What follows belongs to an exercise in optimizing a design on an open flow for small area and a short achievable clock period; a production flow would make more cautious choices.
Only simulation tests tie the RTL to the original design; equivalence was not proved.
The series may have gaps, and a smaller design here may also do less where the tests do not look.

## run.sh

```bash
#!/bin/bash
# synth_recipe.tcl (not shown) runs the flow's synth.tcl, then flattens the netlist and writes it again
# the make line also repeats each setting of config.mk as NAME=value (left out here)
make -C /OpenROAD-flow-scripts/flow DESIGN_CONFIG=/design/flow/config.mk WORK_HOME=/design/flow/orfs CLKGATE_MAP_FILE= SYNTH_SCRIPT=/design/flow/synth_recipe.tcl finish
```

## config.mk

```make
export PLATFORM = sky130hd
export DESIGN_NAME = ABC
export DESIGN_NICKNAME = ABC
export VERILOG_FILES = /design/flow/design.v
export SDC_FILE = /design/flow/constraint.sdc
export NUM_CORES = 4
export LEC_CHECK = 0
export CAP_MARGIN = 20
export CORE_MARGIN = 2
export CORE_UTILIZATION = 40
export SLEW_MARGIN = 20
```

## constraint.sdc

```tcl
create_clock -name core_clock -period 5.5 [get_ports {clk}]
set_input_delay 1.1000 -clock core_clock [delete_from_list [all_inputs] [get_ports {clk}]]
set_output_delay 1.1000 -clock core_clock [all_outputs]
set_load 0.01 [all_outputs]
```

## design.v

```verilog
`timescale 1ns / 1ps
module ABC(
    input                               clk                        ,
    input                               rst_n                      ,
    input wrdata_en,
    input [255:0] wrdata_pld,
    input wrdata_lw,
    input rdata_en,
    output rdatardy,
    output arb_req,
    output arb_lw,
    output [255:0] arb_pld
    );
reg [7:0] cnt;
wire cnt_add_flag;
wire cnt_sub_flag;
wire wr_en;
wire rd_en;
wire [256:0] wr_data;
wire [256:0] rd_data;
wire fifo_data_rdy;
reg fifo_data_rdy_1ff;
wire cnt_hold_flag;
wire empty;
wire full;
assign cnt_add_flag = wrdata_lw & wr_en;
assign cnt_sub_flag = arb_lw & rd_en;
assign cnt_hold_flag = cnt_add_flag & cnt_sub_flag;
assign wr_en = (wrdata_en == 1'b1) && (rdatardy == 1'b1);
assign wr_data = {wrdata_lw, wrdata_pld};
assign rdatardy = (full != 1);
always @(posedge clk or negedge rst_n) begin
    if(rst_n == 1'b0) begin
        cnt <= 8'd0;
    end
    else if(cnt_hold_flag == 1'b1) begin
        cnt <= cnt;
    end
    else if(cnt_add_flag == 1'b1) begin
        cnt <= cnt + 1'b1;
    end
    else if(cnt_sub_flag == 1'b1) begin
        cnt <= cnt - 1'b1;
    end
end
assign rd_en = (fifo_data_rdy == 1'b1) && (rdata_en == 1'b1) ;  
assign fifo_data_rdy = (cnt != 8'd0);    
assign arb_req = rd_en;         
assign arb_lw = rd_data[256];
assign arb_pld = rd_data[255:0];      
sync_fifo
#(.DATA_WIDTH(257), .ADDR_WIDTH(4), .FIFO_DEPTH(16))
U_SYNC (
    .clk(clk)        ,
    .rst_n(rst_n)    ,
    .rd_en(rd_en)    ,
    .rd_data(rd_data),
    .wr_en(wr_en)    ,
    .wr_data(wr_data),
    .empty(empty)    ,
    .full(full)
);                                                            
endmodule
module sync_fifo
#(parameter DATA_WIDTH = 256,
  parameter ADDR_WIDTH = 7,
  parameter FIFO_DEPTH = 16)(
    input   wire            clk,
    input   wire            rst_n,
    input   wire            wr_en,
    input   wire            rd_en,
    input   wire    [DATA_WIDTH - 1:0]   wr_data,
    output  wire            empty,
    output  wire            full,
    output          [DATA_WIDTH - 1:0]  rd_data
);
reg  [DATA_WIDTH - 1:0]  mem[FIFO_DEPTH - 1:0];
wire [ADDR_WIDTH - 1:0]  w_addr,r_addr;
reg  [ADDR_WIDTH:0]      r_addr_a, w_addr_a; 
assign r_addr = r_addr_a[ADDR_WIDTH - 1:0];
assign w_addr = w_addr_a[ADDR_WIDTH - 1:0];
assign rd_data = mem[r_addr];
always@(posedge clk or negedge rst_n) begin
    if(rst_n == 1'b0)
        r_addr_a <= {ADDR_WIDTH{1'b0}};
    else begin
        if(rd_en==1 && empty==0) begin
            r_addr_a <= r_addr_a + 1;
        end
    end
end
always@(posedge clk or negedge rst_n)
    if(rst_n == 1'b0)
        w_addr_a <= {ADDR_WIDTH{1'b0}};
    else begin
        if(wr_en==1 && full==0) begin
            mem[w_addr] <= wr_data;
            w_addr_a <= w_addr_a + 1;
        end
    end
assign empty = (r_addr_a == w_addr_a) ? 1 : 0;
assign full  = (r_addr_a[ADDR_WIDTH] != w_addr_a[ADDR_WIDTH]  && r_addr_a[ADDR_WIDTH - 1:0] == w_addr_a[ADDR_WIDTH - 1:0]) ? 1 : 0; 
endmodule
```

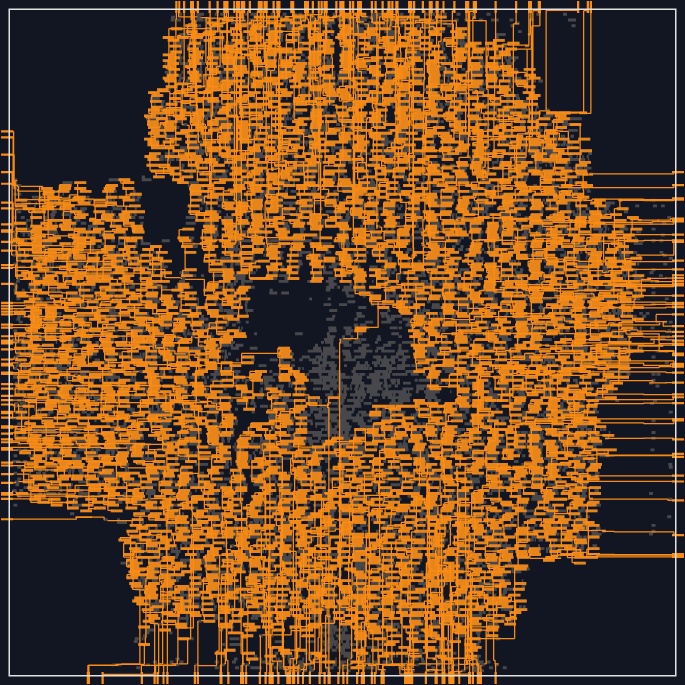
Run 1: wires at chosen ports, followed through buffers
orange -> wrdata_pld  # bits 256, direction input, edge 81 top, 70 bottom, 55 left, 50 right, end cells 4096, buffers 256, wire 66.6 mm
port bufs: 519
num ports: 520

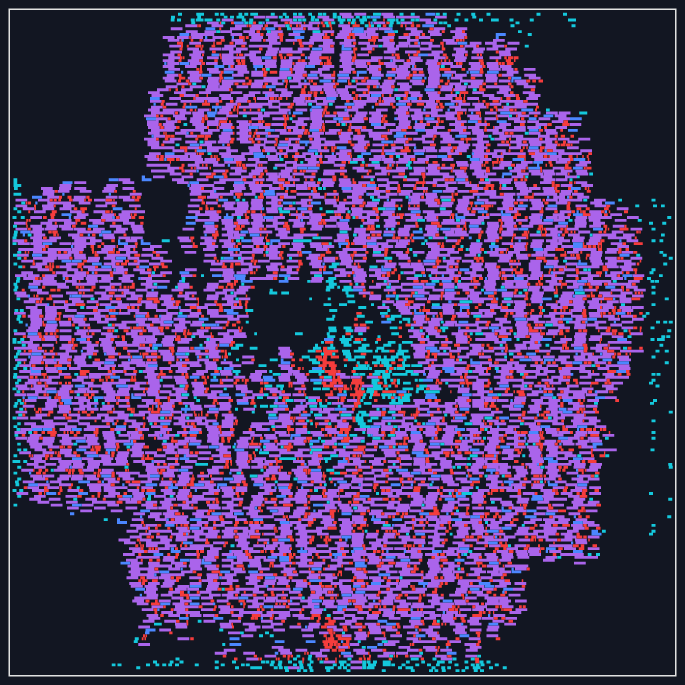
Run 1: placement by cell class
cyan -> other buffers and delay cells  # cells 958, share of their area 6.2%
purple -> flip-flops  # cells 4130, share of their area 71%
blue -> clock drivers and dummy loads  # cells 765, share of their area 7.6%
red -> all other logic  # cells 3778, share of their area 16%
Post-Route Utilization: 47.7%
design area: 182000 sq um
FP Rows: 227
core box area: 382000 sq um

==> results.py, run 1 <==
metrics = {
    "run_status": {
        "outcome": "finished clean",
    },
    "setup_path": {
        "path_max_fanout": 62,
        "crit_slowest_cell": "clkdlybuf4s50_1",
        "path_delay_family": "buffers and inverters",
    },
    "yosys": {
        "postSynthAreaPerCell_sq_um": 18.0,
        "ys_warn_count": 3,
        "async_flop_share_pct": 0.436,
        "synthTopCellsByCount": "4112 x edfxtp_1, 658 x a22oi_1, 398 x nor2_1",
        "synthesis.area_sq_um": 153000,
    },
    "global_route": {
        "gr-total-overflow": 0,
        "use_met1_pct": 34.8,
        "grt_busiest_layer": "met2",
    },
    "cells_and_area": {
        "stdcell_count": 14700,
        "design.seq.count": 4130,
        "final_cell_mix": "4112 x edfxtp_1, 658 x a22oi_1, 515 x clkdlybuf4s50_1, 419 x clkbuf_16, 379 x nor2_1",
        "fill_cells": 31700,
        "comb.multi_input.count": 3765,
        "inv_count": 13,
        "area_growth_pct": 18.9,
        "diodes": 50,
    },
    "placed_design": {
        "dp_hpwl_mm": 277,
        "dp_cells": 13800,
    },
    "clock_tree": {
        "htreeDepth": 5,
        "clock_latency_ns": 1.00,
    },
    "timing": {
        "maxSlewHeadroom_pct": 19.1,
        "rsz0062_at_grt": "yes",
    },
    "drt": {
        "drt_iter0_drc": 13400,
    },
    "floorplan": {
        "die_h_microns": 623,
    },
}
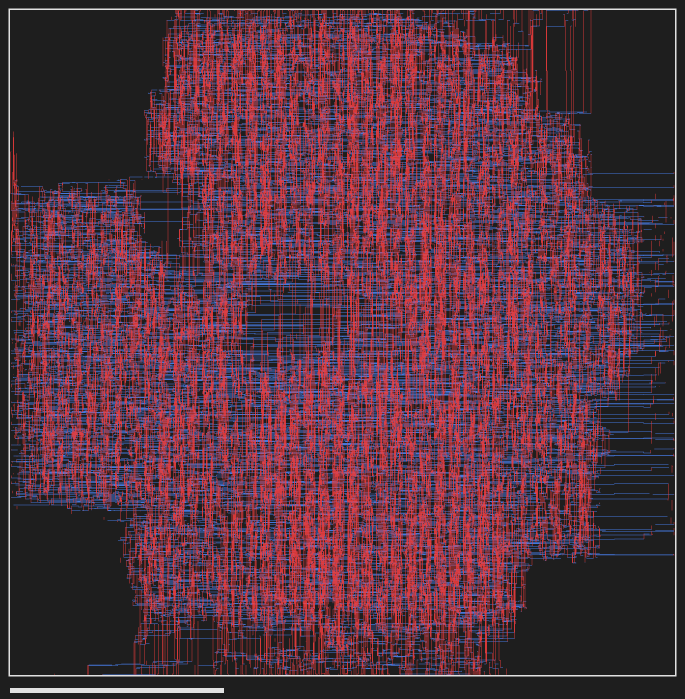
Run 1: wiring by layer
Scale bar: 200 microns. Two of the layers only.
red -> met2  # wire length 251 mm
blue -> met1  # wire length 200 mm

run 1: cell families (layout without fill, tap and decap cells):
family,count (synthesis),count (layout),share of synthesized area (%)
flops,4130,4130,80.9
compound gates,2465,2465,12.1
simple gates,941,943,2.54
buf+inv,625,1736,1.83
mux,321,321,2.37
xor+xnor,21,21,0.120
fa+ha+maj,15,15,0.127
other cells,0,50,0
run 1: worst paths after layout:
path / endpoint / from / slack, ns
worst max-delay path: arb_pld[72] / U_SYNC.r_addr_a[0] / 0.03
worst min-delay path: cnt[7] / cnt[7] / 0.48
worst max register to register: U_SYNC.mem[10][175] / U_SYNC.r_addr_a[2] / 1.22
worst min register to register: cnt[7] / cnt[7] / 0.48
max in group asynchronous: U_SYNC.r_addr_a[3] / rst_n / 4.68
min in group asynchronous: U_SYNC.r_addr_a[4] / rst_n / 0.53
run 1: metrics by stage:
stage          area, sq um  hold slack, ns  util (%)
6_report            182000           0.478      47.7
3_5_place_dp        167000           0.468      43.8
3_3_place_gp        167000           0.459      43.8
4_1_cts             182000           0.480      47.6
2_1_floorplan       153000           0.439         -
5_1_grt             182000           0.501      47.7
==> run 2: changes to the inputs <==
==> design.v (replaced) <==
module ABC(
    input          clk,
    input          rst_n,
    input          wrdata_en,
    input  [255:0] wrdata_pld,
    input          wrdata_lw,
    input          rdata_en,
    output         rdatardy,
    output         arb_req,
    output         arb_lw,
    output [255:0] arb_pld
    );
reg  [256:0] hd;         
reg          hv;         
reg  [256:0] ram [0:14];
reg  [14:0]  wp;         
reg  [14:0]  rp;         
reg  [15:0]  hsel;       
reg  [3:0]   rcnt;       
reg          rne;        
reg          rfull;      
reg          full;       
reg  [4:0]   pcnt;       
reg          pnz;        
wire wr = wrdata_en & ~full;
wire rd = rdata_en & pnz;
assign rdatardy = ~full;
assign arb_req  = rd;
assign arb_pld  = hd[255:0];
assign arb_lw   = hd[256];
wire [256:0] din = {wrdata_lw, wrdata_pld};
genvar g;
generate
    for (g = 0; g < 15; g = g + 1) begin : g_ent
        always @(posedge clk)
            if (wp[g] & ~rfull)
                ram[g] <= din;
    end
endgenerate
reg [256:0] hnext;
integer k;
always @(*) begin
    hnext = {257{hsel[15]}} & din;
    for (k = 0; k < 15; k = k + 1)
        hnext = hnext | ({257{hsel[k]}} & ram[k]);
end
wire hload  = rd | ~hv;
always @(posedge clk)
    if (hload)
        hd <= hnext;
wire pop    = hload & rne;
wire push   = wr & (rne | (hv & ~rd));
wire hv_n   = hload ? (rne | wr) : 1'b1;
wire [3:0]  rcnt_n = rcnt + {3'd0, push} - {3'd0, pop};
wire [14:0] wp_n   = push ? {wp[13:0], wp[14]} : wp;
wire [14:0] rp_n   = pop  ? {rp[13:0], rp[14]} : rp;
wire        rne_n  = (rcnt_n != 4'd0);
wire        padd   = wr & wrdata_lw;
wire        psub   = rd & hd[256];
wire [4:0]  pcnt_n = pcnt + {4'd0, padd} - {4'd0, psub};
always @(posedge clk or negedge rst_n) begin
    if (!rst_n) begin
        hv    <= 1'b0;
        wp    <= 15'd1;
        rp    <= 15'd1;
        hsel  <= 16'h8000;
        rcnt  <= 4'd0;
        rne   <= 1'b0;
        rfull <= 1'b0;
        full  <= 1'b0;
        pcnt  <= 5'd0;
        pnz   <= 1'b0;
    end else begin
        hv    <= hv_n;
        wp    <= wp_n;
        rp    <= rp_n;
        hsel  <= rne_n ? {1'b0, rp_n} : 16'h8000;
        rcnt  <= rcnt_n;
        rne   <= rne_n;
        rfull <= (rcnt_n == 4'd15);
        full  <= hv_n & (rcnt_n == 4'd15);
        pcnt  <= pcnt_n;
        pnz   <= (pcnt_n != 5'd0);
    end
end
endmodule
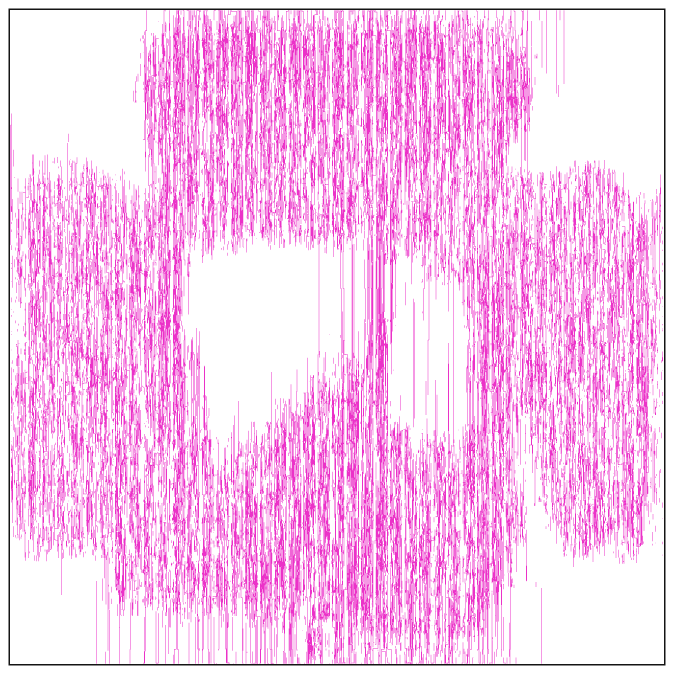
Run 2: signal wires on met2
longest straight run = 170 microns
nets with wire on the layer = 6801
main direction = vertical
share of all routed wire = 50%

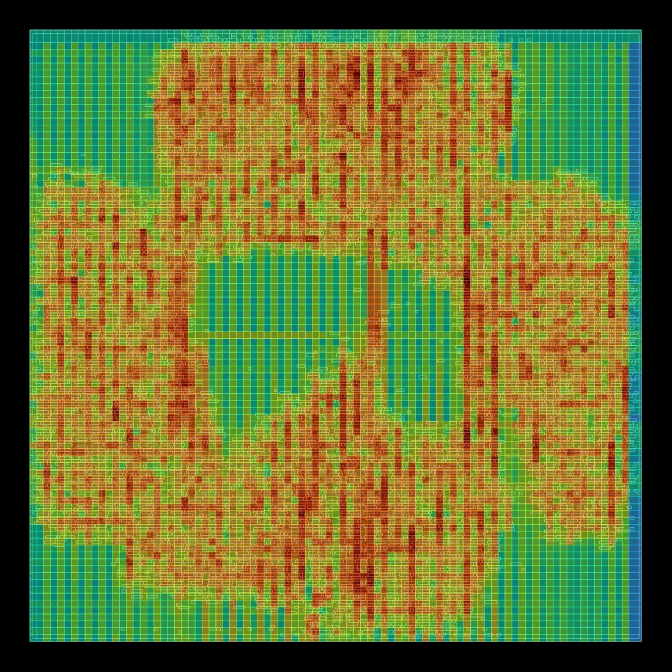
Run 2: routing congestion map
Post-Route Utilization: 46.8%
WL per Instance: 34.0 microns
global routing usage on met3: 3.83%
met2 Use GR: 38.6%
GR peak layer: met2

==> results.py, run 2 <==
metrics = {
    "run_status": {
        "outcome": "finished clean",
    },
    "cells_and_area": {
        "fill_cells": 30500,
        "final_cell_mix": "4112 x edfxtp_1, 1028 x a22o_1, 1028 x a221oi_1, 518 x clkdlybuf4s50_1, 411 x clkbuf_16",
        "largest-register": "ram",
        "final_common_cell": "edfxtp_1",
        "drive_gt1_share_pct": 10.0,
        "area_growth_pct": 16.6,
        "stdcell_count": 13000,
    },
    "floorplan": {
        "die_h_microns": 613,
        "core-area_sq_um": 369000,
        "io_pins": 520,
    },
    "global_route": {
        "grt_max_degree": 111,
        "first_global_vias": 79600,
        "gr-total-overflow": 0,
        "grt.total_usage_pct": 23.0,
    },
    "setup_path": {
        "startpoint": "rdata_en",
        "path_delay_family": "simple AND/OR/NAND/NOR gates",
        "r2r_slack_ns": 2.00,
        "rr_endpoint": "hsel[11]",
        "crit_slowest_cell": "a21oi_4",
        "worstPathArrival_ns": 4.53,
        "cp-endpoint": "hsel[11]",
        "path_max_fanout": 55,
    },
    "yosys": {
        "muxShareOfSynthArea_pct": 0.251,
        "ys_warn_count": 2,
        "syn-num-nets": 7344,
        "synthesis.area_sq_um": 148000,
        "postSynthAreaPerCell_sq_um": 21.0,
        "synth_xor_area_share_pct": 0.0295,
        "synth_top_family_by_area": "compound AO/OA/AOI/OAI gates",
        "async_flop_share_pct": 1.44,
        "synthAdderAreaFrac_pct": 0.103,
        "synth-compound-area-share_pct": 12.2,
        "post_synth_and_or_nand_nor_area_fraction_pct": 1.31,
        "synthTopCellsByCount": "4112 x edfxtp_1, 1028 x a221oi_1, 1028 x a22o_1",
    },
    "timing": {
        "fmax_mhz": 270,
        "rsz0062_at_grt": "no",
        "finalHoldViolCount": 0,
        "maxSlewViolCount": 0,
        "post-route-period-util_pct": 67.4,
        "maxSlewHeadroom_pct": 22.2,
    },
    "drt": {
        "drt_iter0_drc": 9898,
        "drc_errors": 0,
    },
    "placed_design": {
        "dp_hpwl_mm": 203,
        "dp_cells": 12200,
        "io_buffer_count": 519,
    },
    "clock_tree": {
        "htreeDepth": 5,
        "clock_latency_ns": 0.97,
    },
    "flow_run": {
        "maxCapViolations": 0,
    },
}
[run 2: layer usage]
| layer | up-vias | routed length (microns) | global-route usage [%] | part of all wire, % |
|---|---|---|---|---|
| li1 | 32400 | - | - | - |
| met1 | 43000 | 173000 | 30.1 | 39 |
| met2 | 3995 | 219000 | 38.6 | 50 |
| met3 | 755 | 36500 | 3.83 | 8.3 |
| met4 | 58 | 13800 | 8.15 | 3.1 |
| met5 | - | 326 | 0 | 0.074 |
[run 2: per-stage QoR]
stage	hold WS [ns]	area [sq um]	TNS, ns	setup WS [ns]
2_1_floorplan	0.478	148000	-9038.36	-2.46
3_3_place_gp	0.500	159000	0	0.841
3_5_place_dp	0.498	159000	0	0.808
4_1_cts	0.224	173000	0	1.87
5_1_grt	0.312	173000	0	1.67
6_report	0.275	173000	0	1.79
[run 2: layout make-up]
class | instances | share of cell area [%]
timing repair buffer | 672 | 4.32
antenna | 60 | 0.0869
multi-input combinational | 2416 | 12.0
sequential | 4172 | 72.4
clock inverter | 257 | 1.48
clock buffer | 490 | 6.13
inverter | 16 | 0.0442
tap | 4950 | 3.58
==> run 3: changes to the inputs <==
--- a/design.v
+++ b/design.v
@@ -14,5 +14,6 @@
 reg          hv;         
-reg  [256:0] ram [0:14];
+reg  [15*257-1:0] ram;   
 reg  [14:0]  wp;         
 reg  [14:0]  rp;         
+reg  [14:0]  occ;        
 reg  [15:0]  hsel;       
@@ -34,7 +35,9 @@
     for (g = 0; g < 15; g = g + 1) begin : g_ent
+        wire we   = wp[g] & ~rfull;
+        wire keep = occ[g];
         always @(posedge clk)
-            if (wp[g] & ~rfull)
-                ram[g] <= din;
+            ram[g*257 +: 257] <= ({257{we}} & din) | ({257{keep}} & ram[g*257 +: 257]);
     end
 endgenerate
+wire hload  = rd | ~hv;
 reg [256:0] hnext;
@@ -42,10 +45,8 @@
 always @(*) begin
-    hnext = {257{hsel[15]}} & din;
+    hnext = ({257{~hload}} & hd) | ({257{hload & hsel[15]}} & din);
     for (k = 0; k < 15; k = k + 1)
-        hnext = hnext | ({257{hsel[k]}} & ram[k]);
+        hnext = hnext | ({257{hload & hsel[k]}} & ram[k*257 +: 257]);
 end
-wire hload  = rd | ~hv;
 always @(posedge clk)
-    if (hload)
-        hd <= hnext;
+    hd <= hnext;
 wire pop    = hload & rne;
@@ -53,9 +54,31 @@
 wire hv_n   = hload ? (rne | wr) : 1'b1;
-wire [3:0]  rcnt_n = rcnt + {3'd0, push} - {3'd0, pop};
+wire [3:0]  rcnt_i = rcnt + 4'd1;
+wire [3:0]  rcnt_d = rcnt - 4'd1;
+wire        r_is1  = (rcnt == 4'd1);
+wire        r_is14 = (rcnt == 4'd14);
+reg  [3:0]  rcnt_n;
+reg         rne_n, rfull_n;
+always @(*) begin
+    case ({push, pop})
+        2'b10:   begin rcnt_n = rcnt_i; rne_n = 1'b1;   rfull_n = r_is14; end
+        2'b01:   begin rcnt_n = rcnt_d; rne_n = ~r_is1; rfull_n = 1'b0;   end
+        default: begin rcnt_n = rcnt;   rne_n = rne;    rfull_n = rfull;  end
+    endcase
+end
 wire [14:0] wp_n   = push ? {wp[13:0], wp[14]} : wp;
 wire [14:0] rp_n   = pop  ? {rp[13:0], rp[14]} : rp;
-wire        rne_n  = (rcnt_n != 4'd0);
 wire        padd   = wr & wrdata_lw;
 wire        psub   = rd & hd[256];
-wire [4:0]  pcnt_n = pcnt + {4'd0, padd} - {4'd0, psub};
+wire [4:0]  pcnt_i = pcnt + 5'd1;
+wire [4:0]  pcnt_d = pcnt - 5'd1;
+wire        p_is1  = (pcnt == 5'd1);
+reg  [4:0]  pcnt_n;
+reg         pnz_n;
+always @(*) begin
+    case ({padd, psub})
+        2'b10:   begin pcnt_n = pcnt_i; pnz_n = 1'b1;   end
+        2'b01:   begin pcnt_n = pcnt_d; pnz_n = ~p_is1; end
+        default: begin pcnt_n = pcnt;   pnz_n = pnz;    end
+    endcase
+end
 always @(posedge clk or negedge rst_n) begin
@@ -65,2 +88,3 @@
         rp    <= 15'd1;
+        occ   <= 15'd0;
         hsel  <= 16'h8000;
@@ -76,2 +100,3 @@
         rp    <= rp_n;
+        occ   <= (occ & ~({15{pop}} & rp)) | ({15{push}} & wp);
         hsel  <= rne_n ? {1'b0, rp_n} : 16'h8000;
@@ -79,6 +104,6 @@
         rne   <= rne_n;
-        rfull <= (rcnt_n == 4'd15);
-        full  <= hv_n & (rcnt_n == 4'd15);
+        rfull <= rfull_n;
+        full  <= hv_n & rfull_n;
         pcnt  <= pcnt_n;
-        pnz   <= (pcnt_n != 5'd0);
+        pnz   <= pnz_n;
     end
==> flow/run.sh (new file) <==
#!/bin/bash
set -euo pipefail
cd "$(dirname "$0")/.."
bash standard.sh \
  MATCH_CELL_FOOTPRINT=0 \
  "BUFFER_PORTS_ARGS=-buffer_cell sky130_fd_sc_hd__buf_2" \
  finish > flow_make.log 2>&1
==> standard.sh (new file) <==
#!/bin/bash
# synth_recipe.tcl (not shown) runs the flow's synth.tcl, then flattens the netlist and writes it again
# the make line also repeats each setting of config.mk as NAME=value (left out here)
make -C /OpenROAD-flow-scripts/flow DESIGN_CONFIG=/design/flow/config.mk WORK_HOME=/design/flow/orfs CLKGATE_MAP_FILE= SYNTH_SCRIPT=/design/flow/synth_recipe.tcl "${@:-finish}"
--- a/config.mk
+++ b/config.mk
@@ -9,3 +9,4 @@
 export CORE_MARGIN = 2
-export CORE_UTILIZATION = 40
+export CORE_UTILIZATION = 65
+export SETUP_SLACK_MARGIN = 2.5
 export SLEW_MARGIN = 20
removed: run.sh
==> results.py, run 3 <==
metrics = {
    "yosys": {
        "syn-num-nets": 13500,
        "post_synth_and_or_nand_nor_area_fraction_pct": 3.13,
        "synthesis.area_sq_um": 148000,
        "synth_xor_area_share_pct": 0.0531,
        "synth-compound-area-share_pct": 34.5,
    },
    "placed_design": {
        "io_buffer_count": 519,
        "dp_cells": 15000,
        "dp_slack_ns": 1.38,
    },
    "cells_and_area": {
        "drive_gt1_share_pct": 11.4,
        "largest-register": "ram",
        "largest_class": "sequential cells",
        "num-clock-buffers": 585,
        "fill_cells": 16000,
        "area_growth_pct": 10.4,
        "buffer_area_share_pct": 3.10,
        "comb.multi_input.count": 7109,
        "utilization_pct": 72.1,
        "design.seq.count": 4187,
    },
    "global_route": {
        "grt_max_degree": 165,
        "first_global_vias": 121000,
    },
    "flow_run": {
        "maxCapViolations": 0,
    },
    "timing": {
        "hold_ws_ns": 0.0950,
        "post-route-period-util_pct": 55.6,
        "finalHoldViolCount": 0,
        "fin_ws_ns": 2.44,
    },
    "run_status": {
        "outcome": "finished clean",
    },
    "setup_path": {
        "path_max_fanout": 43,
        "crit_slowest_cell": "dfrtp_4",
        "worstPathArrival_ns": 3.97,
    },
    "floorplan": {
        "core.rowCount": 175,
        "tapCellCount": 3009,
    },
    "drt": {
        "drt_iter0_drc": 20700,
        "wl_per_cell_microns": 36.4,
        "drc_errors": 0,
    },
}
## run 3: changes by cell type after synthesis, sizes merged, moves of 15 or more
cell and delta:
dfxtp +4112, edfxtp -4112, a22o +2845, a22oi +2036, a221oi -1025, clkbuf +894
buf +552, nand3 +513, o22ai +256, nand2 +47, a21oi +15, dfrtp +15
mux2 -15
## run 3: final timing paths
path,end,cells after the start
setup / recovery,hd[34],4
hold / removal,pcnt[0],1
setup reg to reg,hd[34],4
hold reg to reg,hd[158],2
max in group asynchronous,hsel[4],2
min in group core_clock,hd[158],2
## run 3: layer usage
metal | GRT usage, % | share of wire, % | up-vias | wire (microns)
met5 | 0 | 0.085 | - | 490
met4 | 26.8 | 6.2 | 72 | 35800
met3 | 13.4 | 14 | 2412 | 80800
met2 | 69.8 | 43 | 11100 | 245000
met1 | 62.1 | 37 | 63100 | 213000
li1 | - | - | 50300 | -
## run 3: timing repair
| item | in CTS | in global routing |
|---|---|---|
| pin swaps | 1 | 0 |
| setup endpoints to repair | 17 | 35 |
| gates resized for setup | 0 | 1 |
| buffers inserted | 1 | 0 |
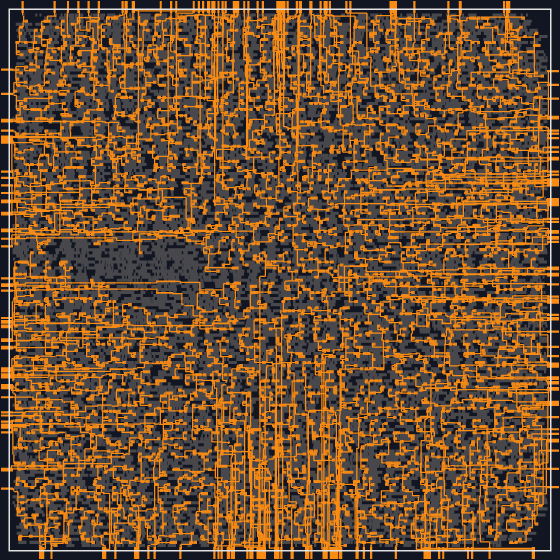
Run 3: wires at chosen ports, followed through buffers
orange -> wrdata_pld  # bits 256, direction input, edge 69 bottom, 66 top, 66 right, 55 left, end cells 4096, buffers 256, wire 50.4 mm

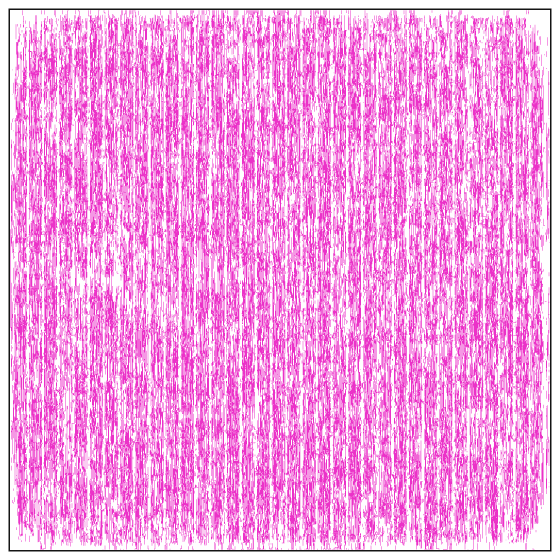
Run 3: signal wires on met2
met2 Use GR: 69.8%
Post-Route WL: 576 mm
routed vias: 127000

Run 3, routing congestion map:
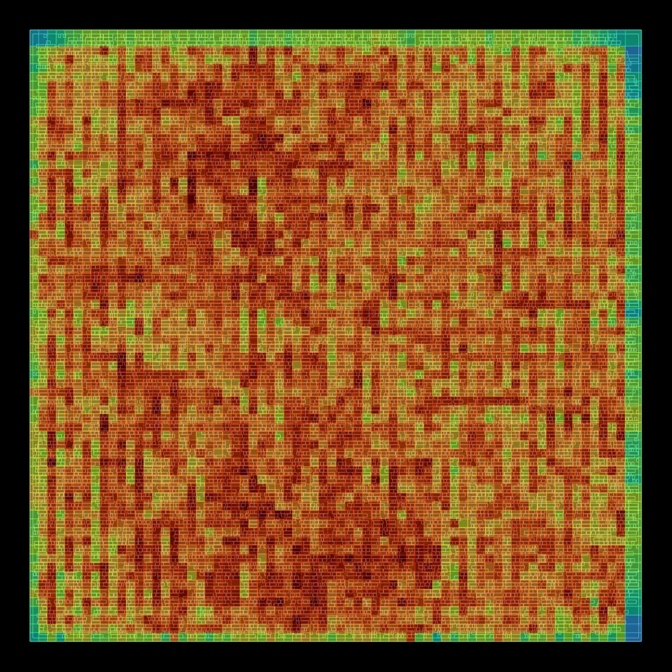

==> run 4: changes to the inputs <==
==> flow/run.sh (replaced) <==
#!/bin/bash
set -euo pipefail
cd "$(dirname "$0")/.."
here=$(pwd)
bash standard.sh \
  MATCH_CELL_FOOTPRINT=0 \
  "BUFFER_PORTS_ARGS=-buffer_cell sky130_fd_sc_hd__buf_2" \
  "CTS_ARGS=-sink_clustering_enable -repair_clock_nets -root_buf sky130_fd_sc_hd__clkbuf_16 -buf_list sky130_fd_sc_hd__clkbuf_16 -sink_clustering_size 25 -sink_clustering_max_diameter 50" \
  "POST_RESIZE_TCL=$here/flow/upsize.tcl" \
  finish > flow_make.log 2>&1
==> flow/upsize.tcl (new file) <==
# Hook run after the placement resizer: the head-word registers, which drive
# the arb_pld/arb_lw port buffers over a long wire, get a stronger drive.
set n_up 0
foreach c [get_cells *] {
  set name [get_full_name $c]
  set ref [get_property $c ref_name]
  if {[regexp {^hd\[[0-9]+\]\$} $name]} {
    set to ""
    if {$ref eq "sky130_fd_sc_hd__dfxtp_1"} {
      set to sky130_fd_sc_hd__dfxtp_2
    }
    if {$to ne ""} {
      replace_cell $c $to
      incr n_up
    }
  }
}
puts "upsize.tcl: upsized $n_up registers"
--- a/config.mk
+++ b/config.mk
@@ -10,3 +10,3 @@
 export CORE_UTILIZATION = 65
-export SETUP_SLACK_MARGIN = 2.5
+export SETUP_SLACK_MARGIN = 2.6
 export SLEW_MARGIN = 20
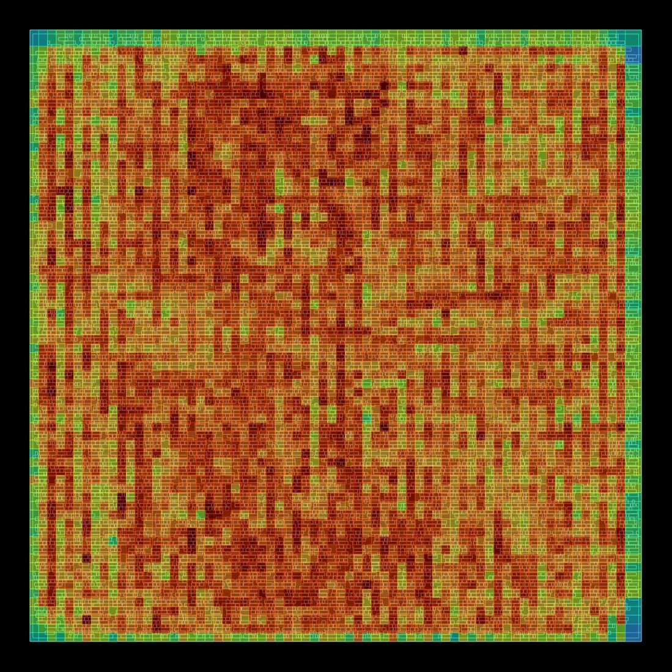
Run 4: routing congestion map
GRT Total Usage: 47.3%
Post-Route Utilization: 71.1%

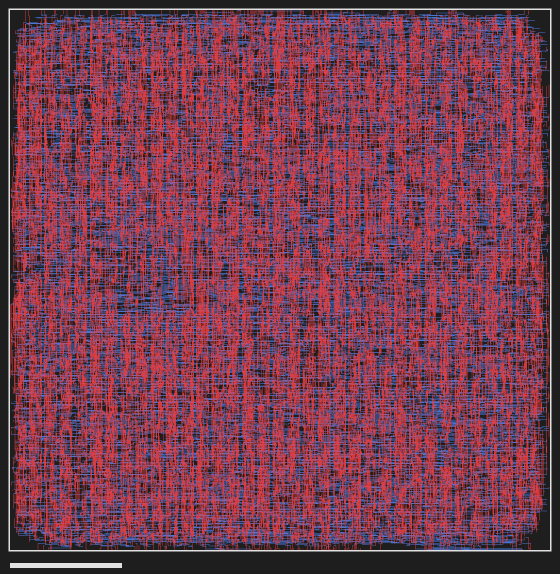
Run 4: wiring by layer
Scale bar: 100 microns. Two of the layers only.
red -> met2  # wire length 246 mm
blue -> met1  # wire length 213 mm

==> results.py, run 4 <==
metrics = {
    "timing": {
        "post-route-period-util_pct": 56.6,
        "maxSlewViolCount": 0,
        "fmax_mhz": 321,
    },
    "setup_path": {
        "startpoint": "hv",
        "worstReg2RegStart": "hv",
        "worstPathArrival_ns": 3.99,
        "reg2reg_depth": 5,
    },
    "placed_design": {
        "dp_hpwl_mm": 259,
    },
    "floorplan": {
        "die_h_microns": 482,
        "io_pins": 520,
    },
    "yosys": {
        "synth_xor_area_share_pct": 0.0531,
        "synth_top_family_by_area": "compound AO/OA/AOI/OAI gates",
        "synth-compound-area-share_pct": 34.5,
    },
    "global_route": {
        "gr-total-overflow": 0,
        "use_met1_pct": 62.8,
        "first_global_vias": 121000,
    },
    "cells_and_area": {
        "design_area_sq_um": 162000,
        "area_growth_pct": 8.80,
        "final_common_cell": "a22o_1",
    },
    "drt": {
        "route.met2.wl_mm": 246,
        "dr_wl_met3_mm": 85.9,
    },
    "worst_hold_path": {
        "hold_depth": 2,
    },
    "run_status": {
        "outcome": "finished clean",
    },
    "clock_tree": {
        "cts_setup_buffers": 2,
    },
}
[run 4: worst max path at each step]
stage	end	slack, ns	depth (start not counted)
after global routing	hd[76]	2.51	5
final	hd[68]	2.39	5
after global placement	hsel[3]	1.36	7
after detailed placement	rne	1.28	7
after floorplan	rne	2.60	10
after CTS	hd[223]	2.61	4
[run 4: kinds of logic after synthesis]
family                   count (synthesis)
buffers and inverters                 1922
AO/OA/AOI/OAI                         6209
flip-flops                            4187
adder cells (fa/ha/maj)                 10
AND/OR/NAND/NOR                        864
multiplexers                            17
XOR/XNOR                                 9
[run 4: area by class of cell]
class | instances | area, sq um | area share, %
inverter | 8 | 31.3 | 0.0194
timing repair buffer | 698 | 5080 | 3.15
multi-input combinational | 7113 | 56400 | 34.9
clock inverter | 254 | 2910 | 1.80
tap | 3009 | 3760 | 2.33
antenna | 82 | 205 | 0.127
clock buffer | 340 | 8510 | 5.27
sequential | 4187 | 84600 | 52.4
[run 4: worst min-delay path, stage by stage (launching register included)]
cell and delay [ns]:
dfxtp_1 0.33, a22oi_1 0.07, nand3_1 0.06
Run 4, the whole layout, all layers:
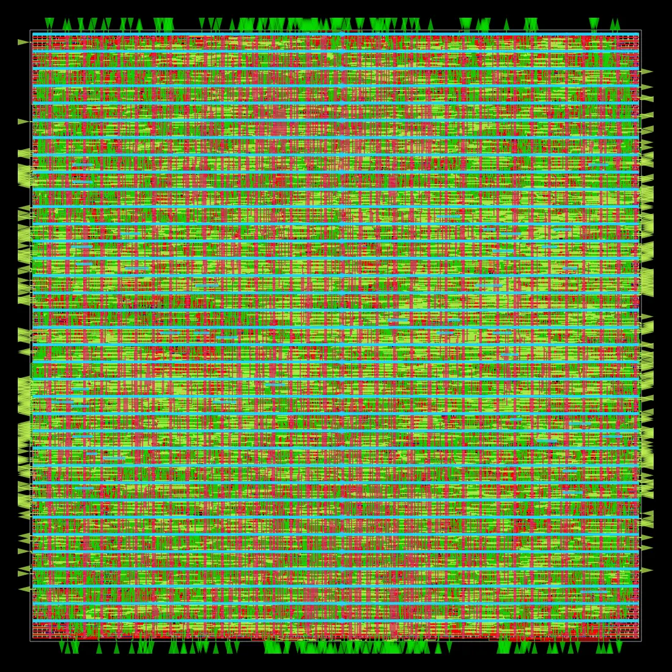

==> run 5: changes to the inputs <==
--- a/config.mk
+++ b/config.mk
@@ -11,2 +11,2 @@
 export SETUP_SLACK_MARGIN = 2.6
-export SLEW_MARGIN = 20
+export SLEW_MARGIN = 50
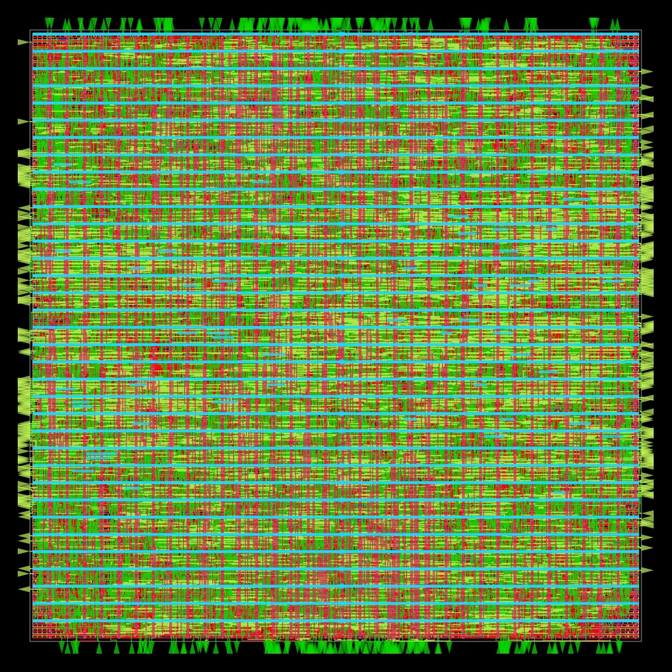
Run 5: the whole layout, all layers
FP Rows: 175
Die Width: 482 microns
Post-Route Utilization: 72.3%

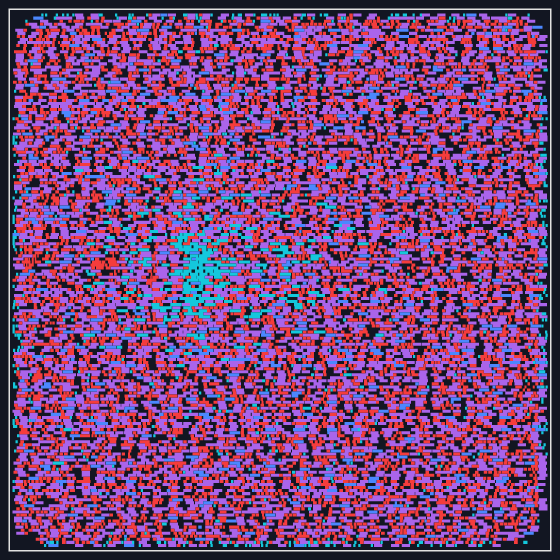
Run 5: placement by cell class
core box area: 227000 sq um
design area: 164000 sq um
Seq area share: 51.5%

==> results.py, run 5 <==
metrics = {
    "global_route": {
        "first_global_vias": 122000,
        "grt_busiest_layer": "met2",
        "grt.total_usage_pct": 47.4,
        "use_met1_pct": 62.2,
        "grt.met3_usage_pct": 15.1,
    },
    "drt": {
        "wl_per_cell_microns": 36.4,
        "drc_errors": 0,
        "routed-via-count": 127000,
        "drt_iter0_drc": 21600,
        "drt-total-wl_mm": 575,
        "top_layer_used": "met5",
        "met1Wirelength_mm": 211,
    },
    "setup_path": {
        "worstPathArrival_ns": 3.77,
        "path_delay_family": "buffers and inverters",
        "rr_endpoint": "hd[39]",
        "reg2reg_depth": 6,
    },
    "timing": {
        "fin_ws_ns": 2.58,
        "maxSlewHeadroom_pct": 41.5,
        "hold_ws_ns": 0.469,
        "fmax_mhz": 343,
        "setup_tns_ns": 0,
    },
    "placed_design": {
        "io_buffer_count": 519,
        "place_area_sq_um": 152000,
        "dp_cells": 15100,
    },
    "clock_tree": {
        "htreeDepth": 5,
        "clock_latency_ns": 0.99,
        "cts_setup_buffers": 0,
    },
    "cells_and_area": {
        "area_growth_pct": 10.7,
        "drive_gt1_share_pct": 13.5,
        "final_common_cell": "a22o_1",
    },
    "yosys": {
        "synthTopCellsByCount": "4112 x dfxtp_1, 3873 x a22o_1, 2036 x a22oi_1",
        "synth_top_family_by_area": "compound AO/OA/AOI/OAI gates",
        "postSynthAreaPerCell_sq_um": 11.2,
        "ys_warn_count": 1,
        "synthAdderAreaFrac_pct": 0.0843,
    },
    "run_status": {
        "outcome": "finished clean",
    },
    "floorplan": {
        "io_pins": 520,
    },
    "worst_hold_path": {
        "hp-start": "ram[2668]",
    },
}
==> run 5: worst max-delay path by stage <==
stage | startpoint | to | cells past startpoint
floorplan | rdata_en | rne | 10
finish | hv | hd[39] | 6
CTS | hv | hsel[7] | 7
global route | hv | hd[202] | 7
global placement | rdata_en | hsel[3] | 7
detailed placement | rdata_en | hsel[9] | 8
==> run 5: worst reg2reg max path, delay by kind of cell, from the launching register on <==
kind	cells	cell delay (ns)
AO/OA/AOI/OAI	2	0.69
buffers and inverters	2	1.19
flip-flops	1	0.39
AND/OR/NAND/NOR	2	0.52
==> run 5: area by class of cell <==
cell class              instances  area (sq um)  share of cell area (%)
flip-flops and latches       4187         84600                    51.5
multi-input cells            7109         56400                    34.3
clock buffers                 340          8510                    5.18
repair buffers                809          7880                    4.80
well taps                    3009          3760                    2.29
clock inverters               252          2920                    1.78
diodes                         82           205                   0.125
inverters                       8          31.3                  0.0190
Run 5, signal wires on met2:
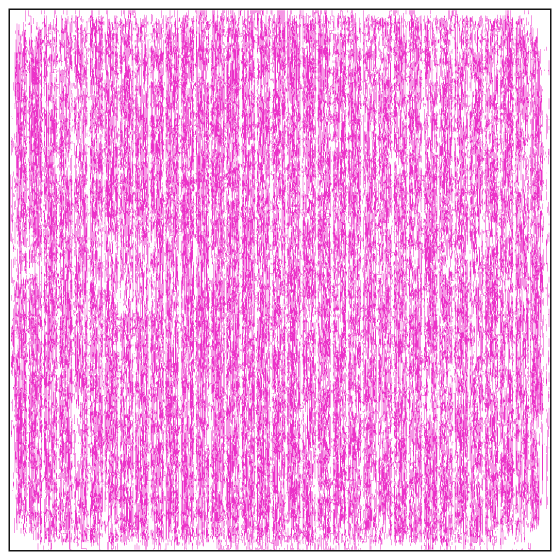

==> run 6: changes to the inputs <==
--- a/design.v
+++ b/design.v
@@ -25,6 +25,10 @@
 reg          pnz;        
-wire wr = wrdata_en & ~full;
-wire rd = rdata_en & pnz;
+reg          pz;         
+reg          nhv;        
+reg          hvnp;       
+reg          nhvp;       
+wire wr = wrdata_en & ~rfull;   
+wire rd = rdata_en & ~pz;
 assign rdatardy = ~full;
-assign arb_req  = rd;
+assign arb_req  = rdata_en & pnz;
 assign arb_pld  = hd[255:0];
@@ -41,3 +45,7 @@
 endgenerate
-wire hload  = rd | ~hv;
+wire [3:0] hload;
+assign hload[0] = rdata_en ? nhvp : nhv;
+assign hload[1] = rdata_en ? ~hvnp : ~hv;
+assign hload[2] = (rdata_en & ~pz) | nhv;
+assign hload[3] = (rdata_en & ~pz) | ~hv;
 reg [256:0] hnext;
@@ -45,11 +53,14 @@
 always @(*) begin
-    hnext = ({257{~hload}} & hd) | ({257{hload & hsel[15]}} & din);
+    hnext = {257{hsel[15]}} & din;
     for (k = 0; k < 15; k = k + 1)
-        hnext = hnext | ({257{hload & hsel[k]}} & ram[k*257 +: 257]);
+        hnext = hnext | ({257{hsel[k]}} & ram[k*257 +: 257]);
 end
-always @(posedge clk)
-    hd <= hnext;
-wire pop    = hload & rne;
-wire push   = wr & (rne | (hv & ~rd));
-wire hv_n   = hload ? (rne | wr) : 1'b1;
+always @(posedge clk) begin
+    hd[63:0]    <= hload[0] ? hnext[63:0]    : (hd[63:0]    & {64{hv}});
+    hd[127:64]  <= hload[1] ? hnext[127:64]  : (hd[127:64]  & {64{hv}});
+    hd[191:128] <= hload[2] ? hnext[191:128] : (hd[191:128] & {64{hv}});
+    hd[256:192] <= hload[3] ? hnext[256:192] : (hd[256:192] & {65{hv}});
+end
+wire [14:0] wp_r   = {wp[13:0], wp[14]};
+wire [14:0] rp_r   = {rp[13:0], rp[14]};
 wire [3:0]  rcnt_i = rcnt + 4'd1;
@@ -58,13 +69,51 @@
 wire        r_is14 = (rcnt == 4'd14);
+reg         hv_n, rne_n, rfull_n;
 reg  [3:0]  rcnt_n;
-reg         rne_n, rfull_n;
+reg  [14:0] wp_n, rp_n, occ_n;
+reg  [15:0] hsel_n;
 always @(*) begin
-    case ({push, pop})
-        2'b10:   begin rcnt_n = rcnt_i; rne_n = 1'b1;   rfull_n = r_is14; end
-        2'b01:   begin rcnt_n = rcnt_d; rne_n = ~r_is1; rfull_n = 1'b0;   end
-        default: begin rcnt_n = rcnt;   rne_n = rne;    rfull_n = rfull;  end
+    case ({rd, wr})
+        2'b01: begin
+            hv_n    = 1'b1;
+            rne_n   = rne | hv;
+            rfull_n = hv & r_is14;
+            rcnt_n  = hv ? rcnt_i : rcnt;
+            wp_n    = hv ? wp_r : wp;
+            rp_n    = rp;
+            occ_n   = hv ? (occ | wp) : occ;
+            hsel_n  = (hv & ~rne) ? {1'b0, rp} : hsel;
+        end
+        2'b10: begin
+            hv_n    = rne;
+            rne_n   = rne & ~r_is1;
+            rfull_n = 1'b0;
+            rcnt_n  = rne ? rcnt_d : rcnt;
+            wp_n    = wp;
+            rp_n    = rne ? rp_r : rp;
+            occ_n   = rne ? (occ & ~rp) : occ;
+            hsel_n  = (rne & ~r_is1) ? {1'b0, rp_r} : 16'h8000;
+        end
+        2'b11: begin
+            hv_n    = 1'b1;
+            rne_n   = rne;
+            rfull_n = 1'b0;
+            rcnt_n  = rcnt;
+            wp_n    = rne ? wp_r : wp;
+            rp_n    = rne ? rp_r : rp;
+            occ_n   = rne ? ((occ & ~rp) | wp) : occ;
+            hsel_n  = rne ? {1'b0, rp_r} : 16'h8000;
+        end
+        default: begin
+            hv_n    = hv;
+            rne_n   = rne;
+            rfull_n = rfull;
+            rcnt_n  = rcnt;
+            wp_n    = wp;
+            rp_n    = rp;
+            occ_n   = occ;
+            hsel_n  = hsel;
+        end
     endcase
 end
-wire [14:0] wp_n   = push ? {wp[13:0], wp[14]} : wp;
-wire [14:0] rp_n   = pop  ? {rp[13:0], rp[14]} : rp;
+wire        full_n = hv_n & rfull_n;
 wire        padd   = wr & wrdata_lw;
@@ -80,3 +129,3 @@
         2'b01:   begin pcnt_n = pcnt_d; pnz_n = ~p_is1; end
-        default: begin pcnt_n = pcnt;   pnz_n = pnz;    end
+        default: begin pcnt_n = pcnt;   pnz_n = ~pz;    end
     endcase
@@ -96,2 +145,6 @@
         pnz   <= 1'b0;
+        pz    <= 1'b1;
+        nhv   <= 1'b1;
+        hvnp  <= 1'b0;
+        nhvp  <= 1'b1;
     end else begin
@@ -100,4 +153,4 @@
         rp    <= rp_n;
-        occ   <= (occ & ~({15{pop}} & rp)) | ({15{push}} & wp);
-        hsel  <= rne_n ? {1'b0, rp_n} : 16'h8000;
+        occ   <= occ_n;
+        hsel  <= hsel_n;
         rcnt  <= rcnt_n;
@@ -105,5 +158,9 @@
         rfull <= rfull_n;
-        full  <= hv_n & rfull_n;
+        full  <= full_n;
         pcnt  <= pcnt_n;
         pnz   <= pnz_n;
+        pz    <= ~pnz_n;
+        nhv   <= ~hv_n;
+        hvnp  <= hv_n & ~pnz_n;
+        nhvp  <= pnz_n | ~hv_n;
     end
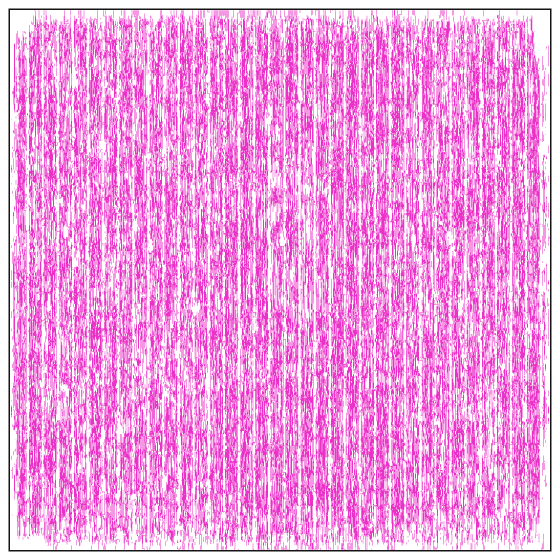
Run 6: signal wires on met2
main direction = vertical
longest straight run = 96.6 microns

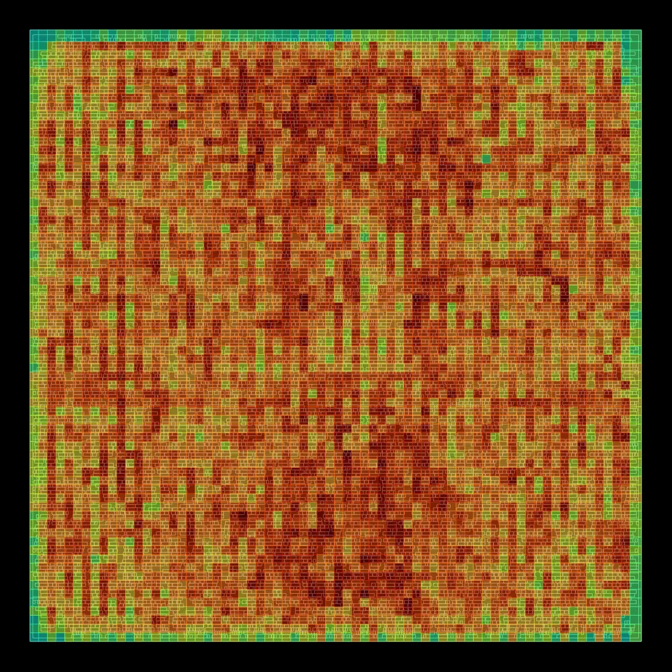
Run 6: routing congestion map
GRT met1 Usage: 60.8%
WL per Instance: 36.8 microns
met2 Use GR: 69.4%

==> results.py, run 6 <==
metrics = {
    "run_status": {
        "outcome": "finished clean",
    },
    "cells_and_area": {
        "final_cell_mix": "4882 x a22o_1, 3855 x dfxtp_1, 963 x a221oi_1, 518 x buf_2, 340 x clkbuf_16",
        "final_common_cell": "a22o_1",
        "largest-register": "ram",
        "utilization_pct": 72.1,
        "inv_count": 13,
        "comb.multi_input.count": 6880,
        "fill_cells": 15900,
        "regArea_sq_um": 84700,
        "buffer_area_share_pct": 4.62,
        "drive_gt1_share_pct": 13.7,
        "buffers_excl_clock": 799,
    },
    "yosys": {
        "syn-num-nets": 13300,
        "synthAdderAreaFrac_pct": 0.108,
        "synth-compound-area-share_pct": 35.8,
        "ys_warn_count": 1,
    },
    "timing": {
        "fin_ws_ns": 2.65,
        "maxSlewHeadroom_pct": 37.6,
        "rsz0062_at_grt": "no",
        "maxSlewViolCount": 0,
    },
    "placed_design": {
        "dp_slack_ns": 2.03,
        "io_buffer_count": 519,
        "dp_hpwl_mm": 275,
    },
    "drt": {
        "dr_wl_met3_mm": 77.9,
        "top_layer_used": "met5",
        "route.met2.wl_mm": 249,
        "met1Wirelength_mm": 214,
        "drc_errors": 0,
    },
    "floorplan": {
        "die_h_microns": 485,
        "io_pins": 520,
        "tapCellCount": 3026,
    },
    "clock_tree": {
        "clock_latency_ns": 0.99,
    },
    "global_route": {
        "grt.total_usage_pct": 46.3,
        "first_global_vias": 121000,
        "grt_busiest_layer": "met2",
    },
    "setup_path": {
        "rr_endpoint": "ram[680]",
    },
}
-- run 6: how the worst max path moves through the flow --
| stage | from | slack, ns | endpoint | cells after the start |
|---|---|---|---|---|
| 6_report | pnz | 2.65 | arb_req | 2 |
| 5_1_grt | pnz | 2.65 | arb_req | 2 |
| 4_1_cts | pnz | 2.64 | arb_req | 2 |
| 3_5_place_dp | rdata_en | 2.03 | wp[13] | 8 |
| 3_3_place_gp | rdata_en | 2.02 | rcnt[3] | 8 |
| 2_1_floorplan | rdata_en | 2.63 | wp[10] | 8 |
-- run 6: metrics by stage --
| stage | hold WS (ns) | std cells |
|---|---|---|
| finish | 0.171 | 15600 |
| global route | 0.202 | 15600 |
| CTS | 0.162 | 15500 |
| detailed placement | 0.451 | 14900 |
| global placement | 0.457 | 14800 |
| floorplan | 0.435 | 13000 |
==> run 7: changes to the inputs <==
--- a/config.mk
+++ b/config.mk
@@ -10,3 +10,3 @@
 export CORE_UTILIZATION = 65
-export SETUP_SLACK_MARGIN = 2.6
+export SETUP_SLACK_MARGIN = 2.8
 export SLEW_MARGIN = 50
==> results.py, run 7 <==
metrics = {
    "run_status": {
        "outcome": "finished clean",
    },
    "drt": {
        "dr_wl_met3_mm": 81.9,
        "met1Wirelength_mm": 212,
        "drt_iter0_drc": 20600,
        "drc_errors": 0,
    },
    "cells_and_area": {
        "comb.multi_input.count": 6880,
        "area_growth_pct": 10.5,
        "multi_input_area_sq_um": 58100,
        "drive_gt1_share_pct": 13.8,
        "final-clk-cell-share_pct": 6.98,
        "buffer_area_share_pct": 4.68,
        "multi_input_area_share_pct": 34.9,
        "inv_count": 13,
        "final_common_cell": "a22o_1",
        "largest_class": "sequential cells",
        "fill_cells": 15900,
        "design.seq.count": 4191,
        "num-clock-buffers": 341,
    },
    "yosys": {
        "async_flop_share_pct": 1.88,
        "ys_warn_count": 1,
        "synthTopCellsByCount": "4882 x a22o_1, 4112 x dfxtp_1, 1189 x clkbuf_1",
        "postSynthAreaPerCell_sq_um": 11.6,
        "synthesis.area_sq_um": 151000,
        "syn-num-nets": 13300,
    },
    "global_route": {
        "first_global_vias": 122000,
        "use_met1_pct": 61.1,
        "grt.total_usage_pct": 46.7,
        "gr-total-overflow": 0,
        "grt_max_degree": 129,
    },
    "flow_run": {
        "maxCapViolations": 0,
    },
    "setup_path": {
        "crit_slowest_cell": "dfrtp_2",
        "path_max_fanout": 1,
        "rr_endpoint": "ram[2603]",
        "worstPathArrival_ns": 1.70,
    },
    "placed_design": {
        "io_buffer_count": 519,
        "dp_hpwl_mm": 278,
    },
    "timing": {
        "setup_tns_ns": 0,
        "finalHoldViolCount": 0,
        "rsz0062_at_grt": "yes",
        "maxSlewHeadroom_pct": 40.3,
    },
    "clock_tree": {
        "cts_resized": 6,
        "clock_latency_ns": 0.99,
        "cts_setup_buffers": 0,
    },
    "floorplan": {
        "io_pins": 520,
        "core.rowCount": 176,
    },
}
## run 7: per-stage QoR
stage	util, %	hold WS, ns	setup slack, ns	std cells	area, sq um
3_3_place_gp	65.8	0.456	1.47	14800	151000
5_1_grt	72.2	0.216	2.68	15600	166000
3_5_place_dp	67.0	0.451	1.81	14900	154000
4_1_cts	72.1	0.179	2.67	15500	166000
2_1_floorplan	-	0.435	2.81	13000	151000
6_report	72.3	0.186	2.70	15600	166000
## run 7: worst max-delay path by stage
stage                  start  endpoint  slack [ns]  depth (start not counted)
floorplan           rdata_en   pcnt[3]        2.81                         10
global placement    rdata_en   rcnt[3]        1.47                          8
detailed placement  rdata_en     wp[8]        1.81                          8
CTS                      pnz   arb_req        2.67                          2
global route             pnz   arb_req        2.68                          2
finish                   pnz   arb_req        2.70                          2
## run 7: logic make-up (layout without fill, tap and decap cells)
family          after synthesis  in the layout  synth area share [%]
compound gates             6248           6248                  35.8
flops                      4191           4191                  56.0
buf+inv                    1952           1423                  5.55
simple gates                591            591                  2.32
mux                          19             19                 0.140
fa+ha+maj                    13             13                 0.108
xor+xnor                      9              9                0.0524
other cells                   0             84                     0
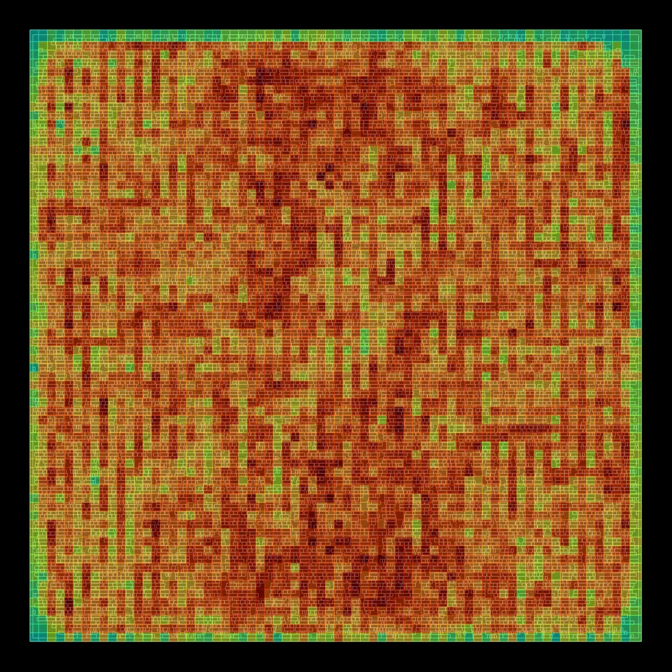
Run 7: routing congestion map
Post-Route Utilization: 72.3%
global routing usage on met3: 13.1%
met2 Use GR: 69.3%
WL per Instance: 37.0 microns

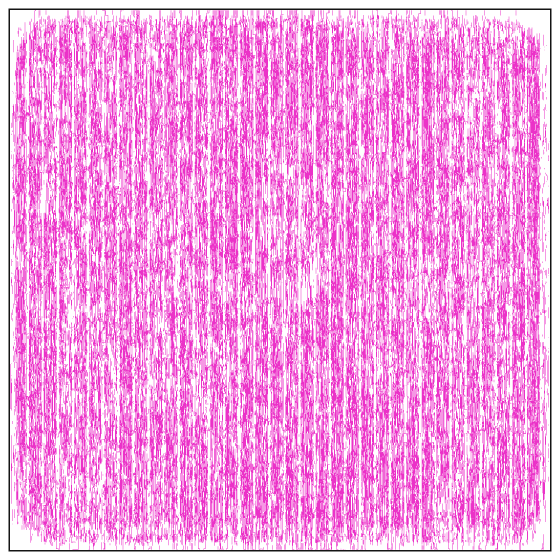
Run 7: signal wires on met2
wire length on this layer = 248 mm
longest straight run = 105 microns
main direction = vertical
share of all routed wire = 43%
routed vias: 127000
Post-Route WL: 577 mm

==> run 8: changes to the inputs <==
--- a/config.mk
+++ b/config.mk
@@ -10,3 +10,3 @@
 export CORE_UTILIZATION = 65
-export SETUP_SLACK_MARGIN = 2.8
+export SETUP_SLACK_MARGIN = 3.0
 export SLEW_MARGIN = 50
==> results.py, run 8 <==
metrics = {
    "global_route": {
        "grt_busiest_layer": "met2",
        "first_global_vias": 122000,
        "grt.total_usage_pct": 47.1,
        "use_met1_pct": 61.5,
        "gr-total-overflow": 0,
        "grt.met3_usage_pct": 12.7,
    },
    "placed_design": {
        "dp_slack_ns": 2.11,
        "dp_cells": 14900,
        "dp_hpwl_mm": 278,
    },
    "drt": {
        "met1Wirelength_mm": 215,
        "drc_errors": 0,
        "wl_per_cell_microns": 37.3,
        "top_layer_used": "met5",
        "dr_wl_met3_mm": 81.4,
        "route.met2.wl_mm": 253,
    },
    "flow_run": {
        "maxCapViolations": 0,
    },
    "yosys": {
        "async_flop_share_pct": 1.88,
        "postSynthAreaPerCell_sq_um": 11.6,
        "syn-num-nets": 13300,
    },
    "floorplan": {
        "io_pins": 520,
        "die_w_microns": 485,
        "die_h_microns": 485,
        "tapCellCount": 3026,
    },
    "cells_and_area": {
        "seq_share_pct": 50.4,
        "num-clock-buffers": 332,
        "largest_class": "sequential cells",
        "design.seq.count": 4191,
        "largest-register": "ram",
        "diodes": 77,
        "multi_input_area_share_pct": 34.5,
        "fill_cells": 15600,
        "stdcell_count": 15700,
        "area_growth_pct": 12.0,
        "multi_input_area_sq_um": 58200,
    },
    "timing": {
        "rsz0062_at_grt": "yes",
        "maxSlewViolCount": 0,
        "post-route-period-util_pct": 51.9,
        "finalHoldViolCount": 0,
    },
    "clock_tree": {
        "clock_latency_ns": 1.00,
        "cts_setup_buffers": 61,
        "htreeDepth": 5,
    },
    "setup_path": {
        "path_max_fanout": 5,
    },
    "run_status": {
        "outcome": "finished clean",
    },
}
## run 8: final timing paths
| check | endpoint | slack, ns | startpoint | cells after the start |
|---|---|---|---|---|
| min in group core_clock | pcnt[4] | 0.47 | pcnt[4] | 1 |
| hold / removal | hsel[7] | 0.16 | rst_n | 1 |
| setup / recovery | arb_req | 2.65 | rdata_en | 3 |
| max in group asynchronous | occ[14] | 4.83 | rst_n | 1 |
| setup reg to reg | ram[3047] | 2.90 | rfull | 6 |
| hold reg to reg | pcnt[4] | 0.47 | pcnt[4] | 1 |
## run 8: worst max-delay path: stages
cell and delay, ns:
buf_2 0.33, and2_4 0.23, buf_6 0.09
## run 8: logic make-up after synthesis
| kind of cell | Yosys count | synth area share, % |
|---|---|---|
| compound gates | 6248 | 35.8 |
| xor+xnor | 9 | 0.0524 |
| fa+ha+maj | 13 | 0.108 |
| flops | 4191 | 56.0 |
| mux | 19 | 0.140 |
| simple gates | 591 | 2.32 |
| buf+inv | 1952 | 5.55 |
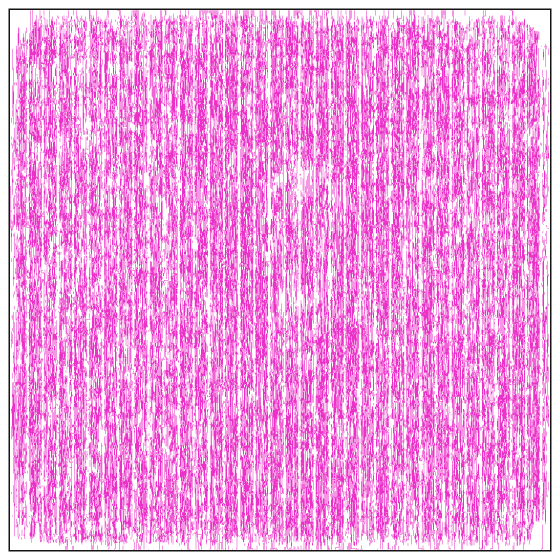
Run 8: signal wires on met2
met2 Use GR: 70.8%
Post-Route WL: 584 mm

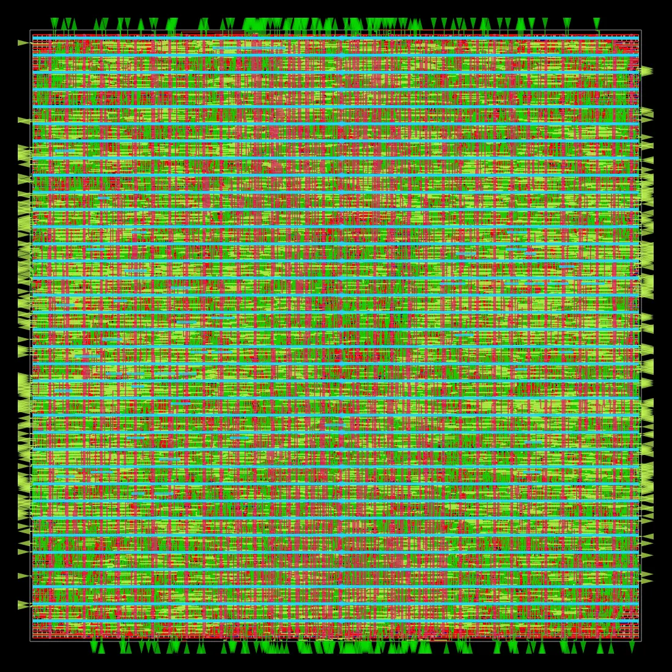
Run 8: the whole layout, all layers
design area: 169000 sq um
die area: 235000 sq um

Run 8, wiring by layer:
Scale bar: 100 microns. Two of the layers only.
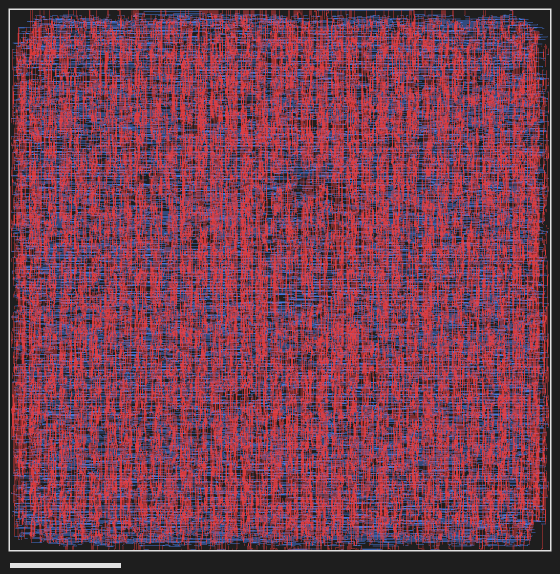

==> run 9: changes to the inputs <==
==> flow/run.sh (replaced) <==
#!/bin/bash
set -euo pipefail
cd "$(dirname "$0")/.."
here=$(pwd)
bash standard.sh \
  MATCH_CELL_FOOTPRINT=0 \
  "BUFFER_PORTS_ARGS=-buffer_cell sky130_fd_sc_hd__buf_2" \
  "CTS_ARGS=-sink_clustering_enable -repair_clock_nets -root_buf sky130_fd_sc_hd__clkbuf_16 -buf_list sky130_fd_sc_hd__clkbuf_16 -sink_clustering_size 30 -sink_clustering_max_diameter 60" \
  "POST_RESIZE_TCL=$here/flow/upsize.tcl" \
  finish > flow_make.log 2>&1
--- a/config.mk
+++ b/config.mk
@@ -10,3 +10,3 @@
 export CORE_UTILIZATION = 65
-export SETUP_SLACK_MARGIN = 3.0
+export SETUP_SLACK_MARGIN = 2.8
 export SLEW_MARGIN = 50
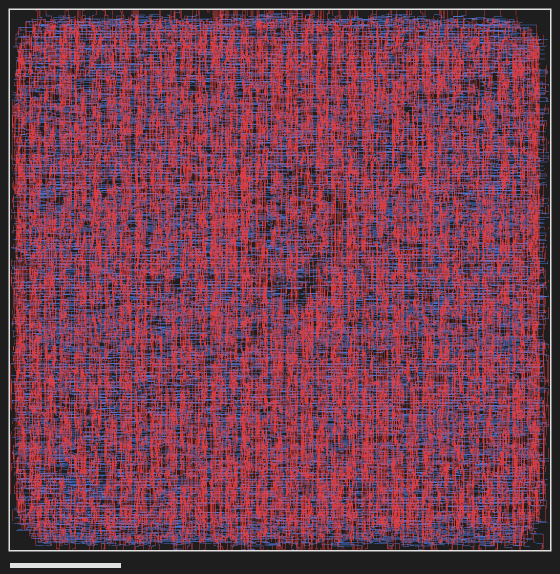
Run 9: wiring by layer
Scale bar: 100 microns. Two of the layers only.
GRT Total Usage: 46.2%
Post-Route WL: 572 mm

==> results.py, run 9 <==
metrics = {
    "drt": {
        "drc_errors": 0,
        "dr_wl_met3_mm": 80.7,
    },
    "floorplan": {
        "core.rowCount": 176,
        "die-area_sq_um": 235000,
    },
    "cells_and_area": {
        "area_growth_pct": 7.55,
        "final_common_cell": "a22o_1",
        "drive_gt1_share_pct": 12.3,
    },
    "placed_design": {
        "dp_slack_ns": 1.81,
        "dp_cells": 14900,
    },
    "flow_run": {
        "maxCapViolations": 0,
    },
    "yosys": {
        "ys_warn_count": 1,
        "synthesis.area_sq_um": 151000,
    },
    "timing": {
        "finalHoldViolCount": 0,
        "rsz0062_at_grt": "yes",
        "setup_tns_ns": 0,
    },
    "global_route": {
        "gr-total-overflow": 0,
        "grt.met3_usage_pct": 13.1,
        "grtUsageMet2_pct": 69.0,
    },
    "run_status": {
        "outcome": "finished clean",
    },
    "setup_path": {
        "worstPathArrival_ns": 1.67,
        "crit_slowest_cell": "dfrtp_2",
        "slowest_delay_ns": 0.48,
    },
}
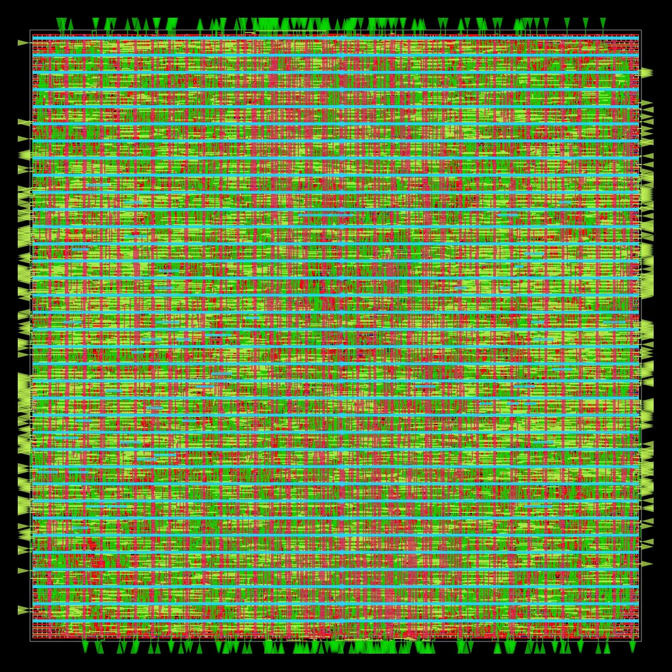
Run 9: the whole layout, all layers
design area: 162000 sq um
Post-Route Utilization: 70.3%
Die Width: 485 microns

[run 9: final cells by class]
cell class                 count  area [sq um]
inverter                      13          51.3
tap                         3026          3790
clock buffer                 213          5330
sequential                  4191         84700
timing repair buffer         807          7700
antenna                       80           200
clock inverter               150          1950
fill                       16500         68300
multi-input combinational   6880         58100
[run 9: timing repair]
item	CTS	global route
resized for setup	2	7
buffers inserted	0	2
endpoints found under the setup margin	9	60
[run 9: logic make-up after synthesis]
group                    Yosys count  share of synthesized area, %
AO/OA/AOI/OAI                   6248                          35.8
adder cells (fa/ha/maj)           13                         0.108
AND/OR/NAND/NOR                  591                          2.32
multiplexers                      19                         0.140
XOR/XNOR                           9                        0.0524
buffers and inverters           1952                          5.55
flip-flops                      4191                          56.0
[run 9: metrics by stage]
| stage | hold WS (ns) |
|---|---|
| 4_1_cts | 0.236 |
| 3_5_place_dp | 0.451 |
| 2_1_floorplan | 0.435 |
| 6_report | 0.215 |
| 3_3_place_gp | 0.456 |
| 5_1_grt | 0.251 |
==> run 10: changes to the inputs <==
--- a/config.mk
+++ b/config.mk
@@ -9,3 +9,3 @@
 export CORE_MARGIN = 2
-export CORE_UTILIZATION = 65
+export CORE_UTILIZATION = 70
 export SETUP_SLACK_MARGIN = 2.8
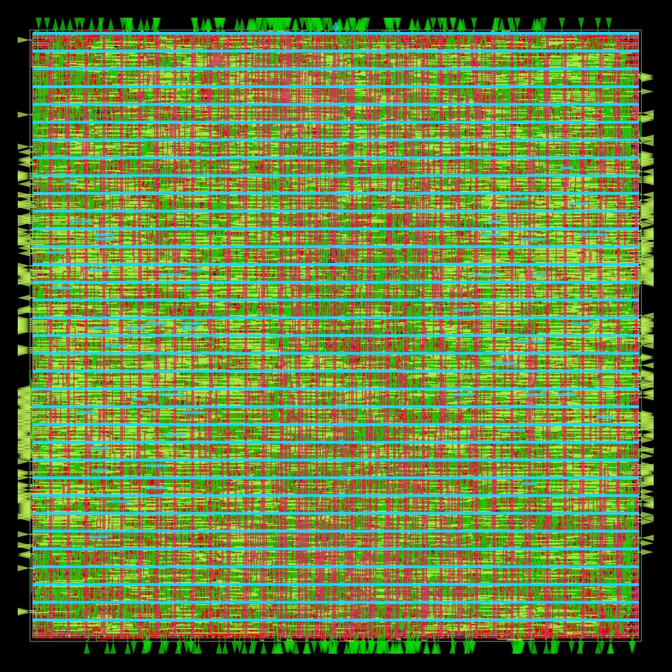
Run 10: the whole layout, all layers
Post-Route Utilization: 75.4%
Die Width: 468 microns
design area: 162000 sq um
Non-Filler Instances: 15200

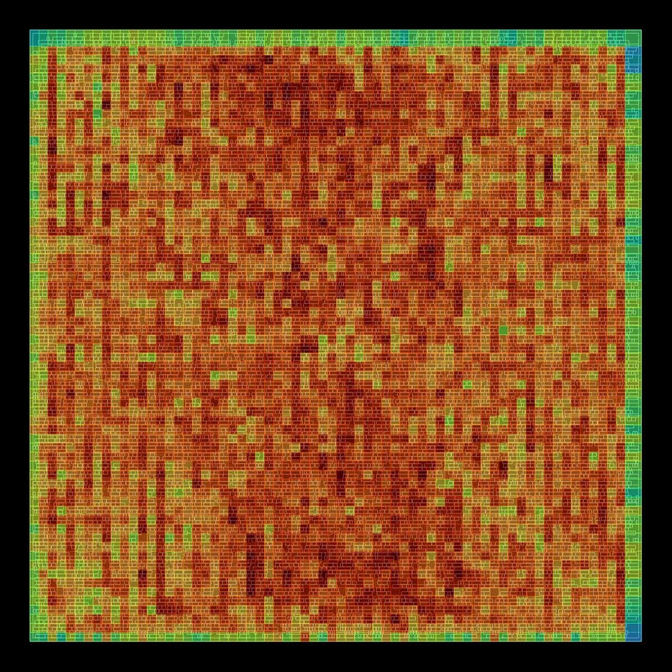
Run 10: routing congestion map
met2 Use GR: 73.4%
WL per Instance: 37.4 microns
GRT met1 Usage: 64.6%
global routing usage on met3: 13.8%
GRT Total Usage: 49.4%

==> results.py, run 10 <==
metrics = {
    "drt": {
        "route.met2.wl_mm": 244,
        "routed-via-count": 127000,
        "dr_wl_met3_mm": 83.8,
        "met1Wirelength_mm": 203,
        "top_layer_used": "met5",
        "drc_errors": 0,
        "drt_iter0_drc": 22500,
        "drt-total-wl_mm": 567,
    },
    "global_route": {
        "grt_max_degree": 128,
        "first_global_vias": 121000,
    },
    "setup_path": {
        "path_delay_family": "buffers and inverters",
        "critPathBufInv": 2,
        "r2r_slack_ns": 2.83,
        "worstPathArrival_ns": 1.58,
        "path_max_fanout": 5,
        "worstPathCellList": "buf_6 -> and2_4 -> buf_6",
    },
    "placed_design": {
        "place_area_sq_um": 154000,
        "dp_cells": 14700,
        "dp_slack_ns": 2.00,
        "dp_hpwl_mm": 279,
        "io_buffer_count": 519,
    },
    "timing": {
        "hold_ws_ns": 0.232,
        "finalHoldViolCount": 0,
        "post-route-period-util_pct": 48.7,
        "setup_tns_ns": 0,
        "fin_ws_ns": 2.82,
    },
    "cells_and_area": {
        "area_growth_pct": 7.35,
        "final_cell_mix": "4882 x a22o_1, 3855 x dfxtp_1, 962 x a221oi_1, 515 x buf_2, 257 x dfxtp_2",
        "fill_cells": 14200,
        "final_common_cell": "a22o_1",
        "largest-register": "ram",
    },
    "floorplan": {
        "io_pins": 520,
        "die-area_sq_um": 219000,
        "core-area_sq_um": 214000,
        "core.rowCount": 170,
    },
    "yosys": {
        "syn-num-nets": 13300,
        "synthesis.area_sq_um": 151000,
    },
    "flow_run": {
        "maxCapViolations": 0,
    },
    "run_status": {
        "outcome": "finished clean",
    },
    "clock_tree": {
        "clock_latency_ns": 0.92,
    },
}
run 10: worst paths after layout:
kind                       cells past startpoint      from      end
max                                            3  rdata_en  arb_req
min                                            1     rst_n      pnz
max reg2reg                                    8   hsel[5]  hd[169]
min reg2reg                                    1   hd[114]  hd[114]
max in group asynchronous                      1     rst_n  occ[11]
min in group core_clock                        1   hd[114]  hd[114]
run 10: final cells by class:
cell class	instances	area, sq um	share of cell area, %
Antenna cell	85	213	0.132
Clock buffer	202	5050	3.13
Clock inverter	147	1840	1.14
Inverter	13	51.3	0.0318
Multi-Input combinational cell	6880	58100	36.0
Sequential cell	4191	84700	52.5
Tap cell	2838	3550	2.20
Timing Repair Buffer	813	8000	4.95
run 10: logic make-up after synthesis:
logic type / after synthesis / share of synthesized area (%)
mux: 19 / 0.140
fa+ha+maj: 13 / 0.108
buf+inv: 1952 / 5.55
compound gates: 6248 / 35.8
xor+xnor: 9 / 0.0524
simple gates: 591 / 2.32
flops: 4191 / 56.0
run 10: repair_timing:
item	CTS	global route
gates resized for setup	7	8
pin swaps	1	2
buffers inserted	0	6
setup endpoints to repair	11	34

==> gallery <==
The whole layout, all layers.
image #1
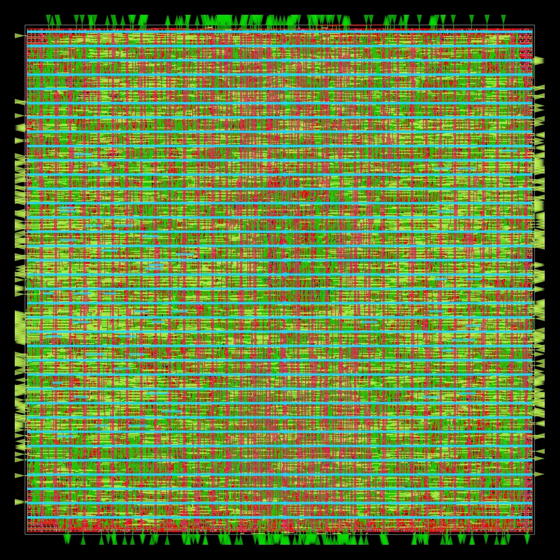
image #2
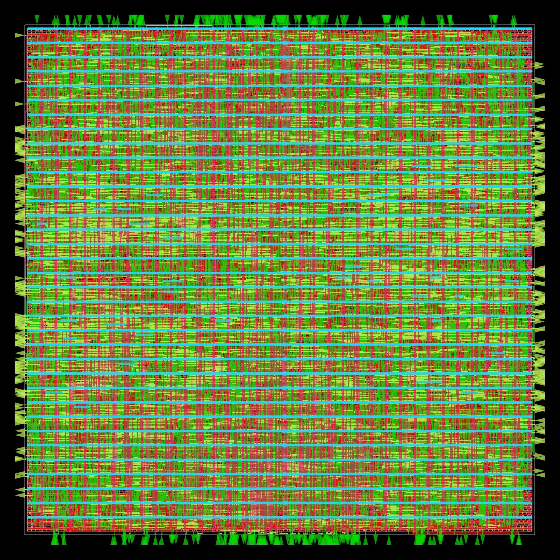
image #3
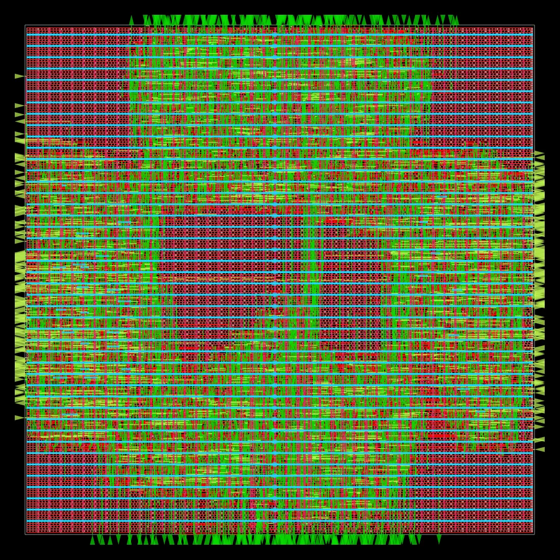
image #4
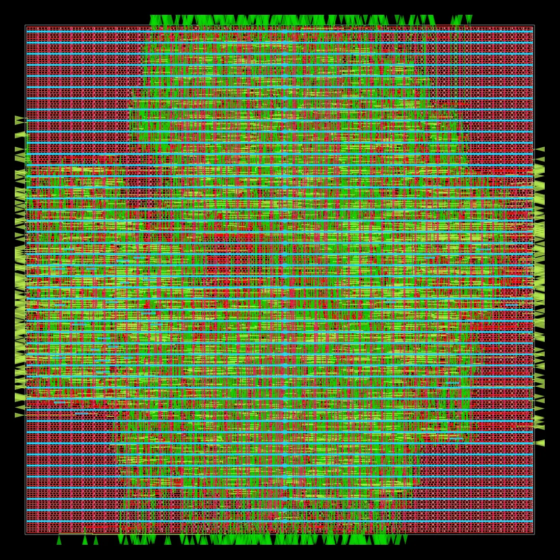
image #5
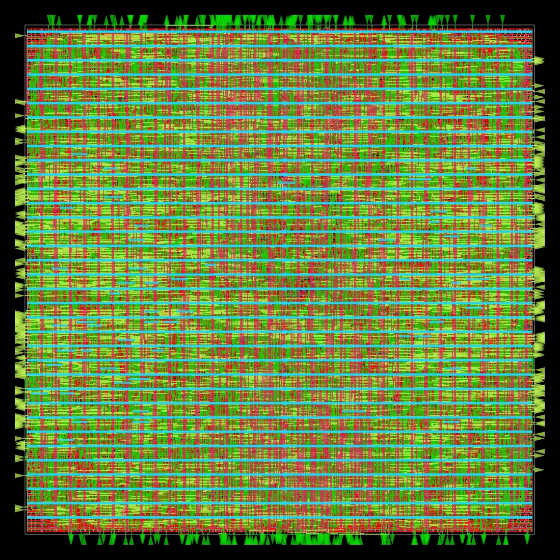
- image #1 = run 6
- image #2 = run 3
- image #5 = run 7
- image #4 = run 1
- image #3 = run 2
The one with the least wire is image #3.


## Gallery

Signal wires on met2.
(a)
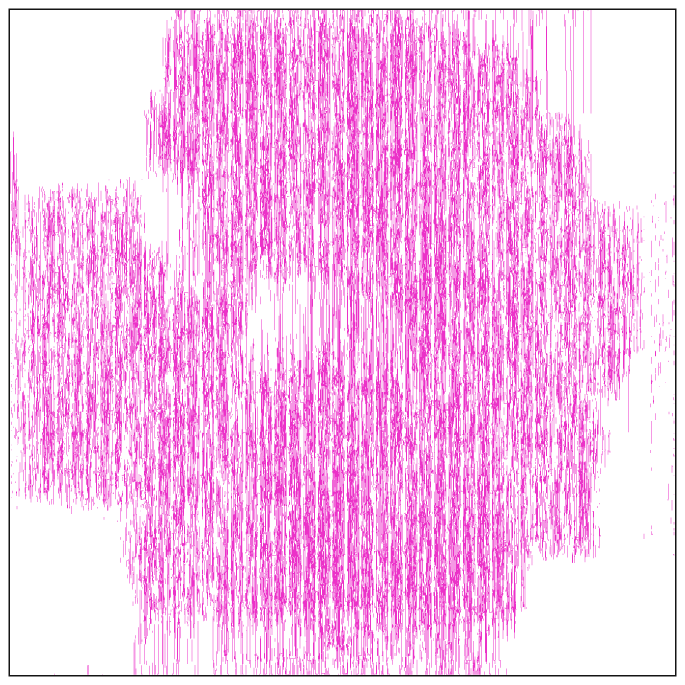
(b)
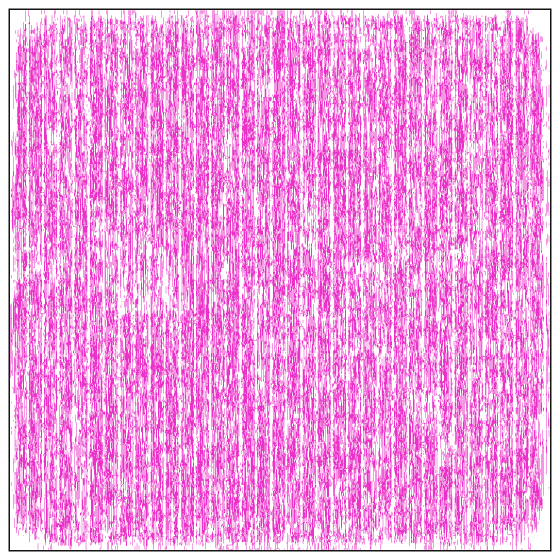
(c)
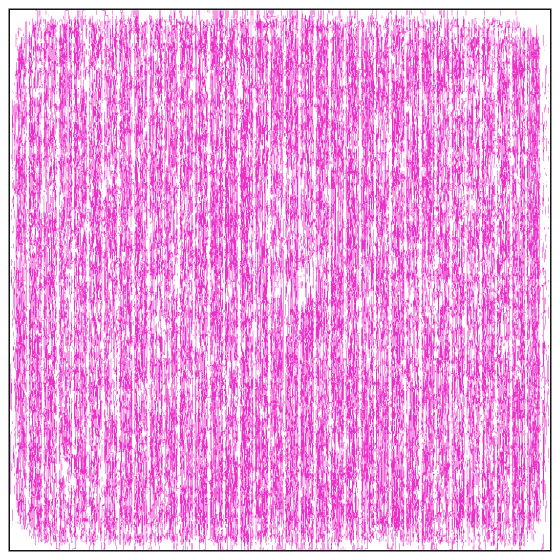
(d)
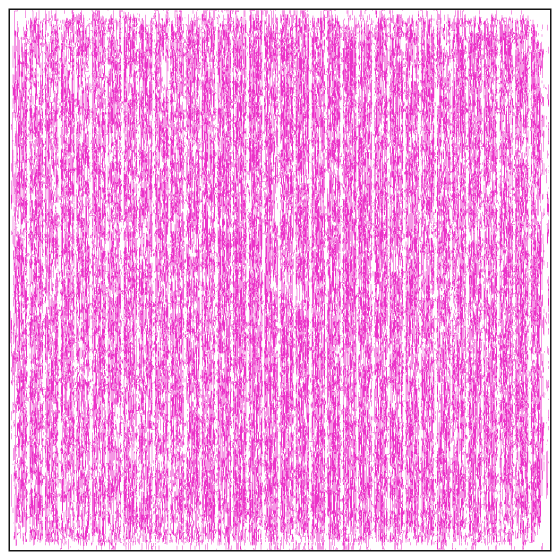
(d) comes from run 10.
(b) comes from run 4.
(c) comes from run 9.
(a) comes from run 1.

## afterwards: timing with drivers on the ports
The flow's constraints put no driver on any port. The routed layouts listed below were extracted and timed again, unchanged, in two steps.
Step 1: set_driving_cell puts a clkbuf_16 on clk and a buf_2 on each other input, an assumption about the parent block.
Step 2 moves the port delays by t, midway between the first and last clock arrival at a register: inputs arrive t later, outputs are due t later. That takes back most of the time a late clock gives input paths.
Slacks: no drivers / after step 1 / after step 2; pairs: no drivers / after step 1.
| run | t (ns) | setup WS [ns] | worst setup path at the end | latest minus earliest clock arrival (ns) | worst register clock-pin slew, ns |
|---|---|---|---|---|---|
| run 1 | 1.085 | 0.027 / -0.081 / 0.779 | input to register | 0.071 / 0.070 | 0.07 / 0.07 |
| run 2 | 1.051 | 1.795 / 1.866 / 0.815 | input to register | 0.087 / 0.088 | 0.07 / 0.07 |
| run 3 | 1.062 | 2.443 / 2.443 / 1.702 | input to register | 0.049 / 0.049 | 0.07 / 0.07 |
| run 4 | 1.070 | 2.387 / 2.387 / 1.581 | input to register | 0.053 / 0.052 | 0.10 / 0.10 |
| run 5 | 1.075 | 2.581 / 2.581 / 1.799 | input to register | 0.061 / 0.061 | 0.10 / 0.10 |
| run 6 | 1.063 | 2.650 / 2.550 / 1.975 | input to register | 0.055 / 0.055 | 0.10 / 0.10 |
| run 7 | 1.075 | 2.698 / 2.587 / 2.125 | input to register | 0.061 / 0.061 | 0.09 / 0.09 |
| run 8 | 1.086 | 2.647 / 2.556 / 2.166 | input to register | 0.060 / 0.060 | 0.10 / 0.10 |
| run 9 | 1.012 | 2.730 / 2.632 / 2.134 | input to register | 0.045 / 0.045 | 0.12 / 0.12 |
| run 10 | 1.003 | 2.824 / 2.665 / 2.146 | input to register | 0.060 / 0.060 | 0.11 / 0.11 |
After both steps setup and hold are still met in every run listed. The setup slack of run 2, which loses most, moves by +0.071 ns with the drivers and by -0.980 ns with both steps.
